Background: an optimization exercise with open tools, aiming at small area and a short achievable clock period. Do not read the settings as production practice. Only simulation tests tie the RTL to the original design; equivalence was not proved. Some runs may be left out. An edit can pass the tests and still lose a function that they never use. In runs 4 to 6 the design's own scripts or RTL, not TritonCTS, make the clock network. The flow treats the clock pin as an ideal source. Dropping or thinning the clock tree relies on that and would not hold on a real chip. No activity file was given, so power comes from the tool's default toggle rates.

`design.v`:
```
module avalon_host #(
    parameter DEPTH = 32,               
    parameter AW    = $clog2(DEPTH)     
) (
    input clk,
    input rst_n,
	 input reset_release,
    input [127:0] s_axi_data,
    input s_axi_valid,
    input s_axi_last,
    output reg ready_out,  
    input s_axi_ready,
    output reg [31:0] avm_address,
    output reg [31:0] avm_burstcount,
    output reg avm_write,
    output reg [127:0] avm_writedata,
    output reg [15:0] avm_byteenable,
    output reg avm_read_0,
    input avm_readdatavalid_0,
    input [127:0] avm_readdata_0
);
    reg [127:0] fifo_mem [0:DEPTH-1];
    reg [AW-1:0] wr_ptr;
    reg [AW-1:0] rd_ptr;
    reg [AW:0]   fifo_count;       
    reg [7:0] aval_ptr;       
    localparam [1:0] RESET = 2'b00,
                     WRITE = 2'b01,
                     READ  = 2'b10;
    reg [1:0] state, next_state;
    wire push = s_axi_valid && ready_out;
    wire pop  = (state == WRITE) && (fifo_count > 0);
    always @(posedge clk) begin
        if (push)
            fifo_mem[wr_ptr] <= s_axi_data;
    end
    always @(posedge clk or negedge rst_n) begin
        if (!rst_n) begin
            state <= RESET;
            next_state <= RESET;
            wr_ptr <= 0;
            rd_ptr <= 0;
            fifo_count <= 0;
            avm_write <= 0;
            avm_burstcount <= 1;
            avm_read_0 <= 0;
            ready_out <= 1;  
            aval_ptr <= 0;
        end else begin
            case (state)
                RESET: begin
                    avm_write <= 0;
                    avm_read_0 <= 0;
                    next_state <= WRITE;
                    ready_out <= 1;
                end
                WRITE: begin
                    if (fifo_count > 0) begin
                        avm_write <= 1;
                        avm_address <= rd_ptr * 16;
                        avm_writedata <= fifo_mem[rd_ptr];
                        avm_byteenable <= 16'hFFFF;
                        rd_ptr <= rd_ptr + 1;
                    end else begin
                        avm_write <= 0;
                        next_state <= READ;
                    end
                end
                READ: begin
                    if (fifo_count==0) begin
                        avm_read_0 <= 1;
                        avm_address <= aval_ptr * 16;
                    end else if (avm_readdatavalid_0) begin
                        avm_address <= aval_ptr *16;
                        aval_ptr <= aval_ptr + 1;
                        avm_read_0 <= 0;
                        next_state <= WRITE;
                    end
                end
                default: begin
                    next_state <= RESET;
                end
            endcase
            state <= next_state;
            if (push) begin
                wr_ptr <= wr_ptr + 1;
                if (fifo_count == DEPTH-1) begin
                    ready_out <= 0;
                end
            end else if (fifo_count < DEPTH-1) begin
                ready_out <= 1;
            end
            fifo_count <= fifo_count + push - pop;
        end
    end
endmodule
```
`run.sh`:
```
#!/bin/bash
# synth_recipe.tcl (not shown) runs the flow's synth.tcl, then flattens the netlist and writes it again
# the make line also repeats each setting of config.mk as NAME=value (left out here)
make -C /OpenROAD-flow-scripts/flow DESIGN_CONFIG=/design/flow/config.mk WORK_HOME=/design/flow/orfs CLKGATE_MAP_FILE= SYNTH_SCRIPT=/design/flow/synth_recipe.tcl finish
```
`config.mk`:
```
export PLATFORM = sky130hd
export DESIGN_NAME = avalon_host
export DESIGN_NICKNAME = avalon_host
export VERILOG_FILES = /design/flow/design.v
export SDC_FILE = /design/flow/constraint.sdc
export NUM_CORES = 4
export LEC_CHECK = 0
export CAP_MARGIN = 20
export CORE_MARGIN = 2
export CORE_UTILIZATION = 40
export SLEW_MARGIN = 20
```
`constraint.sdc`:
```
create_clock -name core_clock -period 4.0 [get_ports {clk}]
set_input_delay 0.8000 -clock core_clock [delete_from_list [all_inputs] [get_ports {clk}]]
set_output_delay 0.8000 -clock core_clock [all_outputs]
set_load 0.01 [all_outputs]
```
run_1/cts.png
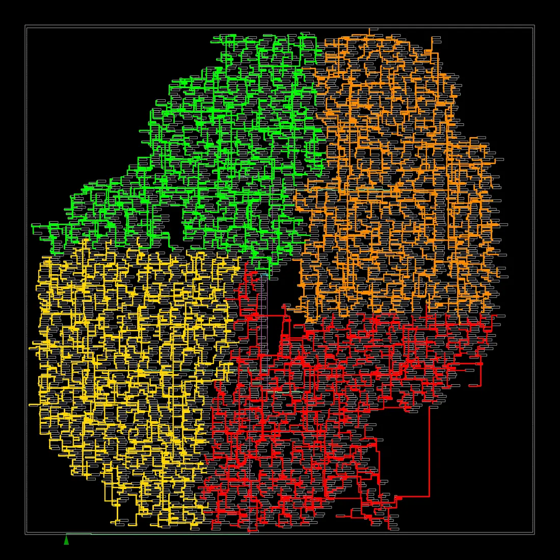
CTS H-tree lvls: 5
root cell of the clock tree: sky130_fd_sc_hd__clkbuf_16
total clock buffers created by CTS: 422
Clock Sinks: 4263
num sequential: 4263

run_1/class_map.png
Fill, decap, tap and diode cells in grey.
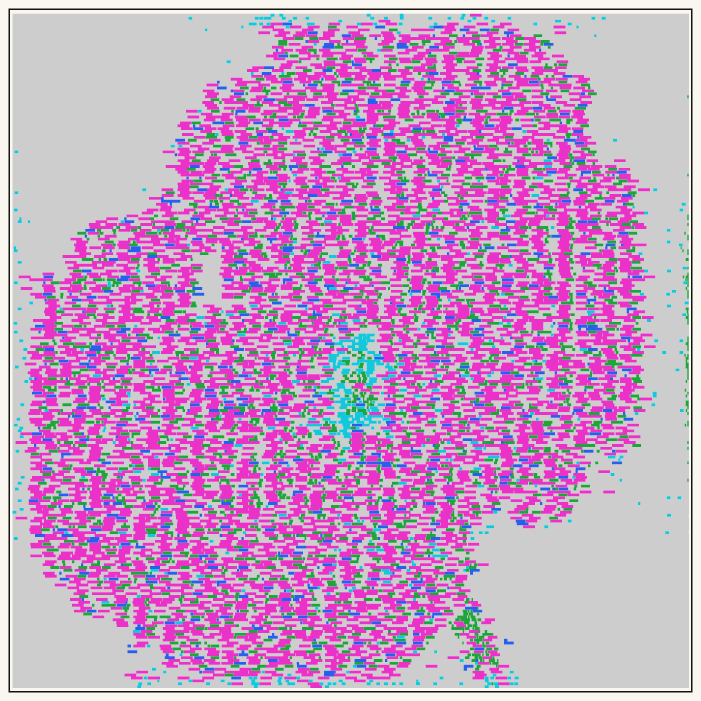
registers: shown in magenta, cells 4263, share of their area 72%. clock drivers and dummy loads: shown in blue, cells 765, share of their area 7.4%. remaining logic cells: shown in green, cells 2376, share of their area 17%. remaining buffers and delay cells: shown in cyan, cells 586, share of their area 4.0%.
utilization after layout: 46.4%
number of cell rows: 232
Design Area, Final: 185000 um^2

run_1/placed.png
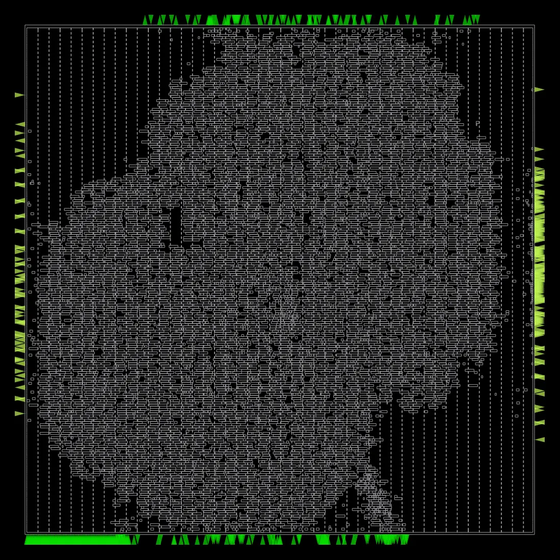
flip-flop and latch share of the layout cell area: 69.0%
tap cells: 5265

run_1/pinout.png
Pins as bars across the die edge, other pins in grey.
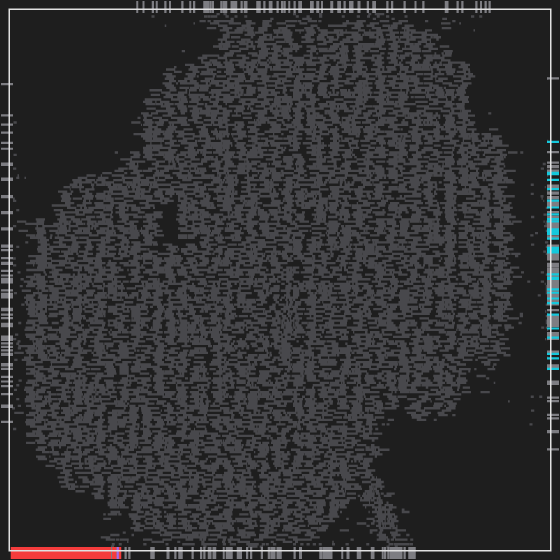
`s_axi_ready`: shown in purple, pins 1, direction input, edge south. `avm_readdata_0`: shown in red, pins 128, direction input, edge south. `avm_burstcount`: shown in cyan, pins 32, direction output, edge east.
All pins by edge: 218 south, 126 east, 74 north, 56 west.
Die W: 637 um
Port Buf Inserts: 270

==> qor.txt, run 1 <==
=================================================================================
Final setup violation count                                                     0
Global-route usage over all layers                                          20.7%
Post-detailed-placement cell area                                     172000 um^2
Aggregate negative setup slack                                               0 ns
Commonest cells after routing, fill and taps aside                   4232 x sky130_fd_sc_hd__edfxtp_1, 793 x sky130_fd_sc_hd__mux4_2, 462 x sky130_fd_sc_hd__mux2i_1, 429 x sky130_fd_sc_hd__clkbuf_16, 332 x sky130_fd_sc_hd__o22ai_1
Relative slew slack                                                         26.2%
Critical path data arrival time                                           3.92 ns
Cell area after technology mapping                                    160000 um^2
Detail Route Antenna Nets                                                       0
Register share of total power                                               42.8%
Power per standard cell area                                          694 nW/um^2
Register bit count reported by yosys                                         4263
Transition time at the pin with the least slew margin                     1.10 ns
Fin crit share                                                              80.4%
CTS tree                                                                      yes
Worst Hold Class                                                     input port to flop
Commonest non-fill, non-tap cell in the layout                       sky130_fd_sc_hd__edfxtp_1
Initial DRT Pass Iterations                                                     7
Placed wire-length estimate                                             227000 um
DRC                                                                             0
Final Routed Wirelength                                                 427000 um
P_int                                                                    0.0898 W
Gate Count Post-Synth                                                        7046
Number of cells in the finished layout apart from fillers                   13300
Die Outline Area                                                      406000 um^2
Global-route wire length before repair                                  600000 um
Placeable Area                                                        399000 um^2
Buffer levels on the longest clock path                                         4
Overflow left after global routing                                              0
Psw                                                                      0.0388 W
DRC marker count from the first detailed-route iteration                     8726
Combinational cell fraction of total power                                  27.6%
LEAKAGE                                                                   58.1 nW
Portion of the post-synthesis area used by sequential elements              79.7%
Post-layout total power                                                   0.129 W
Post-synth EDFFs                                                             4232
Max-capacitance violation count                                                 0
Initial standard-cell utilization of the core                               40.2%
Layout area overhead                                                        15.5%
Fraction of power consumed by the clock network                             29.6%
Share of layout cells above drive strength 1                                22.8%
Async set-or-reset flop fraction in the synthesized netlist                0.727%
Average wire per standard cell                                            32.2 um
Setup repair after global routing missed its margin                            no
Average footprint of a synthesized cell                                 22.8 um^2
Share of total power consumed by net switching                              30.2%
Largest clock skew in the final design                                  0.0715 ns
Fin crit period                                                           3.21 ns
Worst-Skew Late Latency                                                   0.97 ns
Post-CTS setup repair buffer count                                              0
Net count reported at finish                                                 7929
Number of top-level pins                                                      474
Initial antenna violation count                                                67
Largest net degree at the start of global routing                             112
R2r startpoint                                                          rd_ptr[1]
Overall via count from detail_route                                         77400
Result of the run                                                    complete, no violations
Sort of element at the end of the critical path                              flop
Clock slew seen by the registers of the worst setup and hold paths        0.07 ns
Maximum VDD drop                                                       0.000455 V
Startpoint-to-endpoint class of the critical path                    flop to flop
Via density per instance                                                     5.83
HP Start                                                             s_axi_data[18]
Post-synthesis cell type count                                                 57
Fill cell count                                                             32600
Post-cts sizing count                                                           0
Count of final max-slew check failures                                          0
Top_reg_cell synth                                                   sky130_fd_sc_hd__edfxtp_1
Placed cell count                                                           12500
Quantity of hold-fixing buffers added after cts                                 1
Critical path fanouts, max                                                     27
Number of global-route vias before repair                                   78200
Warnings, synthesis                                                             1
=================================================================================
-- run 1: cell families after synthesis --
kind of cell	synth area share, %
other cells	0.00468
buf+inv	1.67
mux	14.1
simple gates	0.330
flops	79.7
fa+ha+maj	0.137
compound gates	4.02
xor+xnor	0.0928
-- run 1: power groups by stage --
stage / clock network (W) / registers (W) / logic (W)
2_1_floorplan: 0 / 0.0554 / 0.0222
3_3_place_gp: 0 / 0.0559 / 0.0358
3_5_place_dp: 0 / 0.0560 / 0.0361
4_1_cts: 0.0387 / 0.0552 / 0.0362
5_1_grt: 0.0404 / 0.0553 / 0.0376
6_report: 0.0381 / 0.0550 / 0.0355
-- run 1: cell type report --
type	instances	area, um^2	area share, %
multi-input combinational	2362	30500	16.5
inverter	14	52.6	0.0283
clock buffer	526	11100	5.99
sequential	4263	128000	69.0
tap	5265	6590	3.55
clock inverter	239	2100	1.13
timing repair buffer	586	7070	3.81
antenna	25	62.6	0.0337
-- run 1: worst max-delay path: stages, from the launching register on --
cell and delay, ns:
sky130_fd_sc_hd__dfrtp_4 0.97, sky130_fd_sc_hd__or3_2 0.82, sky130_fd_sc_hd__buf_4 0.50, sky130_fd_sc_hd__o221ai_1 0.19, sky130_fd_sc_hd__a21oi_1 0.30, sky130_fd_sc_hd__a211oi_2 0.11
-- run 1: state kept, by name (all words and copies together) (netlist names) --
signal / count
fifo_mem: 4096
avm_write: 1
avm_address: 8
avm_read_0: 1
ready_out: 1
state: 2
avm_writedata: 128
next_state: 2
rd_ptr: 5
fifo_count: 6
aval_ptr: 8
wr_ptr: 5
-- run 1: path summary, 6_finish.rpt --
path | endpoint | slack [ns] | cells after the start
setup / recovery | avm_writedata[114] | 0.79 | 5
hold / removal | fifo_mem[16][18] | 0.34 | 1
hold reg to reg | state[1] | 0.38 | 0
setup reg to reg | avm_writedata[114] | 0.79 | 5
min in group asynchronous | aval_ptr[6] | 0.52 | 3
max in group asynchronous | rd_ptr[1] | 3.06 | 3
-- run 1: cells in the mapped netlist, types with 4 or more instances --
cell type | instances | area, um^2
sky130_fd_sc_hd__a211oi_1 | 154 | 1160
sky130_fd_sc_hd__a211oi_2 | 51 | 638
sky130_fd_sc_hd__a21oi_1 | 57 | 285
sky130_fd_sc_hd__a22oi_1 | 230 | 1730
sky130_fd_sc_hd__and2_1 | 5 | 31.3
sky130_fd_sc_hd__buf_1 | 9 | 33.8
sky130_fd_sc_hd__buf_2 | 161 | 806
sky130_fd_sc_hd__buf_4 | 148 | 1110
sky130_fd_sc_hd__buf_6 | 10 | 113
sky130_fd_sc_hd__clkbuf_1 | 147 | 552
sky130_fd_sc_hd__dfrtp_1 | 30 | 751
sky130_fd_sc_hd__edfxtp_1 | 4232 | 127000
sky130_fd_sc_hd__ha_1 | 16 | 200
sky130_fd_sc_hd__inv_1 | 14 | 52.6
sky130_fd_sc_hd__mux2_2 | 7 | 78.8
sky130_fd_sc_hd__mux2i_1 | 462 | 4620
sky130_fd_sc_hd__mux4_2 | 793 | 17900
sky130_fd_sc_hd__nand2_1 | 11 | 41.3
sky130_fd_sc_hd__nand2b_1 | 4 | 25.0
sky130_fd_sc_hd__nand3_1 | 6 | 30.0
sky130_fd_sc_hd__nand3b_1 | 4 | 30.0
sky130_fd_sc_hd__nand4_1 | 5 | 31.3
sky130_fd_sc_hd__nor2_1 | 42 | 158
sky130_fd_sc_hd__nor2b_1 | 7 | 43.8
sky130_fd_sc_hd__o21ai_0 | 5 | 25.0
sky130_fd_sc_hd__o221ai_1 | 52 | 455
sky130_fd_sc_hd__o22ai_1 | 332 | 2080
sky130_fd_sc_hd__xnor2_1 | 13 | 114
sky130_fd_sc_hd__xor2_1 | 4 | 35.0
-- run 1: per-stage QoR --
stage / worst slack, ns / hold WS (ns) / util (%)
4_1_cts: 0.701 / 0.358 / 46.4
3_3_place_gp: 0.392 / 0.354 / 43.1
6_report: 0.786 / 0.341 / 46.4
5_1_grt: 0.633 / 0.339 / 46.4
3_5_place_dp: 0.438 / 0.369 / 43.1
2_1_floorplan: -1.35 / 0.348 / -
-- run 1: routing by layer --
metal	vias to the layer above	track usage, %	share of wire, %
met5	-	0	0.038
met4	26	5.31	2.7
met3	645	3.33	6.9
met2	3133	34.7	50
met1	42300	28.3	41
li1	31300	-	-
--- run 2 (diff from run 1) ---
==> design.v (replaced) <==
module avalon_host #(
    parameter DEPTH = 32,               
    parameter AW    = $clog2(DEPTH)     
) (
    input clk,
    input rst_n,
	 input reset_release,
    input [127:0] s_axi_data,
    input s_axi_valid,
    input s_axi_last,
    output reg ready_out,  
    input s_axi_ready,
    output [31:0] avm_address,
    output [31:0] avm_burstcount,
    output reg avm_write,
    output reg [127:0] avm_writedata,
    output [15:0] avm_byteenable,
    output reg avm_read_0,
    input avm_readdatavalid_0,
    input [127:0] avm_readdata_0
);
    reg [AW-1:0] wr_ptr;
    reg [AW-1:0] rd_ptr;
    reg [AW:0]   fifo_count;
    reg [7:0]    aval_ptr;
    reg [7:0]    addr_q;           
    localparam [1:0] RESET = 2'b00,
                     WRITE = 2'b01,
                     READ  = 2'b10;
    reg [1:0] state, next_state;
    wire push = s_axi_valid && ready_out;
    reg  pop;                      
    reg  empty;                    
    assign avm_burstcount = 32'd1;
    assign avm_byteenable = 16'hFFFF;
    assign avm_address    = {20'd0, addr_q, 4'd0};
    reg [DEPTH-1:0] wen;           
    reg [DEPTH-1:0] rd_oh;         
    reg [128*DEPTH-1:0] store;
    genvar g;
    generate
        for (g = 0; g < DEPTH; g = g + 1) begin : slot
            always @(posedge clk)
                if (wen[g])
                    store[128*g +: 128] <= s_axi_data;
        end
    endgenerate
    reg [127:0] rdata;
    integer k;
    always @(*) begin
        rdata = 128'd0;
        for (k = 0; k < DEPTH; k = k + 1)
            rdata = rdata | (store[128*k +: 128] & {128{rd_oh[k]}});
    end
    always @(posedge clk)
        if (pop)
            avm_writedata <= rdata;
    wire [AW-1:0] wr_ptr_n = wr_ptr + push;
    wire [AW:0]   cnt_n    = fifo_count + push - pop;
    wire ready_n = push ? (fifo_count != DEPTH-1)
                        : ((fifo_count < DEPTH-1) | ready_out);
    always @(posedge clk or negedge rst_n) begin
        if (!rst_n) begin
            wen   <= {{(DEPTH-1){1'b0}}, 1'b1};
            rd_oh <= {{(DEPTH-1){1'b0}}, 1'b1};
            pop   <= 1'b0;
            empty <= 1'b1;
        end else begin
            wen   <= ready_n ? ({{(DEPTH-1){1'b0}}, 1'b1} << wr_ptr_n) : {DEPTH{1'b0}};
            pop   <= (next_state == WRITE) && (cnt_n != 0);
            empty <= (cnt_n == 0);
            if (pop)
                rd_oh <= {rd_oh[DEPTH-2:0], rd_oh[DEPTH-1]};
        end
    end
    always @(posedge clk or negedge rst_n) begin
        if (!rst_n) begin
            state <= RESET;
            next_state <= RESET;
            wr_ptr <= 0;
            rd_ptr <= 0;
            fifo_count <= 0;
            avm_write <= 0;
            avm_read_0 <= 0;
            ready_out <= 1;
            aval_ptr <= 0;
        end else begin
            case (state)
                RESET: begin
                    avm_write <= 0;
                    avm_read_0 <= 0;
                    next_state <= WRITE;
                end
                WRITE: begin
                    if (!empty) begin
                        avm_write <= 1;
                        addr_q <= {3'd0, rd_ptr};
                        rd_ptr <= rd_ptr + 1;
                    end else begin
                        avm_write <= 0;
                        next_state <= READ;
                    end
                end
                READ: begin
                    if (empty) begin
                        avm_read_0 <= 1;
                        addr_q <= aval_ptr;
                    end else if (avm_readdatavalid_0) begin
                        addr_q <= aval_ptr;
                        aval_ptr <= aval_ptr + 1;
                        avm_read_0 <= 0;
                        next_state <= WRITE;
                    end
                end
                default: begin
                    next_state <= RESET;
                end
            endcase
            state <= next_state;
            wr_ptr <= wr_ptr_n;
            ready_out <= ready_n;
            fifo_count <= cnt_n;
        end
    end
endmodule
--- a/config.mk
+++ b/config.mk
@@ -8,4 +8,5 @@
 export CAP_MARGIN = 20
 export CORE_MARGIN = 2
-export CORE_UTILIZATION = 40
+export CORE_UTILIZATION = 60
+export SETUP_SLACK_MARGIN = 1.2
 export SLEW_MARGIN = 20
run_2/pinout.png
Pins as bars across the die edge, other pins in grey.
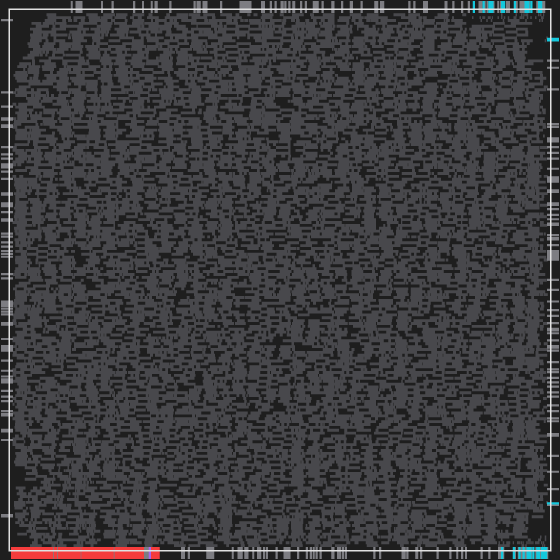
`avm_readdata_0`: shown in red, pins 128, direction input, edge south. `s_axi_ready`: shown in purple, pins 1, direction input, edge south. `avm_burstcount`: shown in cyan, pins 32, direction output, edge 15 north, 14 south, 3 east.
All pins by edge: 237 south, 104 north, 70 east, 63 west.
Die W: 509 um
overall die height: 509 um

run_2/cts.png
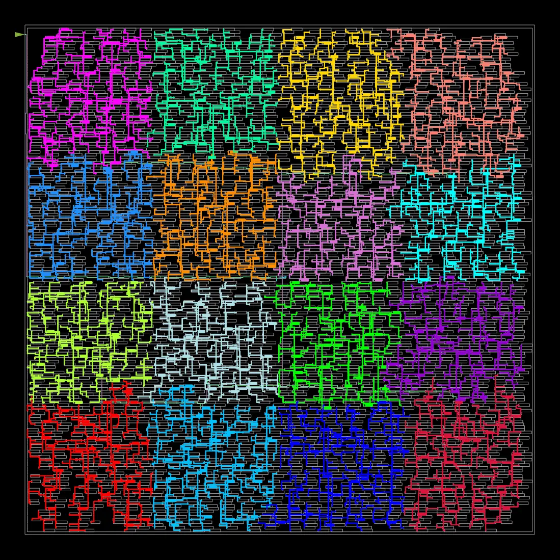
num sequential: 4329
Clock Sinks: 4329
total clock buffers created by CTS: 432

==> qor.txt, run 2 <==
=================================================================================
Maximum cell stage delay along the critical path                          0.84 ns   -0.13 ns
Number of instances on the worst hold path                                      1   unchanged
Critical path fanouts, max                                                     50   +85%
Clock slew seen by the registers of the worst setup and hold paths        0.06 ns   about the same
Maximum VDD drop                                                       0.000519 V   +14%
Final Routed Wirelength                                                 504000 um   +18%
Critical path data arrival time                                           3.50 ns   -0.42 ns
Number of top-level pins                                                      474   unchanged
Largest clock skew in the final design                                  0.0504 ns   -0.0211 ns
Number of global-route vias before repair                                   84000   +7.4%
Gate Count Post-Synth                                                        7739   +9.8%
Fin crit share                                                              71.8%   -8.6 points
Largest net degree at the start of global routing                              96   -14%
Cell count of the worst reg-to-reg path                                         4   -1
Number of cells in the finished layout apart from fillers                   12000   -9.9%
Global-route wire length before repair                                  680000 um   +13%
Warnings, synthesis                                                             1   unchanged
Die Outline Area                                                      259000 um^2   -36%
Worst-Skew Late Latency                                                   0.98 ns   about the same
Commonest non-fill, non-tap cell in the layout                       sky130_fd_sc_hd__edfxtp_1
Port Buf Inserts                                                              270   unchanged
Commonest cells after routing, fill and taps aside                   4232 x sky130_fd_sc_hd__edfxtp_1, 2048 x sky130_fd_sc_hd__a22oi_1, 518 x sky130_fd_sc_hd__nand4_1, 436 x sky130_fd_sc_hd__clkbuf_16, 226 x sky130_fd_sc_hd__clkdlybuf4s50_1
Top cells by area, synth                                             sky130_fd_sc_hd__edfxtp_1 83%, sky130_fd_sc_hd__a22oi_1 10%, sky130_fd_sc_hd__nand4_1 2.1%
Placed cell count                                                           11200   -11%
Crit path cell chain                                                 buf_12 > a22oi_1 > nand4_1 > or4_1
Share of layout cells above drive strength 1                                11.3%   -11 points
Initial DRT Pass Iterations                                                     8   +1
Slowest library cell on the worst path                               sky130_fd_sc_hd__dfrtp_4
Biggest regs                                                         store: 4096 flops, avm_writedata: 128 flops
Largest register FFs                                                         4096   unchanged
Register bit count reported by yosys                                         4329   +1.5%
Startpoint-to-endpoint class of the critical path                    flop to flop
DRC                                                                             0   unchanged
Post-synth top area share                                                   83.0%   +3.8 points
Layout area overhead                                                        14.4%
Register ranked first by flip-flop count                                    store
Fill cell count                                                             16000   -51%
Post-synthesis cell type count                                                 47   -18%
Initial standard-cell utilization of the core                               60.3%   +20 points
Post-synth EDFFs                                                             4232   unchanged
Detail Route Antenna Nets                                                       0   unchanged
Average wire per standard cell                                            42.1 um   +31%
CTS H-tree lvls                                                                 5   unchanged
Power per standard cell area                                          622 nW/um^2   -10%
Sort of element at the end of the critical path                              flop
Average footprint of a synthesized cell                                 19.8 um^2   -13%
Root cell of the clock tree                                          sky130_fd_sc_hd__clkbuf_16
Via density per instance                                                     7.45   +28%
Top_reg_cell synth                                                   sky130_fd_sc_hd__edfxtp_1
Top cells by count, synth                                            4232 x sky130_fd_sc_hd__edfxtp_1, 2048 x sky130_fd_sc_hd__a22oi_1, 518 x sky130_fd_sc_hd__nand4_1, 251 x sky130_fd_sc_hd__clkbuf_1, 179 x sky130_fd_sc_hd__buf_2
Setup repair after global routing missed its margin                           yes
Aggregate negative setup slack                                               0 ns   unchanged
Post-route setup slack                                                    1.13 ns   +0.342 ns
Setup slack after placement                                              0.662 ns   +0.224 ns
Net count reported at finish                                                 8508   +7.3%
Final setup violation count                                                     0   unchanged
Async set-or-reset flop fraction in the synthesized netlist                 2.24%   +1.5 points
Initial antenna violation count                                                41   -39%
Number of cell rows                                                           185   -20%
LEAKAGE                                                                   55.0 nW   -5.3%
Portion of the post-synthesis area used by sequential elements              84.6%   +5.0 points
Max-capacitance violation count                                                 0   unchanged
Most area-hungry cell type in the Yosys netlist                      sky130_fd_sc_hd__edfxtp_1
Result of the run                                                    complete, no violations
Global-route usage over all layers                                          38.4%   +18 points
Placed wire-length estimate                                             240000 um   +5.5%
Relative slew slack                                                         21.2%   -5.1 points
Overflow left after global routing                                              0   unchanged
=================================================================================
run_2/class_map.png
Fill, decap, tap and diode cells in grey.
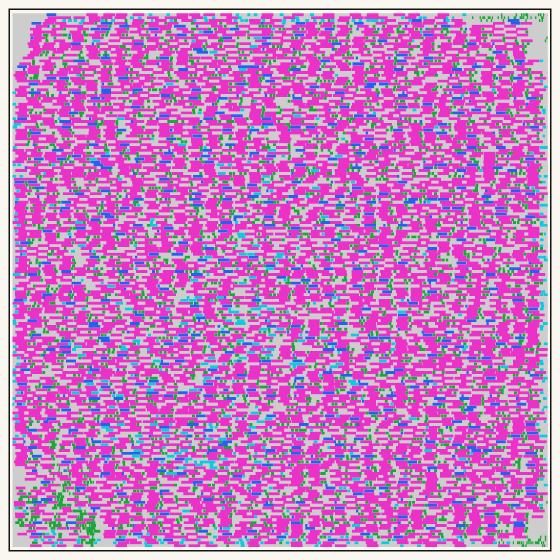
remaining buffers and delay cells: shown in cyan, cells 518, share of their area 3.6%. registers: shown in magenta, cells 4329, share of their area 76%. remaining logic cells: shown in green, cells 2951, share of their area 12%. clock drivers and dummy loads: shown in blue, cells 778, share of their area 8.0%.
flip-flop and latch share of the layout cell area: 74.1%
Design Area, Final: 175000 um^2
utilization after layout: 68.9%
Placeable Area: 254000 um^2

==> run 2: cell types whose count changed in the layout (fill, tap and decap cells not counted), moves of 153 or more <==
| cell | change |
|---|---|
| sky130_fd_sc_hd__a22oi_1 | +1818 |
| sky130_fd_sc_hd__mux4_2 | -793 |
| sky130_fd_sc_hd__nand4_1 | +513 |
| sky130_fd_sc_hd__mux2i_1 | -462 |
| sky130_fd_sc_hd__o22ai_1 | -330 |
| sky130_fd_sc_hd__a211oi_1 | -153 |
==> run 2: cells by family after synthesis <==
logic type / count (synthesis) / synth area share, %
DFF: 4329 / 84.6
AOI/OAI and AO/OA: 2067 / 10.1
and+or+nand+nor: 725 / 3.02
buffers and inverters: 545 / 1.70
muxes: 41 / 0.302
xor gates and xnor gates: 17 / 0.0973
adders and majority gates: 13 / 0.111
other: 2 / 0.00491
==> run 2: area by class of cell <==
| class | instances | area, um^2 | share of cell area [%] |
|---|---|---|---|
| antenna | 22 | 55.1 | 0.0315 |
| clock buffer | 540 | 11400 | 6.48 |
| clock inverter | 238 | 2270 | 1.30 |
| inverter | 16 | 60.1 | 0.0343 |
| multi-input combinational | 2935 | 21200 | 12.1 |
| sequential | 4329 | 130000 | 74.1 |
| tap | 3366 | 4210 | 2.41 |
| timing repair buffer | 518 | 6150 | 3.51 |
==> run 2: final timing paths <==
| kind | from | endpoint | slack, ns |
|---|---|---|---|
| worst max-delay path | rd_oh[9] | avm_writedata[35] | 1.13 |
| worst min register to register | next_state[1] | state[1] | 0.43 |
| worst max register to register | rd_oh[9] | avm_writedata[35] | 1.13 |
| worst min-delay path | s_axi_data[65] | store[577] | 0.32 |
| max in group asynchronous | rst_n | wen[9] | 2.60 |
| min in group asynchronous | rst_n | rd_oh[3] | 0.35 |
==> run 2: layer usage <==
metal / GRT usage (%) / vias to the layer above / routed length [um]
li1: - / 34000 / -
met1: 56.3 / 46900 / 184000
met2: 59.6 / 7242 / 237000
met3: 6.57 / 1049 / 65600
met4: 12.2 / 30 / 17300
met5: 0 / - / 187
==> run 2: repair_timing <==
item,CTS,global route
gates cloned,0,0
setup endpoints to repair,31,14
endpoints found under the hold margin,29,0
buffers inserted,0,3
gates resized for setup,32,4
hold buffers,1,0
pin swaps,0,0
==> run 2: worst max-delay path: cells and delay by family (launching register included) <==
family                 cells  cell delay, ns
and+or+nand+nor            2            0.94
DFF                        1            0.84
buffers and inverters      1            0.44
AOI/OAI and AO/OA          1            0.24
==> run 2: report_power, final <==
part,switching (W),internal (W)
clock,0.0167,0.0227
sequential,0.00317,0.0571
combinational,0.00744,0.00190
total,0.0273,0.0817
==> run 2: through the flow <==
stage,hold WS (ns),instance area (um^2),utilization [%],total power (W)
2_1_floorplan,0.375,153000,-,0.0630
3_3_place_gp,0.398,161000,63.5,0.0700
3_5_place_dp,0.412,161000,63.5,0.0703
4_1_cts,0.314,175000,68.9,0.109
5_1_grt,0.327,175000,68.9,0.111
6_report,0.321,175000,68.9,0.109
--- run 3 (diff from run 2) ---
--- a/config.mk
+++ b/config.mk
@@ -8,5 +8,7 @@
 export CAP_MARGIN = 20
 export CORE_MARGIN = 2
-export CORE_UTILIZATION = 60
-export SETUP_SLACK_MARGIN = 1.2
+export CORE_UTILIZATION = 50
+export CTS_CLUSTER_DIAMETER = 60
+export CTS_CLUSTER_SIZE = 25
+export SETUP_SLACK_MARGIN = 1.6
 export SLEW_MARGIN = 20
run_3/class_map.png
Fill, decap, tap and diode cells in grey.
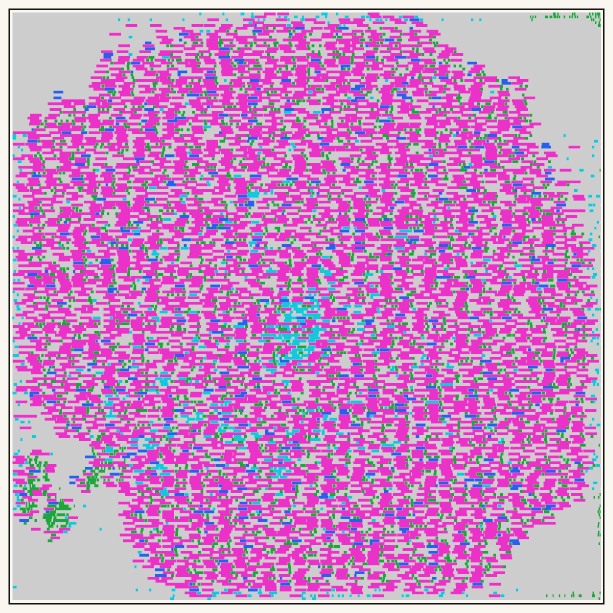
remaining logic cells: shown in green, cells 2951, share of their area 13%. remaining buffers and delay cells: shown in cyan, cells 647, share of their area 4.5%. clock drivers and dummy loads: shown in blue, cells 505, share of their area 5.8%. registers: shown in magenta, cells 4329, share of their area 77%.
flip-flop and latch share of the layout cell area: 74.7%
utilization after layout: 56.9%
Design Area, Final: 174000 um^2
Placeable Area: 305000 um^2
number of cell rows: 203

run_3/pinout.png
Pins as bars across the die edge, other pins in grey.
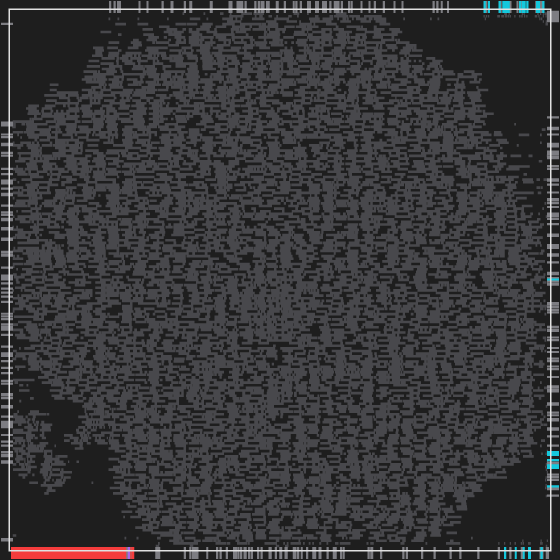
`s_axi_ready`: shown in purple, pins 1, direction input, edge south. `avm_readdata_0`: shown in red, pins 128, direction input, edge south. `avm_burstcount`: shown in cyan, pins 32, direction output, edge 17 north, 9 east, 6 south.
overall die height: 557 um
Die W: 557 um

run_3/floorplan.png
Pins as bars on the die edge.
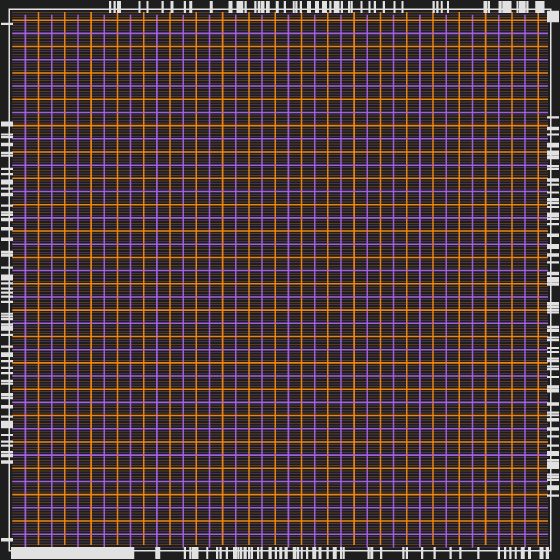
VSS: shown in purple. VDD: shown in orange.
474 signal pins sit on the boundary. 40 straps on met5. 40 straps on met4.
maximum VDD drop: 0.000479 V

==> qor.txt, run 3 <==
=================================================================================
Hold slack                                                               0.315 ns   -0.00618 ns
Biggest regs                                                         store: 4096 flops, avm_writedata: 128 flops
LEAKAGE                                                                   54.1 nW   -1.8%
Top cells by count, synth                                            4232 x sky130_fd_sc_hd__edfxtp_1, 2048 x sky130_fd_sc_hd__a22oi_1, 518 x sky130_fd_sc_hd__nand4_1, 251 x sky130_fd_sc_hd__clkbuf_1, 179 x sky130_fd_sc_hd__buf_2
Share of layout cells above drive strength 1                                13.4%   +2.2 points
DRC                                                                             0   unchanged
Crit path cell chain                                                        buf_2
Total clock buffers created by CTS                                            280   -35%
Post-layout total power                                                   0.101 W   -7.1%
Top cells by area, synth                                             sky130_fd_sc_hd__edfxtp_1 83%, sky130_fd_sc_hd__a22oi_1 10%, sky130_fd_sc_hd__nand4_1 2.1%
Register bit count reported by yosys                                         4329   unchanged
Root cell of the clock tree                                          sky130_fd_sc_hd__clkbuf_16
Largest clock skew in the final design                                  0.0628 ns   +0.0124 ns
Relative slew slack                                                         20.3%   -0.87 points
Startpoint-to-endpoint class of the critical path                    flop to output port
Result of the run                                                    complete, no violations
Clock Sinks                                                                  4329   unchanged
Slowest library cell on the worst path                               sky130_fd_sc_hd__edfxtp_1
Register ranked first by flip-flop count                                    store
Final setup violation count                                                     0   unchanged
Async set-or-reset flop fraction in the synthesized netlist                 2.24%   unchanged
Aggregate negative setup slack                                               0 ns   unchanged
Top delay family on crit path                                          flip-flops
Post-synth top area share                                                   83.0%   unchanged
Final Routed Wirelength                                                 541000 um   +7.3%
Crit path buf inv count                                                         1   unchanged
Setup repair after global routing missed its margin                           yes
Critical path fanouts, max                                                      1   -98%
Most area-hungry cell type in the Yosys netlist                      sky130_fd_sc_hd__edfxtp_1
Start point of the critical path                                     avm_writedata[30]
Post-detailed-placement cell area                                     162000 um^2   +0.54%
Overflow left after global routing                                              0   unchanged
Clock slew seen by the registers of the worst setup and hold paths        0.09 ns   +0.03 ns
Top_reg_cell synth                                                   sky130_fd_sc_hd__edfxtp_1
Largest net degree at the start of global routing                              99   +3.1%
Critical path data arrival time                                           1.80 ns   -1.70 ns
Initial antenna violation count                                                74   +80%
Post-synth EDFFs                                                             4232   unchanged
Global-route wire length before repair                                  719000 um   +5.7%
Commonest cells after routing, fill and taps aside                   4232 x sky130_fd_sc_hd__edfxtp_1, 2047 x sky130_fd_sc_hd__a22oi_1, 518 x sky130_fd_sc_hd__nand4_1, 286 x sky130_fd_sc_hd__clkbuf_16, 170 x sky130_fd_sc_hd__buf_4
Via density per instance                                                     7.15   -4.1%
Sort of element at the end of the critical path                       output port
Count of endpoints failing hold in the final timing report                      0
CTS H-tree lvls                                                                 5   unchanged
Initial standard-cell utilization of the core                               50.1%   -10 points
Number of global-route vias before repair                                   83900   -0.17%
Average footprint of a synthesized cell                                 19.8 um^2   unchanged
Commonest non-fill, non-tap cell in the layout                       sky130_fd_sc_hd__edfxtp_1
Fin crit share                                                              65.0%   -6.8 points
Net count reported at finish                                                 8485   -0.27%
Detail Route Antenna Nets                                                       0   unchanged
Placed wire-length estimate                                             244000 um   +2.0%
Maximum cell stage delay along the critical path                          0.65 ns   -0.19 ns
Post-synthesis cell type count                                                 47   unchanged
Portion of the post-synthesis area used by sequential elements              84.6%   unchanged
Number of top-level pins                                                      474   unchanged
Layout area overhead                                                        13.6%
Average wire per standard cell                                            43.1 um   +2.2%
Global-route usage over all layers                                          34.1%   -4.3 points
Worst-Skew Late Latency                                                   0.98 ns   about the same
Largest register FFs                                                         4096   unchanged
Die Outline Area                                                      311000 um^2   +20%
Initial DRT Pass Iterations                                                     6   -2
Power per standard cell area                                          583 nW/um^2   -6.4%
Warnings, synthesis                                                             1   unchanged
=================================================================================
-- run 3: cell counts after synthesis --
No cell type changed its count.
-- run 3: cell families after synthesis --
| kind of cell | after synthesis | synth area share [%] |
|---|---|---|
| AO/OA/AOI/OAI | 2067 | 10.1 |
| flip-flops | 4329 | 84.6 |
| buffers and inverters | 545 | 1.70 |
| adder cells (fa/ha/maj) | 13 | 0.111 |
| AND/OR/NAND/NOR | 725 | 3.02 |
| XOR/XNOR | 17 | 0.0973 |
| multiplexers | 41 | 0.302 |
| other | 2 | 0.00491 |
-- run 3: report_power, final --
part	switching (W)	leakage [nW]	internal [W]
Combinational	0.00767	9.65	0.00172
Sequential	0.00308	39.7	0.0569
Clock	0.0169	4.72	0.0149
-- run 3: per-stage QoR --
| stage | cells | utilization (%) | setup slack, ns |
|---|---|---|---|
| global placement | 11900 | 53.1 | 0.495 |
| finish | 12600 | 56.9 | 1.40 |
| floorplan | 7809 | - | 0.628 |
| global route | 12500 | 56.9 | 1.36 |
| CTS | 12500 | 56.8 | 1.41 |
| detailed placement | 11900 | 53.1 | 0.478 |
-- run 3: what timing repair did --
| item | 4_1_cts | 5_1_grt |
|---|---|---|
| pin swaps | 0 | 2 |
| hold buffers | 1 | 0 |
| endpoints found under the setup margin | 391 | 76 |
| setup buffers | 111 | 6 |
| gates resized for setup | 540 | 25 |
| gates cloned | 6 | 2 |
| endpoints found under the hold margin | 16 | 0 |
-- run 3: layout make-up --
cell class | count | area [um^2] | area share [%]
well taps | 4100 | 5130 | 2.95
clock buffers | 294 | 7150 | 4.12
clock inverters | 211 | 2620 | 1.51
inverters | 16 | 60.1 | 0.0346
multi-input cells | 2935 | 21300 | 12.3
flip-flops and latches | 4329 | 130000 | 74.7
diodes | 32 | 80.1 | 0.0461
repair buffers | 647 | 7650 | 4.40
-- run 3: path summary, 6_finish.rpt --
check / to / slack [ns] / depth (start not counted)
setup / recovery: avm_writedata[30] / 1.40 / 1
hold / removal: rd_oh[9] / 0.32 / 2
setup reg to reg: pop / 1.47 / 9
hold reg to reg: state[1] / 0.44 / 0
max in group asynchronous: rd_oh[10] / 2.63 / 3
min in group core_clock: store[1410] / 0.36 / 1
-- run 3: routing by layer --
layer  share of wire [%]  wire length, um  global-route usage, %  up-vias
li1                    -                -                      -    33800
met1                  36           195000                   48.1    47500
met2                  46           250000                   53.2     7336
met3                  14            74600                   6.99     1073
met4                 3.8            20500                   11.5       46
met5               0.055              299                      0        -
run_3/placed.png
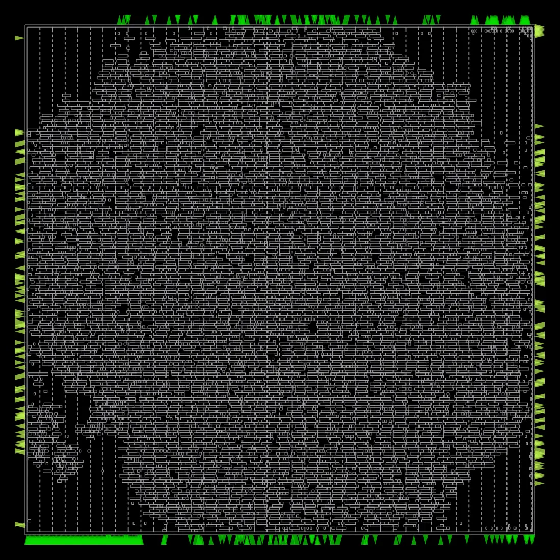

==> run 4: a larger rewrite; changed files in full <==
removed: run.sh
==> design.v <==
module avalon_host #(
    parameter DEPTH = 32,               
    parameter AW    = $clog2(DEPTH)     
) (
    input clk,
    input rst_n,
	 input reset_release,
    input [127:0] s_axi_data,
    input s_axi_valid,
    input s_axi_last,
    output ready_out,  
    input s_axi_ready,
    output [31:0] avm_address,
    output [31:0] avm_burstcount,
    output reg avm_write,
    output reg [127:0] avm_writedata,
    output [15:0] avm_byteenable,
    output reg avm_read_0,
    input avm_readdatavalid_0,
    input [127:0] avm_readdata_0
);
    reg [AW-1:0] wr_ptr;
    reg [AW-1:0] rd_ptr;
    reg [AW:0]   fifo_count;
    reg [7:0]    aval_ptr;
    reg [7:0]    addr_q;           
    localparam [1:0] RESET = 2'b00,
                     WRITE = 2'b01,
                     READ  = 2'b10;
    reg [1:0] state, next_state;
    reg  rdy;
    reg  not_rdy;
    assign ready_out = ~not_rdy;
    wire push = s_axi_valid && rdy;
    reg  pop;                      
    reg  empty;                    
    assign avm_burstcount = 32'd1;
    assign avm_byteenable = 16'hFFFF;
    assign avm_address    = {20'd0, addr_q, 4'd0};
    reg [DEPTH-1:0] wen;           
    reg [DEPTH-1:0] wkeep;         
    reg [DEPTH-1:0] rsel;          
    reg             rkeep;         
    reg [DEPTH-1:0] rd_oh;         
    reg [128*DEPTH-1:0] store;
    genvar g;
    generate
        for (g = 0; g < DEPTH; g = g + 1) begin : slot
            always @(posedge clk)
                store[128*g +: 128] <= (s_axi_data & {128{wen[g]}})
                                     | (store[128*g +: 128] & {128{wkeep[g]}});
        end
    endgenerate
    reg [127:0] rdata;
    integer k;
    always @(*) begin
        rdata = avm_writedata & {128{rkeep}};
        for (k = 0; k < DEPTH; k = k + 1)
            rdata = rdata | (store[128*k +: 128] & {128{rsel[k]}});
    end
    always @(posedge clk)
        avm_writedata <= rdata;
    wire inc = push & ~pop;
    wire dec = pop & ~push;
    wire [AW-1:0] wr_ptr_p1 = wr_ptr + 1'b1;
    wire [AW-1:0] wr_ptr_n  = push ? wr_ptr_p1 : wr_ptr;
    wire [AW:0]   cnt_p1    = fifo_count + 1'b1;
    wire [AW:0]   cnt_m1    = fifo_count - 1'b1;
    wire [AW:0]   cnt_n     = inc ? cnt_p1 : (dec ? cnt_m1 : fifo_count);
    wire          empty_n   = inc ? 1'b0 : (dec ? (fifo_count == 1) : empty);
    wire [DEPTH-1:0] rd_oh_n = pop ? {rd_oh[DEPTH-2:0], rd_oh[DEPTH-1]} : rd_oh;
    wire pop_n = (next_state == WRITE) && !empty_n;
    wire ready_n = push ? (fifo_count != DEPTH-1)
                        : ((fifo_count < DEPTH-1) | rdy);
    wire [DEPTH-1:0] wr_dec    = {{(DEPTH-1){1'b0}}, 1'b1} << wr_ptr;
    wire [DEPTH-1:0] wr_dec_p1 = {{(DEPTH-1){1'b0}}, 1'b1} << wr_ptr_p1;
    wire [DEPTH-1:0] wen_n = ready_n ? (push ? wr_dec_p1 : wr_dec) : {DEPTH{1'b0}};
    always @(posedge clk or negedge rst_n) begin
        if (!rst_n) begin
            wen   <= {{(DEPTH-1){1'b0}}, 1'b1};
            wkeep <= ~{{(DEPTH-1){1'b0}}, 1'b1};
            rd_oh <= {{(DEPTH-1){1'b0}}, 1'b1};
            rsel  <= {DEPTH{1'b0}};
            rkeep <= 1'b1;
            pop   <= 1'b0;
            empty <= 1'b1;
        end else begin
            wen   <= wen_n;
            wkeep <= ~wen_n;
            rsel  <= pop_n ? rd_oh_n : {DEPTH{1'b0}};
            rkeep <= ~pop_n;
            pop   <= pop_n;
            empty <= empty_n;
            rd_oh <= rd_oh_n;
        end
    end
    always @(posedge clk or negedge rst_n) begin
        if (!rst_n) begin
            state <= RESET;
            next_state <= RESET;
            wr_ptr <= 0;
            rd_ptr <= 0;
            fifo_count <= 0;
            avm_write <= 0;
            avm_read_0 <= 0;
            rdy <= 1;
            not_rdy <= 0;
            aval_ptr <= 0;
        end else begin
            case (state)
                RESET: begin
                    avm_write <= 0;
                    avm_read_0 <= 0;
                    next_state <= WRITE;
                end
                WRITE: begin
                    if (!empty) begin
                        avm_write <= 1;
                        addr_q <= {3'd0, rd_ptr};
                        rd_ptr <= rd_ptr + 1;
                    end else begin
                        avm_write <= 0;
                        next_state <= READ;
                    end
                end
                READ: begin
                    if (empty) begin
                        avm_read_0 <= 1;
                        addr_q <= aval_ptr;
                    end else if (avm_readdatavalid_0) begin
                        addr_q <= aval_ptr;
                        aval_ptr <= aval_ptr + 1;
                        avm_read_0 <= 0;
                        next_state <= WRITE;
                    end
                end
                default: begin
                    next_state <= RESET;
                end
            endcase
            state <= next_state;
            wr_ptr <= wr_ptr_n;
            rdy <= ready_n;
            not_rdy <= ~ready_n;
            fifo_count <= cnt_n;
        end
    end
endmodule
==> flow/run.sh <==
#!/bin/bash
set -euo pipefail
export PRE_CTS_TCL="$PWD/flow/manual_cts.tcl"
export MC_M=8
export MC_L=8
bash standard.sh finish > flow_make.log 2>&1
==> flow/manual_cts.tcl <==
# Manual clock tree, sourced as the PRE_CTS hook of ORFS's cts.tcl.
# clk port -> 4 root buffers (one per region) -> 4 mid buffers each -> 16 leaf
# buffers each -> flip-flops. Regions come from recursive median bisection of
# the placed flip-flops, and every buffer sits at the centroid of what it
# drives, so all flip-flops see the same number of buffer stages.

proc mc_split {items n} {
  if {$n <= 1} { return [list $items] }
  set xs {}; set ys {}
  foreach i $items { lappend xs [lindex $i 0]; lappend ys [lindex $i 1] }
  set dx [expr {[tcl::mathfunc::max {*}$xs] - [tcl::mathfunc::min {*}$xs]}]
  set dy [expr {[tcl::mathfunc::max {*}$ys] - [tcl::mathfunc::min {*}$ys]}]
  set k [expr {$dx >= $dy ? 0 : 1}]
  set s [lsort -integer -index $k $items]
  set h [expr {[llength $s] / 2}]
  return [concat [mc_split [lrange $s 0 [expr {$h - 1}]] [expr {$n / 2}]] \
                 [mc_split [lrange $s $h end] [expr {$n / 2}]]]
}

proc mc_centroid {items} {
  set sx 0; set sy 0
  foreach i $items { set sx [expr {$sx + [lindex $i 0]}]; set sy [expr {$sy + [lindex $i 1]}] }
  set n [llength $items]
  return [list [expr {int($sx / $n)}] [expr {int($sy / $n)}]]
}

# make a buffer at the centroid of items, driving their pins; returns an item
# {x y A-iterm} for the level above
proc mc_buf {name items} {
  lassign [mc_centroid $items] x y
  set inst [odb::dbInst_create $::mc_block $::mc_master $name]
  $inst setLocation [expr {$x - 2760}] [expr {$y - 1360}]
  $inst setPlacementStatus PLACED
  set net [odb::dbNet_create $::mc_block "${name}_net"]
  $net setSigType CLOCK
  [$inst findITerm X] connect $net
  foreach i $items {
    set it [lindex $i 2]
    $it disconnect
    $it connect $net
  }
  return [list $x $y [$inst findITerm A]]
}

proc mc_main {} {
  set ::mc_block [ord::get_db_block]
  set ::mc_master [[ord::get_db] findMaster sky130_fd_sc_hd__clkbuf_16]
  set clk [$::mc_block findNet clk]
  set mc_sinks {}
  foreach it [$clk getITerms] {
    set inst [$it getInst]
    if {[[$it getMTerm] getName] ne "CLK"} { error "manual_cts: unexpected clock load [$inst getName]" }
    set bb [$inst getBBox]
    lappend mc_sinks [list [expr {([$bb xMin] + [$bb xMax]) / 2}] [expr {([$bb yMin] + [$bb yMax]) / 2}] $it]
  }
  puts "manual_cts: [llength $mc_sinks] clock sinks"

  set mc_roots {}
  set r 0
  foreach rg [mc_split $mc_sinks 4] {
    set mids {}
    set m 0
    foreach mg [mc_split $rg $::env(MC_M)] {
      set leaves {}
      set l 0
      foreach lg [mc_split $mg $::env(MC_L)] {
        lappend leaves [mc_buf "mcts_leaf_${r}_${m}_${l}" $lg]
        incr l
      }
      lappend mids [mc_buf "mcts_mid_${r}_${m}" $leaves]
      incr m
    }
    lappend mc_roots [mc_buf "mcts_root_${r}" $mids]
    incr r
  }
  foreach i $mc_roots { [lindex $i 2] connect $clk }
  $clk setSigType CLOCK
  global_connect
  set_propagated_clock [all_clocks]
  puts "manual_cts: tree 4 x $::env(MC_M) x $::env(MC_L)"


}
mc_main

# cts.tcl calls clock_tree_synthesis next: the tree is already built
rename clock_tree_synthesis mc_orig_clock_tree_synthesis
proc clock_tree_synthesis {args} { puts "manual_cts: clock_tree_synthesis skipped" }
==> standard.sh <==
#!/bin/bash
# synth_recipe.tcl (not shown) runs the flow's synth.tcl, then flattens the netlist and writes it again
# the make line also repeats each setting of config.mk as NAME=value (left out here)
make -C /OpenROAD-flow-scripts/flow DESIGN_CONFIG=/design/flow/config.mk WORK_HOME=/design/flow/orfs CLKGATE_MAP_FILE= SYNTH_SCRIPT=/design/flow/synth_recipe.tcl "${@:-finish}"
==> config.mk <==
export PLATFORM = sky130hd
export DESIGN_NAME = avalon_host
export DESIGN_NICKNAME = avalon_host
export VERILOG_FILES = /design/flow/design.v
export SDC_FILE = /design/flow/constraint.sdc
export NUM_CORES = 4
export LEC_CHECK = 0
export CAP_MARGIN = 20
export CORE_MARGIN = 2
export CORE_UTILIZATION = 46
export SETUP_SLACK_MARGIN = 1.9
export SLEW_MARGIN = 20
run_4/placed.png
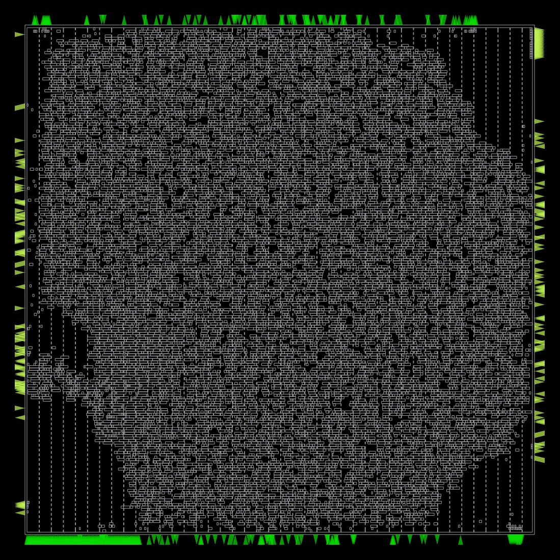
fill cell count: 28200
utilization after layout: 52.3%
tap cells: 4387

run_4/pinout.png
Pins as bars across the die edge, other pins in grey.
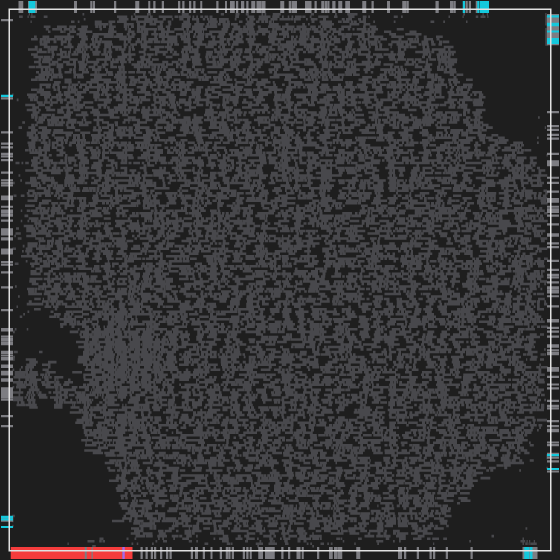
`avm_burstcount`: shown in cyan, pins 32, direction output, edge 13 north, 10 east, 5 south, 4 west. `avm_readdata_0`: shown in red, pins 128, direction input, edge south. `s_axi_ready`: shown in purple, pins 1, direction input, edge south.
All pins by edge: 214 south, 95 north, 92 east, 73 west.
overall die height: 582 um
Die W: 582 um

run_4/class_map.png
Fill, decap, tap and diode cells in grey.
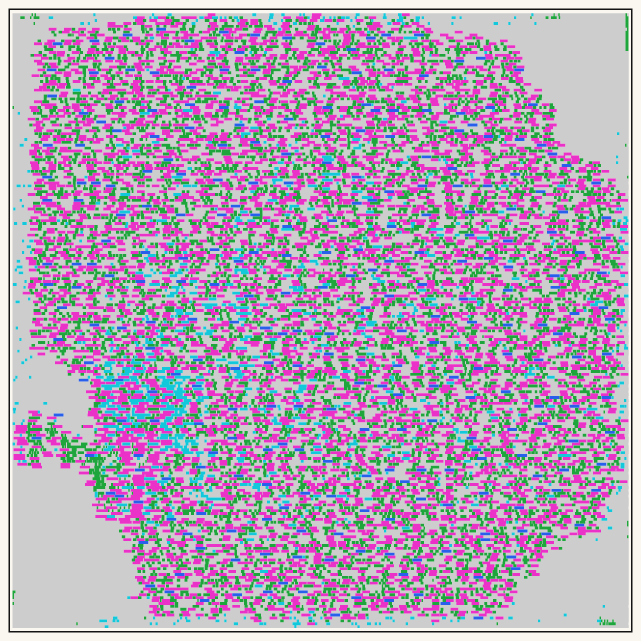
remaining logic cells: shown in green, cells 7265, share of their area 35%. clock-net drivers: shown in blue, cells 292, share of their area 4.3%. registers: shown in magenta, cells 4395, share of their area 53%. remaining buffers and delay cells: shown in cyan, cells 1032, share of their area 7.2%.
Design Area, Final: 174000 um^2
flip-flop and latch share of the layout cell area: 51.4%
number of cell rows: 212
Placeable Area: 333000 um^2

==> qor.txt, run 4 <==
=================================================================================
Overflow left after global routing                                              0   unchanged
DRC marker count from the first detailed-route iteration                    30200
Die Outline Area                                                      339000 um^2   +9.3%
Largest net degree at the start of global routing                              98   -1.0%
Initial antenna violation count                                               117   +58%
Global-route wire length before repair                                 1100000 um   +53%
Post-detailed-placement cell area                                     161000 um^2   -0.47%
Max-capacitance violation count                                                 0
Top cells by count, synth                                            4224 x sky130_fd_sc_hd__dfxtp_1, 4097 x sky130_fd_sc_hd__a22o_1, 1920 x sky130_fd_sc_hd__a22oi_1, 1630 x sky130_fd_sc_hd__clkbuf_1, 393 x sky130_fd_sc_hd__nand4_1
Worst path required time                                                  4.65 ns
Commonest non-fill, non-tap cell in the layout                       sky130_fd_sc_hd__dfxtp_1
Initial standard-cell utilization of the core                               46.2%   -3.9 points
Share of layout cells above drive strength 1                                13.4%   -0.048 points
Maximum VDD drop                                                       0.000495 V   +3.4%
Via density per instance                                                     8.16   +14%
Cell area after technology mapping                                    154000 um^2
Post-layout total power                                                   0.134 W   +32%
Final setup violation count                                                     0   unchanged
LEAKAGE                                                                   71.0 nW   +31%
Register bit count reported by yosys                                         4395   +1.5%
Fin crit share                                                              57.0%   -8.1 points
Largest clock skew in the final design                                  0.0673 ns   +0.00451 ns
Result of the run                                                    complete, no violations
Number of global-route vias before repair                                  131000   +56%
Cell with the most instances after synthesis                         sky130_fd_sc_hd__dfxtp_1
Net count reported at finish                                                13300   +56%
Port Buf Inserts                                                              270
Highest attainable clock frequency                                      0.439 GHz
Register ranked first by flip-flop count                                    store
Number of top-level pins                                                      474   unchanged
Warnings, synthesis                                                             1   unchanged
Count of endpoints failing hold in the final timing report                      0   unchanged
Post-synth EDFFs                                                                8   -99.8%
Sort of element at the end of the critical path                              flop
Top_reg_cell synth                                                   sky130_fd_sc_hd__dfxtp_1
Count of final max-slew check failures                                          0
Hold slack                                                              0.0746 ns   -0.240 ns
Global-route usage over all layers                                          45.6%   +12 points
Biggest regs                                                         store: 4096 flops, avm_writedata: 128 flops
Setup repair after global routing missed its margin                           yes
Average footprint of a synthesized cell                                 11.5 um^2   -42%
Aggregate negative setup slack                                               0 ns   unchanged
Critical path fanouts, max                                                     44   +43
DRC                                                                             0   unchanged
Startpoint-to-endpoint class of the critical path                    flop to flop
Top cells by area, synth                                             sky130_fd_sc_hd__dfxtp_1 55%, sky130_fd_sc_hd__a22o_1 23%, sky130_fd_sc_hd__a22oi_1 9.4%
Initial DRT Pass Iterations                                                     9   +3
Placed wire-length estimate                                             403000 um   +65%
Most area-hungry cell type in the Yosys netlist                      sky130_fd_sc_hd__dfxtp_1
Average wire per standard cell                                            47.4 um   +10%
Worst-Skew Late Latency                                                   0.72 ns   -0.26 ns
Critical path data arrival time                                           2.93 ns   +1.13 ns
Gate Count Post-Synth                                                       13400
Portion of the post-synthesis area used by sequential elements              57.8%   -27 points
Fin crit period                                                           2.28 ns
Power per standard cell area                                          770 nW/um^2   +32%
Final Routed Wirelength                                                 828000 um   +53%
Largest register FFs                                                         4096   unchanged
Post-synthesis cell type count                                                 62   +32%
Type of element launching the critical path                                  flop
Worst Hold Class                                                     input port to asynchronous set/reset pin
Relative slew slack                                                         12.6%   -7.7 points
Layout area overhead                                                        13.2%
Detail Route Antenna Nets                                                       0   unchanged
Global placement routability congestion                                     0.886
Quantity of hold-fixing buffers added after cts                                 0   -1
Overall via count from detail_route                                        142000
Transition time at the pin with the least slew margin                     1.31 ns
Post-synth top area share                                                   54.9%   -28 points
Commonest cells after routing, fill and taps aside                   4142 x sky130_fd_sc_hd__dfxtp_1, 4097 x sky130_fd_sc_hd__a22o_1, 1813 x sky130_fd_sc_hd__a22oi_1, 393 x sky130_fd_sc_hd__nand4_1, 387 x sky130_fd_sc_hd__buf_4
Clock slew seen by the registers of the worst setup and hold paths        0.08 ns   about the same
Async set-or-reset flop fraction in the synthesized netlist                 3.71%   +1.5 points
=================================================================================
run 4: changes by cell type after synthesis, moves of 130 or more:
cell,before,now
sky130_fd_sc_hd__edfxtp_1,4232,8
sky130_fd_sc_hd__buf_2,179,5
sky130_fd_sc_hd__clkbuf_1,251,1630
sky130_fd_sc_hd__nand2_1,5,171
sky130_fd_sc_hd__nand3_1,6,136
sky130_fd_sc_hd__a22o_1,1,4097
sky130_fd_sc_hd__dfxtp_1,0,4224
run 4: where the power goes:
group	switching, W	internal [W]
Combinational	0.0158	0.0158
Clock	0.0150	0.0130
Sequential	0.0131	0.0614
run 4: logic make-up after synthesis:
kind of cell	after synthesis	synth area share, %
muxes	42	0.306
AOI/OAI and AO/OA	6175	33.7
DFF	4395	57.8
other	2	0.00488
xor gates and xnor gates	19	0.113
adders and majority gates	8	0.0650
and+or+nand+nor	937	3.40
buffers and inverters	1840	4.67
run 4: per-layer routing:
metal / GRT usage [%] / vias to the layer above / routed length, um
li1: - / 51900 / -
met1: 57.9 / 70500 / 287000
met2: 62.1 / 15900 / 322000
met3: 19.1 / 4088 / 146000
met4: 31.8 / 111 / 70800
met5: 0.638 / - / 1200
run 4: critical path: stages (launching register included):
cell,delay [ns]
sky130_fd_sc_hd__dfrtp_4,1.13
sky130_fd_sc_hd__buf_12,0.43
sky130_fd_sc_hd__a22o_1,0.26
run 4: stage by stage:
| step | setup WS [ns] | cells | utilization [%] |
|---|---|---|---|
| 5_1_grt | 1.79 | 17400 | 52.2 |
| 3_3_place_gp | 0.963 | 16800 | 48.5 |
| 4_1_cts | 1.64 | 17300 | 51.7 |
| 2_1_floorplan | 1.84 | 13500 | - |
| 3_5_place_dp | 0.955 | 16800 | 48.5 |
| 6_report | 1.72 | 17500 | 52.3 |
run 4: layout make-up:
| type | count | area (um^2) | share of cell area, % |
|---|---|---|---|
| plain buffers | 292 | 7310 | 4.20 |
| multi-input cells | 7253 | 59500 | 34.1 |
| flip-flops and latches | 4395 | 89600 | 51.4 |
| well taps | 4387 | 5490 | 3.15 |
| diodes | 83 | 208 | 0.119 |
| repair buffers | 1032 | 12100 | 6.94 |
| inverters | 12 | 57.6 | 0.0330 |
run 4: final timing paths:
check | slack (ns) | to | cells after the start | startpoint
setup / recovery | 1.72 | store[1479] | 2 | wen[11]
hold / removal | 0.07 | rd_ptr[1] | 1 | rst_n
setup reg to reg | 1.72 | store[1479] | 2 | wen[11]
hold reg to reg | 0.42 | state[0] | 0 | next_state[0]
max in group asynchronous | 2.91 | wen[11] | 2 | rst_n
min in group core_clock | 0.42 | state[0] | 0 | next_state[0]
run 4: timing repair:
item                       CTS  global route
pin swaps                   24           121
gates resized for setup    690           296
setup buffers              186            64
setup endpoints to repair  575           215
gates cloned                 8            14
--- run 5 (diff from run 4) ---
--- a/config.mk
+++ b/config.mk
@@ -9,4 +9,4 @@
 export CORE_MARGIN = 2
 export CORE_UTILIZATION = 46
-export SETUP_SLACK_MARGIN = 1.9
+export SETUP_SLACK_MARGIN = 1.75
 export SLEW_MARGIN = 20
run_5/pinout.png
Pins as bars across the die edge, other pins in grey.
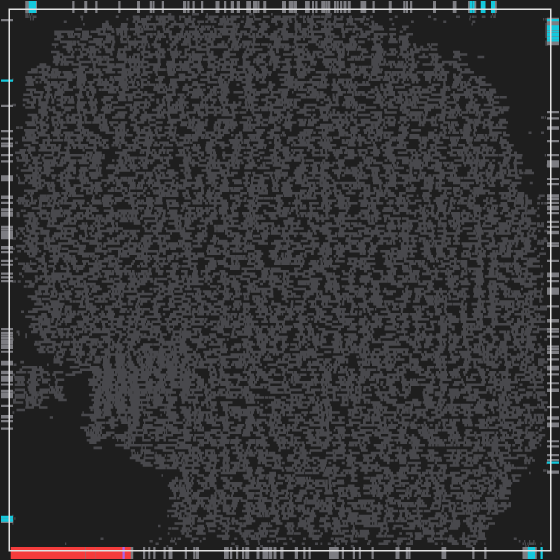
`avm_burstcount`: shown in cyan, pins 32, direction output, edge 12 north, 10 east, 6 south, 4 west. `s_axi_ready`: shown in purple, pins 1, direction input, edge south. `avm_readdata_0`: shown in red, pins 128, direction input, edge south.

run_5/class_map.png
Fill, decap, tap and diode cells in grey.
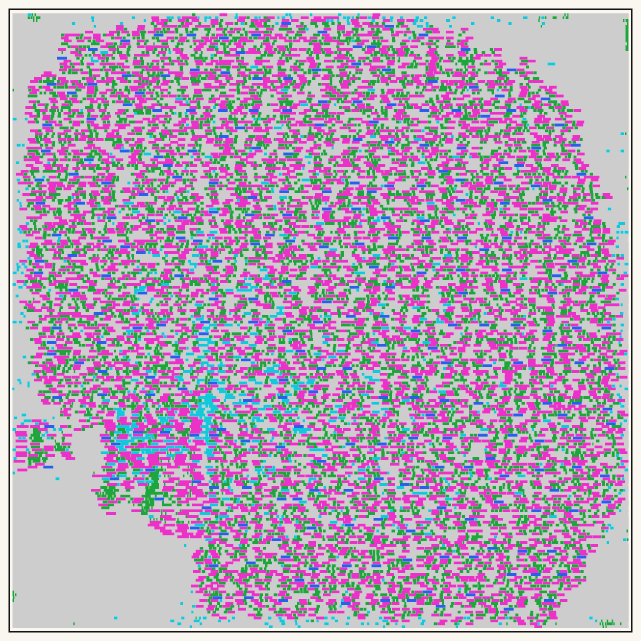
remaining buffers and delay cells: shown in cyan, cells 890, share of their area 6.0%. registers: shown in magenta, cells 4395, share of their area 54%. remaining logic cells: shown in green, cells 7265, share of their area 35%. clock-net drivers: shown in blue, cells 292, share of their area 4.4%.
utilization after layout: 51.3%
flip-flop and latch share of the layout cell area: 52.3%

run_5/placed.png
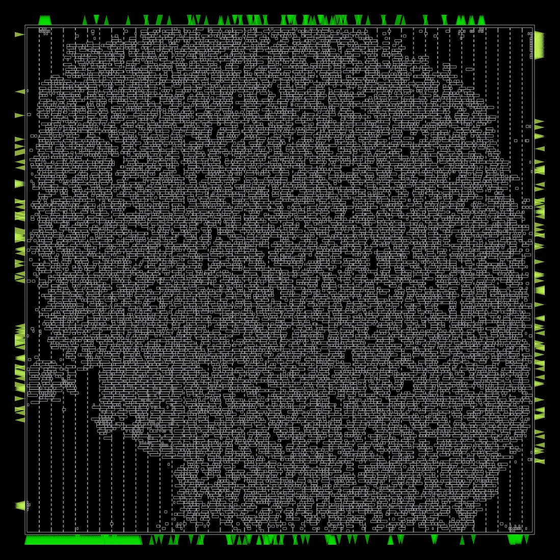
number of cells in the finished layout apart from fillers: 17300
num sequential: 4395
fill cell count: 28400

==> qor.txt, run 5 <==
=================================================================================
Warnings, synthesis                                                             1   unchanged
Startpoint-to-endpoint class of the critical path                    flop to flop
Number of cell rows                                                           212   unchanged
Post-synthesis cell type count                                                 62   unchanged
Type of element launching the critical path                                  flop
DRC                                                                             0   unchanged
Count of final max-slew check failures                                          0   unchanged
Most area-hungry cell type in the Yosys netlist                      sky130_fd_sc_hd__dfxtp_1
Placeable Area                                                        333000 um^2   unchanged
Power per standard cell area                                          780 nW/um^2   +1.3%
Met2 track demand over resource                                             62.2%   +0.10 points
Setup repair after global routing missed its margin                           yes
Result of the run                                                    complete, no violations
Post-route setup slack                                                    1.64 ns   -0.0790 ns
Grt met1 use                                                                57.6%   -0.31 points
Worst Hold Class                                                     input port to asynchronous set/reset pin
Met3 capacity usage during global routing                                   16.4%   -2.7 points
LEAKAGE                                                                   70.1 nW   -1.3%
Initial antenna violation count                                                94   -20%
Largest register FFs                                                         4096   unchanged
Final setup violation count                                                     0   unchanged
Relative slew slack                                                         11.9%   -0.69 points
Global-route wire length before repair                                 1080000 um   -1.5%
Fin crit period                                                           2.36 ns   +0.0790 ns
Net count reported at finish                                                13100   -1.1%
Global-route usage over all layers                                          44.8%   -0.84 points
Number of top-level pins                                                      474   unchanged
Overall die height                                                         582 um   unchanged
Portion of the post-synthesis area used by sequential elements              57.8%   unchanged
Average wire per standard cell                                            46.3 um   -2.3%
DRC marker count from the first detailed-route iteration                    29500   -2.3%
Worst path required time                                                  4.64 ns   about the same
Average footprint of a synthesized cell                                 11.5 um^2   unchanged
Overflow left after global routing                                              0   unchanged
Crit path to                                                          store[1313]
Reg-to-reg slack, setup                                                   1.64 ns   -0.08 ns
Largest net degree at the start of global routing                             164   +67%
Setup slack after placement                                              0.993 ns   +0.0383 ns
Top cells by area, synth                                             sky130_fd_sc_hd__dfxtp_1 55%, sky130_fd_sc_hd__a22o_1 23%, sky130_fd_sc_hd__a22oi_1 9.4%
Hold slack                                                               0.150 ns   +0.0750 ns
Maximum VDD drop                                                       0.000463 V   -6.6%
Cell count of the worst reg-to-reg path                                         2   unchanged
Count of endpoints failing hold in the final timing report                      0   unchanged
Quantity of hold-fixing buffers added after cts                                 0   unchanged
Via density per instance                                                     8.14   -0.30%
Critical path fanouts, max                                                     40   -9.1%
Final Routed Wirelength                                                 801000 um   -3.2%
Biggest regs                                                         store: 4096 flops, avm_writedata: 128 flops
Share of layout cells above drive strength 1                                10.1%   -3.3 points
Highest attainable clock frequency                                      0.424 GHz   -3.4%
Critical path data arrival time                                           2.99 ns   +0.06 ns
Post-synth top area share                                                   54.9%   unchanged
Async set-or-reset flop fraction in the synthesized netlist                 3.71%   unchanged
Commonest cells after routing, fill and taps aside                   4161 x sky130_fd_sc_hd__dfxtp_1, 4097 x sky130_fd_sc_hd__a22o_1, 1916 x sky130_fd_sc_hd__a22oi_1, 393 x sky130_fd_sc_hd__nand4_1, 351 x sky130_fd_sc_hd__buf_4
Commonest non-fill, non-tap cell in the layout                       sky130_fd_sc_hd__dfxtp_1
R2r startpoint                                                          wkeep[10]
Detail Route Antenna Nets                                                       0   unchanged
Worst R2R End                                                         store[1313]
Transition time at the pin with the least slew margin                     1.32 ns   +0.0104 ns
Clock slew seen by the registers of the worst setup and hold paths        0.07 ns   about the same
Fin crit share                                                              58.9%   +2.0 points
Die Outline Area                                                      339000 um^2   unchanged
Placed wire-length estimate                                             398000 um   -1.0%
Cell area after technology mapping                                    154000 um^2   unchanged
Start point of the critical path                                        wkeep[10]
Register bit count reported by yosys                                         4395   unchanged
Register ranked first by flip-flop count                                    store
Gate Count Post-Synth                                                       13400   unchanged
Top_reg_cell synth                                                   sky130_fd_sc_hd__dfxtp_1
Sort of element at the end of the critical path                              flop
Cell with the most instances after synthesis                         sky130_fd_sc_hd__dfxtp_1
Global placement routability congestion                                     0.889   +0.35%
Overall via count from detail_route                                        141000   -1.2%
Number of global-route vias before repair                                  130000   -0.44%
Post-synth EDFFs                                                                8   unchanged
Initial standard-cell utilization of the core                               46.2%   unchanged
Port Buf Inserts                                                              270   unchanged
Global route hottest layer                                                   met2
Die W                                                                      582 um   unchanged
Max-capacitance violation count                                                 0   unchanged
Largest clock skew in the final design                                  0.0596 ns   -0.00769 ns
Worst-Skew Late Latency                                                   0.73 ns   about the same
Initial DRT Pass Iterations                                                     9   unchanged
Layout area overhead                                                        11.0%
Aggregate negative setup slack                                               0 ns   unchanged
Top cells by count, synth                                            4224 x sky130_fd_sc_hd__dfxtp_1, 4097 x sky130_fd_sc_hd__a22o_1, 1920 x sky130_fd_sc_hd__a22oi_1, 1630 x sky130_fd_sc_hd__clkbuf_1, 393 x sky130_fd_sc_hd__nand4_1
=================================================================================
-- run 5: layer usage --
layer / wire [um] / up-vias
li1: - / 51500
met1: 285000 / 69900
met2: 319000 / 15400
met3: 131000 / 3952
met4: 65800 / 64
met5: 691 / -
-- run 5: cell type report --
type                       instances  area (um^2)  share of cell area (%)
inverter                          12         47.5                  0.0278
timing repair buffer             890         9990                    5.85
tap                             4387         5490                    3.21
antenna                           68          170                  0.0996
multi-input combinational       7253        58500                    34.2
sequential                      4395        89400                    52.3
buffer                           292         7310                    4.28
-- run 5: how the worst min path moves through the flow --
stage | startpoint | to | cells after the start
6_report | rst_n | rd_ptr[0] | 2
5_1_grt | rst_n | rd_ptr[0] | 2
4_1_cts | rst_n | aval_ptr[1] | 2
3_5_place_dp | next_state[1] | state[1] | 0
3_3_place_gp | next_state[1] | state[1] | 0
2_1_floorplan | next_state[1] | state[1] | 0
-- run 5: what timing repair did --
action / in CTS / in global routing
setup endpoints to repair: 264 / 111
resized for setup: 281 / 46
pin swaps: 1 / 11
setup buffers: 105 / 38
endpoints found under the hold margin: 0 / 0
-- run 5: stage by stage --
step           cells  power (W)  utilization, %  instance area, um^2
5_1_grt        17300      0.136            51.3               171000
4_1_cts        17200      0.130            51.2               170000
3_3_place_gp   16800      0.101            48.5               162000
6_report       17300      0.133            51.3               171000
3_5_place_dp   16800      0.103            48.5               162000
2_1_floorplan  13500     0.0899               -               154000
-- run 5: where the power goes --
part | switching [W] | internal, W | total (W) | leakage, nW
combinational | 0.0155 | 0.0156 | 0.0310 | 29.4
clock | 0.0150 | 0.0130 | 0.0280 | 3.60
sequential | 0.0129 | 0.0614 | 0.0743 | 37.0
total | 0.0434 | 0.0900 | 0.133 | 70.1
-- run 5: cells by family (layout without fill, tap and decap cells) --
family / after synthesis / in the layout / share of synthesized area, %
buf+inv: 1840 / 1194 / 4.67
compound gates: 6175 / 6175 / 33.7
mux: 42 / 42 / 0.306
fa+ha+maj: 8 / 8 / 0.0650
xor+xnor: 19 / 19 / 0.113
flops: 4395 / 4395 / 57.8
other cells: 2 / 140 / 0.00488
simple gates: 937 / 937 / 3.40
-- run 5: worst max-delay path, cell delays in order, from the launching register on --
cell	delay, ns
sky130_fd_sc_hd__dfstp_4	1.39
sky130_fd_sc_hd__buf_4	0.51
sky130_fd_sc_hd__a22o_1	0.21
run_5/floorplan.png
Pins as bars on the die edge.
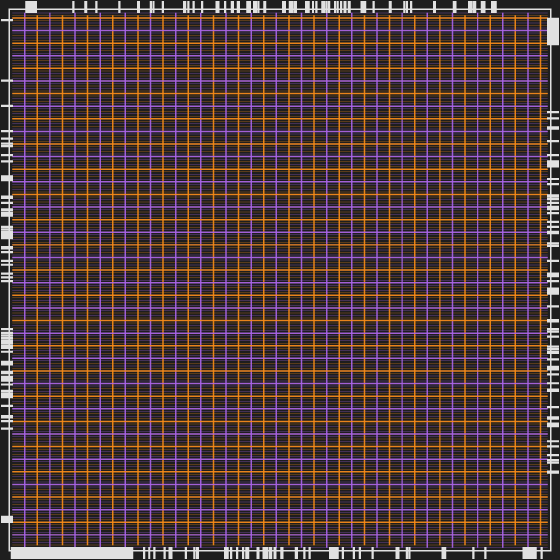

--- run 6 (diff from run 5) ---
--- a/flow/run.sh
+++ b/flow/run.sh
@@ -4,3 +4,5 @@
 export MC_M=8
 export MC_L=8
+export MC_LEAF=sky130_fd_sc_hd__clkbuf_8
+export MC_SMALL_HPWL_DBU=75000
 bash standard.sh finish > flow_make.log 2>&1
--- a/flow/manual_cts.tcl
+++ b/flow/manual_cts.tcl
@@ -27,7 +27,8 @@
 # make a buffer at the centroid of items, driving their pins; returns an item
 # {x y A-iterm} for the level above
-proc mc_buf {name items} {
+proc mc_buf {name items {master ""}} {
+  if {$master eq ""} { set master $::mc_master }
   lassign [mc_centroid $items] x y
-  set inst [odb::dbInst_create $::mc_block $::mc_master $name]
+  set inst [odb::dbInst_create $::mc_block $master $name]
   $inst setLocation [expr {$x - 2760}] [expr {$y - 1360}]
   $inst setPlacementStatus PLACED
@@ -43,7 +44,17 @@
 }
 
+# a compact leaf cluster gets the smaller clkbuf_8, a spread one clkbuf_16
+proc mc_leaf_master {items} {
+  set xs {}; set ys {}
+  foreach i $items { lappend xs [lindex $i 0]; lappend ys [lindex $i 1] }
+  set hpwl [expr {[tcl::mathfunc::max {*}$xs] - [tcl::mathfunc::min {*}$xs] + [tcl::mathfunc::max {*}$ys] - [tcl::mathfunc::min {*}$ys]}]
+  if {$hpwl <= $::env(MC_SMALL_HPWL_DBU) && [llength $items] <= 20} { return $::mc_leaf_master }
+  return $::mc_master
+}
+
 proc mc_main {} {
   set ::mc_block [ord::get_db_block]
   set ::mc_master [[ord::get_db] findMaster sky130_fd_sc_hd__clkbuf_16]
+  set ::mc_leaf_master [[ord::get_db] findMaster $::env(MC_LEAF)]
   set clk [$::mc_block findNet clk]
   set mc_sinks {}
@@ -65,5 +76,5 @@
       set l 0
       foreach lg [mc_split $mg $::env(MC_L)] {
-        lappend leaves [mc_buf "mcts_leaf_${r}_${m}_${l}" $lg]
+        lappend leaves [mc_buf "mcts_leaf_${r}_${m}_${l}" $lg [mc_leaf_master $lg]]
         incr l
       }
--- a/config.mk
+++ b/config.mk
@@ -9,4 +9,4 @@
 export CORE_MARGIN = 2
 export CORE_UTILIZATION = 46
-export SETUP_SLACK_MARGIN = 1.75
+export SETUP_SLACK_MARGIN = 1.9
 export SLEW_MARGIN = 20
run_6/floorplan.png
Pins as bars on the die edge.
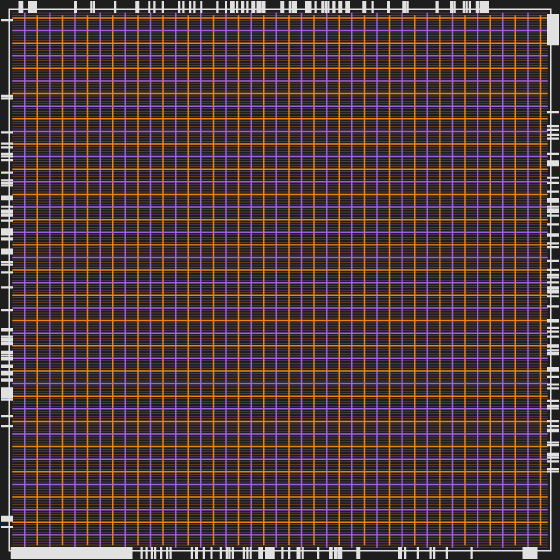
VDD: shown in orange. VSS: shown in purple.
42 straps on met4. 474 signal pins sit on the boundary. 213 met1 rails follow the rows. 42 straps on met5.
maximum VDD drop: 0.000493 V

run_6/pinout.png
Pins as bars across the die edge, other pins in grey.
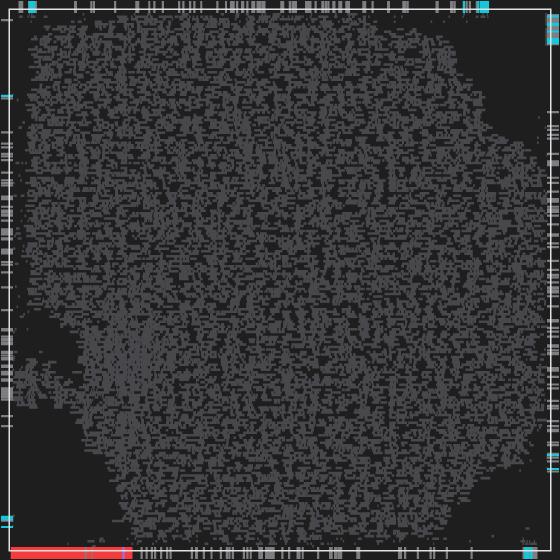
`avm_burstcount`: shown in cyan, pins 32, direction output, edge 13 north, 10 east, 5 south, 4 west. `s_axi_ready`: shown in purple, pins 1, direction input, edge south. `avm_readdata_0`: shown in red, pins 128, direction input, edge south.

==> qor.txt, run 6 <==
=================================================================================
Result of the run                                                    complete, no violations
Clock slew seen by the registers of the worst setup and hold paths        0.10 ns   +0.03 ns
Initial antenna violation count                                               103   +9.6%
Setup slack after placement                                              0.955 ns   -0.0383 ns
Highest attainable clock frequency                                      0.446 GHz   +5.2%
Power per standard cell area                                          745 nW/um^2   -4.6%
Type of element launching the critical path                                  flop
Initial DRT Pass Iterations                                                    17   +8
Relative slew slack                                                         12.8%   +0.89 points
Biggest regs                                                         store: 4096 flops, avm_writedata: 128 flops
Gate Count Post-Synth                                                       13400   unchanged
Startpoint-to-endpoint class of the critical path                    flop to flop
Net count reported at finish                                                13300   +1.3%
Placed cell count                                                           16800   +0.077%
Top_reg_cell synth                                                   sky130_fd_sc_hd__dfxtp_1
Crit path cell chain                                                 buf_4 > a22o_1
LEAKAGE                                                                   70.0 nW   about the same
Max-capacitance violation count                                                 0   unchanged
Layout area overhead                                                        11.8%
Average footprint of a synthesized cell                                 11.5 um^2   unchanged
Top cells by count, synth                                            4224 x sky130_fd_sc_hd__dfxtp_1, 4097 x sky130_fd_sc_hd__a22o_1, 1920 x sky130_fd_sc_hd__a22oi_1, 1630 x sky130_fd_sc_hd__clkbuf_1, 393 x sky130_fd_sc_hd__nand4_1
Quantity of hold-fixing buffers added after cts                                 0   unchanged
Worst Hold Class                                                     input port to asynchronous set/reset pin
Post-route setup slack                                                    1.76 ns   +0.116 ns
Critical path fanouts, max                                                     35   -13%
Number of top-level pins                                                      474   unchanged
Count of endpoints failing hold in the final timing report                      0   unchanged
Cell area after technology mapping                                    154000 um^2   unchanged
Detail Route Antenna Nets                                                       0   unchanged
Overflow left after global routing                                              0   unchanged
Die W                                                                      582 um   unchanged
Top cells by area, synth                                             sky130_fd_sc_hd__dfxtp_1 55%, sky130_fd_sc_hd__a22o_1 23%, sky130_fd_sc_hd__a22oi_1 9.4%
DRC marker count from the first detailed-route iteration                    30400   +3.1%
Crit path buf inv count                                                         1   unchanged
Share of layout cells above drive strength 1                                14.0%   +3.9 points
Register bit count reported by yosys                                         4395   unchanged
Overall via count from detail_route                                        143000   +1.6%
Worst path required time                                                  4.60 ns   -0.04 ns
Transition time at the pin with the least slew margin                     1.31 ns   -0.0134 ns
Fin crit period                                                           2.24 ns   -0.116 ns
Reg-to-reg slack, setup                                                   1.76 ns   +0.12 ns
Number of global-route vias before repair                                  131000   +0.70%
Final Routed Wirelength                                                 835000 um   +4.2%
Global-route wire length before repair                                 1100000 um   +1.8%
Most area-hungry cell type in the Yosys netlist                      sky130_fd_sc_hd__dfxtp_1
Via density per instance                                                     8.17   +0.46%
Async set-or-reset flop fraction in the synthesized netlist                 3.71%   unchanged
Count of final max-slew check failures                                          0   unchanged
Global-route usage over all layers                                          45.8%   +0.97 points
Average wire per standard cell                                            47.8 um   +3.1%
Portion of the post-synthesis area used by sequential elements              57.8%   unchanged
Cell with the most instances after synthesis                         sky130_fd_sc_hd__dfxtp_1
Sort of element at the end of the critical path                              flop
Setup repair after global routing missed its margin                           yes
Commonest non-fill, non-tap cell in the layout                       sky130_fd_sc_hd__dfxtp_1
Largest clock skew in the final design                                  0.0666 ns   +0.00703 ns
Post-synth top area share                                                   54.9%   unchanged
Placeable Area                                                        333000 um^2   unchanged
Overall die height                                                         582 um   unchanged
Post-synthesis cell type count                                                 62   unchanged
Port Buf Inserts                                                              270   unchanged
Largest register FFs                                                         4096   unchanged
Fin crit share                                                              56.0%   -2.9 points
Maximum cell stage delay along the critical path                          1.28 ns   -0.11 ns
Post-detailed-placement cell area                                     161000 um^2   about the same
Placed wire-length estimate                                             403000 um   +1.0%
Number of cells in the finished layout apart from fillers                   17500   +1.1%
DRC                                                                             0   unchanged
Final setup violation count                                                     0   unchanged
Slowest library cell on the worst path                               sky130_fd_sc_hd__dfstp_4
Commonest cells after routing, fill and taps aside                   4130 x sky130_fd_sc_hd__dfxtp_1, 4097 x sky130_fd_sc_hd__a22o_1, 1778 x sky130_fd_sc_hd__a22oi_1, 393 x sky130_fd_sc_hd__nand4_1, 372 x sky130_fd_sc_hd__buf_4
Register ranked first by flip-flop count                                    store
Critical path data arrival time                                           2.84 ns   -0.15 ns
Warnings, synthesis                                                             1   unchanged
Top delay family on crit path                                          flip-flops
Post-synth EDFFs                                                                8   unchanged
Global placement routability congestion                                     0.886   -0.35%
Hold slack                                                              0.0971 ns   -0.0525 ns
Fill cell count                                                             28500   +0.45%
Largest net degree at the start of global routing                              98   -40%
Number of cell rows                                                           212   unchanged
Die Outline Area                                                      339000 um^2   unchanged
Aggregate negative setup slack                                               0 ns   unchanged
Worst-Skew Late Latency                                                   0.71 ns   -0.02 ns
Initial standard-cell utilization of the core                               46.2%   unchanged
=================================================================================
run_6/class_map.png
Fill, decap, tap and diode cells in grey.
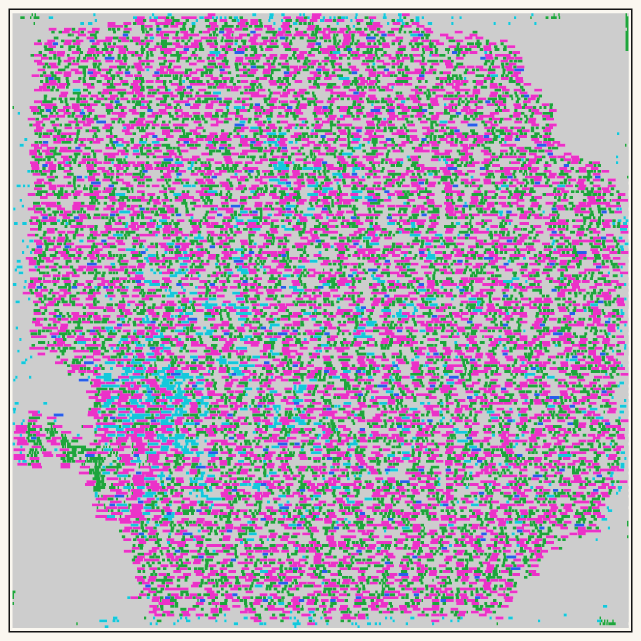
registers: shown in magenta, cells 4395, share of their area 54%. clock-net drivers: shown in blue, cells 292, share of their area 2.7%. remaining buffers and delay cells: shown in cyan, cells 1059, share of their area 7.6%. remaining logic cells: shown in green, cells 7265, share of their area 36%.
utilization after layout: 51.7%
Design Area, Final: 172000 um^2
flip-flop and latch share of the layout cell area: 52.0%

run 6: layer usage:
layer | global-route usage (%) | share of wire (%) | up-vias
met5 | 0.312 | 0.077 | -
met4 | 31.8 | 8.8 | 80
met3 | 18.7 | 18 | 4194
met2 | 62.2 | 39 | 16100
met1 | 58.5 | 35 | 70800
li1 | - | - | 51800
run 6: where the power goes:
group | internal, W | leakage [nW] | total, W | switching [W]
logic | 0.0158 | 30.6 | 0.0318 | 0.0160
clock network | 0.00763 | 2.33 | 0.0220 | 0.0143
registers | 0.0614 | 37.1 | 0.0744 | 0.0131
total | 0.0848 | 70.0 | 0.128 | 0.0434
run 6: kinds of logic after synthesis:
kind of cell / after synthesis / synth area share (%)
AOI/OAI and AO/OA: 6175 / 33.7
xor gates and xnor gates: 19 / 0.113
adders and majority gates: 8 / 0.0650
buffers and inverters: 1840 / 4.67
DFF: 4395 / 57.8
muxes: 42 / 0.306
other: 2 / 0.00488
and+or+nand+nor: 937 / 3.40
run 6: cell type report:
cell class | instances | area (um^2) | share of cell area, %
Inverter | 12 | 57.6 | 0.0334
Antenna cell | 94 | 235 | 0.137
Timing Repair Buffer | 1059 | 12600 | 7.32
Sequential cell | 4395 | 89600 | 52.0
Tap cell | 4387 | 5490 | 3.19
Buffer | 292 | 4510 | 2.62
Multi-Input combinational cell | 7253 | 59600 | 34.7
run 6: worst paths after layout:
kind / from / to / cells after the start
worst max-delay path: wkeep[23] / store[3057] / 2
worst max register to register: wkeep[23] / store[3057] / 2
min in group core_clock: next_state[1] / state[1] / 0
worst min register to register: next_state[1] / state[1] / 0
max in group asynchronous: rst_n / wen[12] / 2
worst min-delay path: rst_n / aval_ptr[0] / 1
run 6: through the flow:
| step | utilization [%] | power [W] |
|---|---|---|
| after floorplan | - | 0.0900 |
| after global placement | 48.5 | 0.101 |
| after detailed placement | 48.5 | 0.103 |
| after CTS | 50.9 | 0.124 |
| after global routing | 51.6 | 0.131 |
| final | 51.7 | 0.128 |
run 6: repair_timing:
item / 4_1_cts / 5_1_grt
hold endpoints to repair: 0 / 0
gates resized for setup: 714 / 384
cloned: 9 / 19
pin swaps: 37 / 153
buffers inserted: 198 / 73
endpoints found under the setup margin: 589 / 282

==> port drivers added, routing unchanged <==
How much do the figures lean on ideal ports? The routed layouts below were timed once more, with nothing changed but the port constraints.
Step 1 sets driving cells, clkbuf_16 on the clock port and buf_2 on the other inputs (assumed; they add their load-dependent delay and slew).
Step 2, shift: input delay + t, output delay - t, t = (earliest + latest rising clock arrival at the registers) / 2. This alone moves slack from input paths to output paths.
Three values: ideal ports, drivers, drivers and shift; two values: the first two.
| run | t, ns | setup WS [ns] | worst hold slack (ns) | clock arrival spread, ns | slew at the worst register clock pin (ns) |
|---|---|---|---|---|---|
| run 1 | 1.037 | 0.786 / 0.786 / 0.417 | 0.341 / 0.260 / 0.381 | 0.072 / 0.072 | 0.07 / 0.07 |
| run 2 | 1.058 | 1.128 / 1.128 / 0.645 | 0.321 / 0.243 / 0.426 | 0.060 / 0.059 | 0.07 / 0.07 |
| run 3 | 1.039 | 1.399 / 1.297 / 0.550 | 0.315 / 0.233 / 0.435 | 0.077 / 0.076 | 0.10 / 0.10 |
| run 4 | 0.954 | 1.722 / 1.565 / 1.274 | 0.075 / -0.105 / 0.416 | 0.077 / 0.075 | 0.08 / 0.08 |
| run 5 | 0.950 | 1.643 / 1.468 / 1.365 | 0.150 / -0.005 / 0.423 | 0.072 / 0.071 | 0.08 / 0.08 |
| run 6 | 0.960 | 1.759 / 1.514 / 1.253 | 0.097 / -0.095 / 0.440 | 0.078 / 0.076 | 0.12 / 0.12 |
After both steps every run listed still meets setup and hold. The setup slack of run 3, which loses most, moves by -0.102 ns with the drivers and by -0.849 ns with both steps.
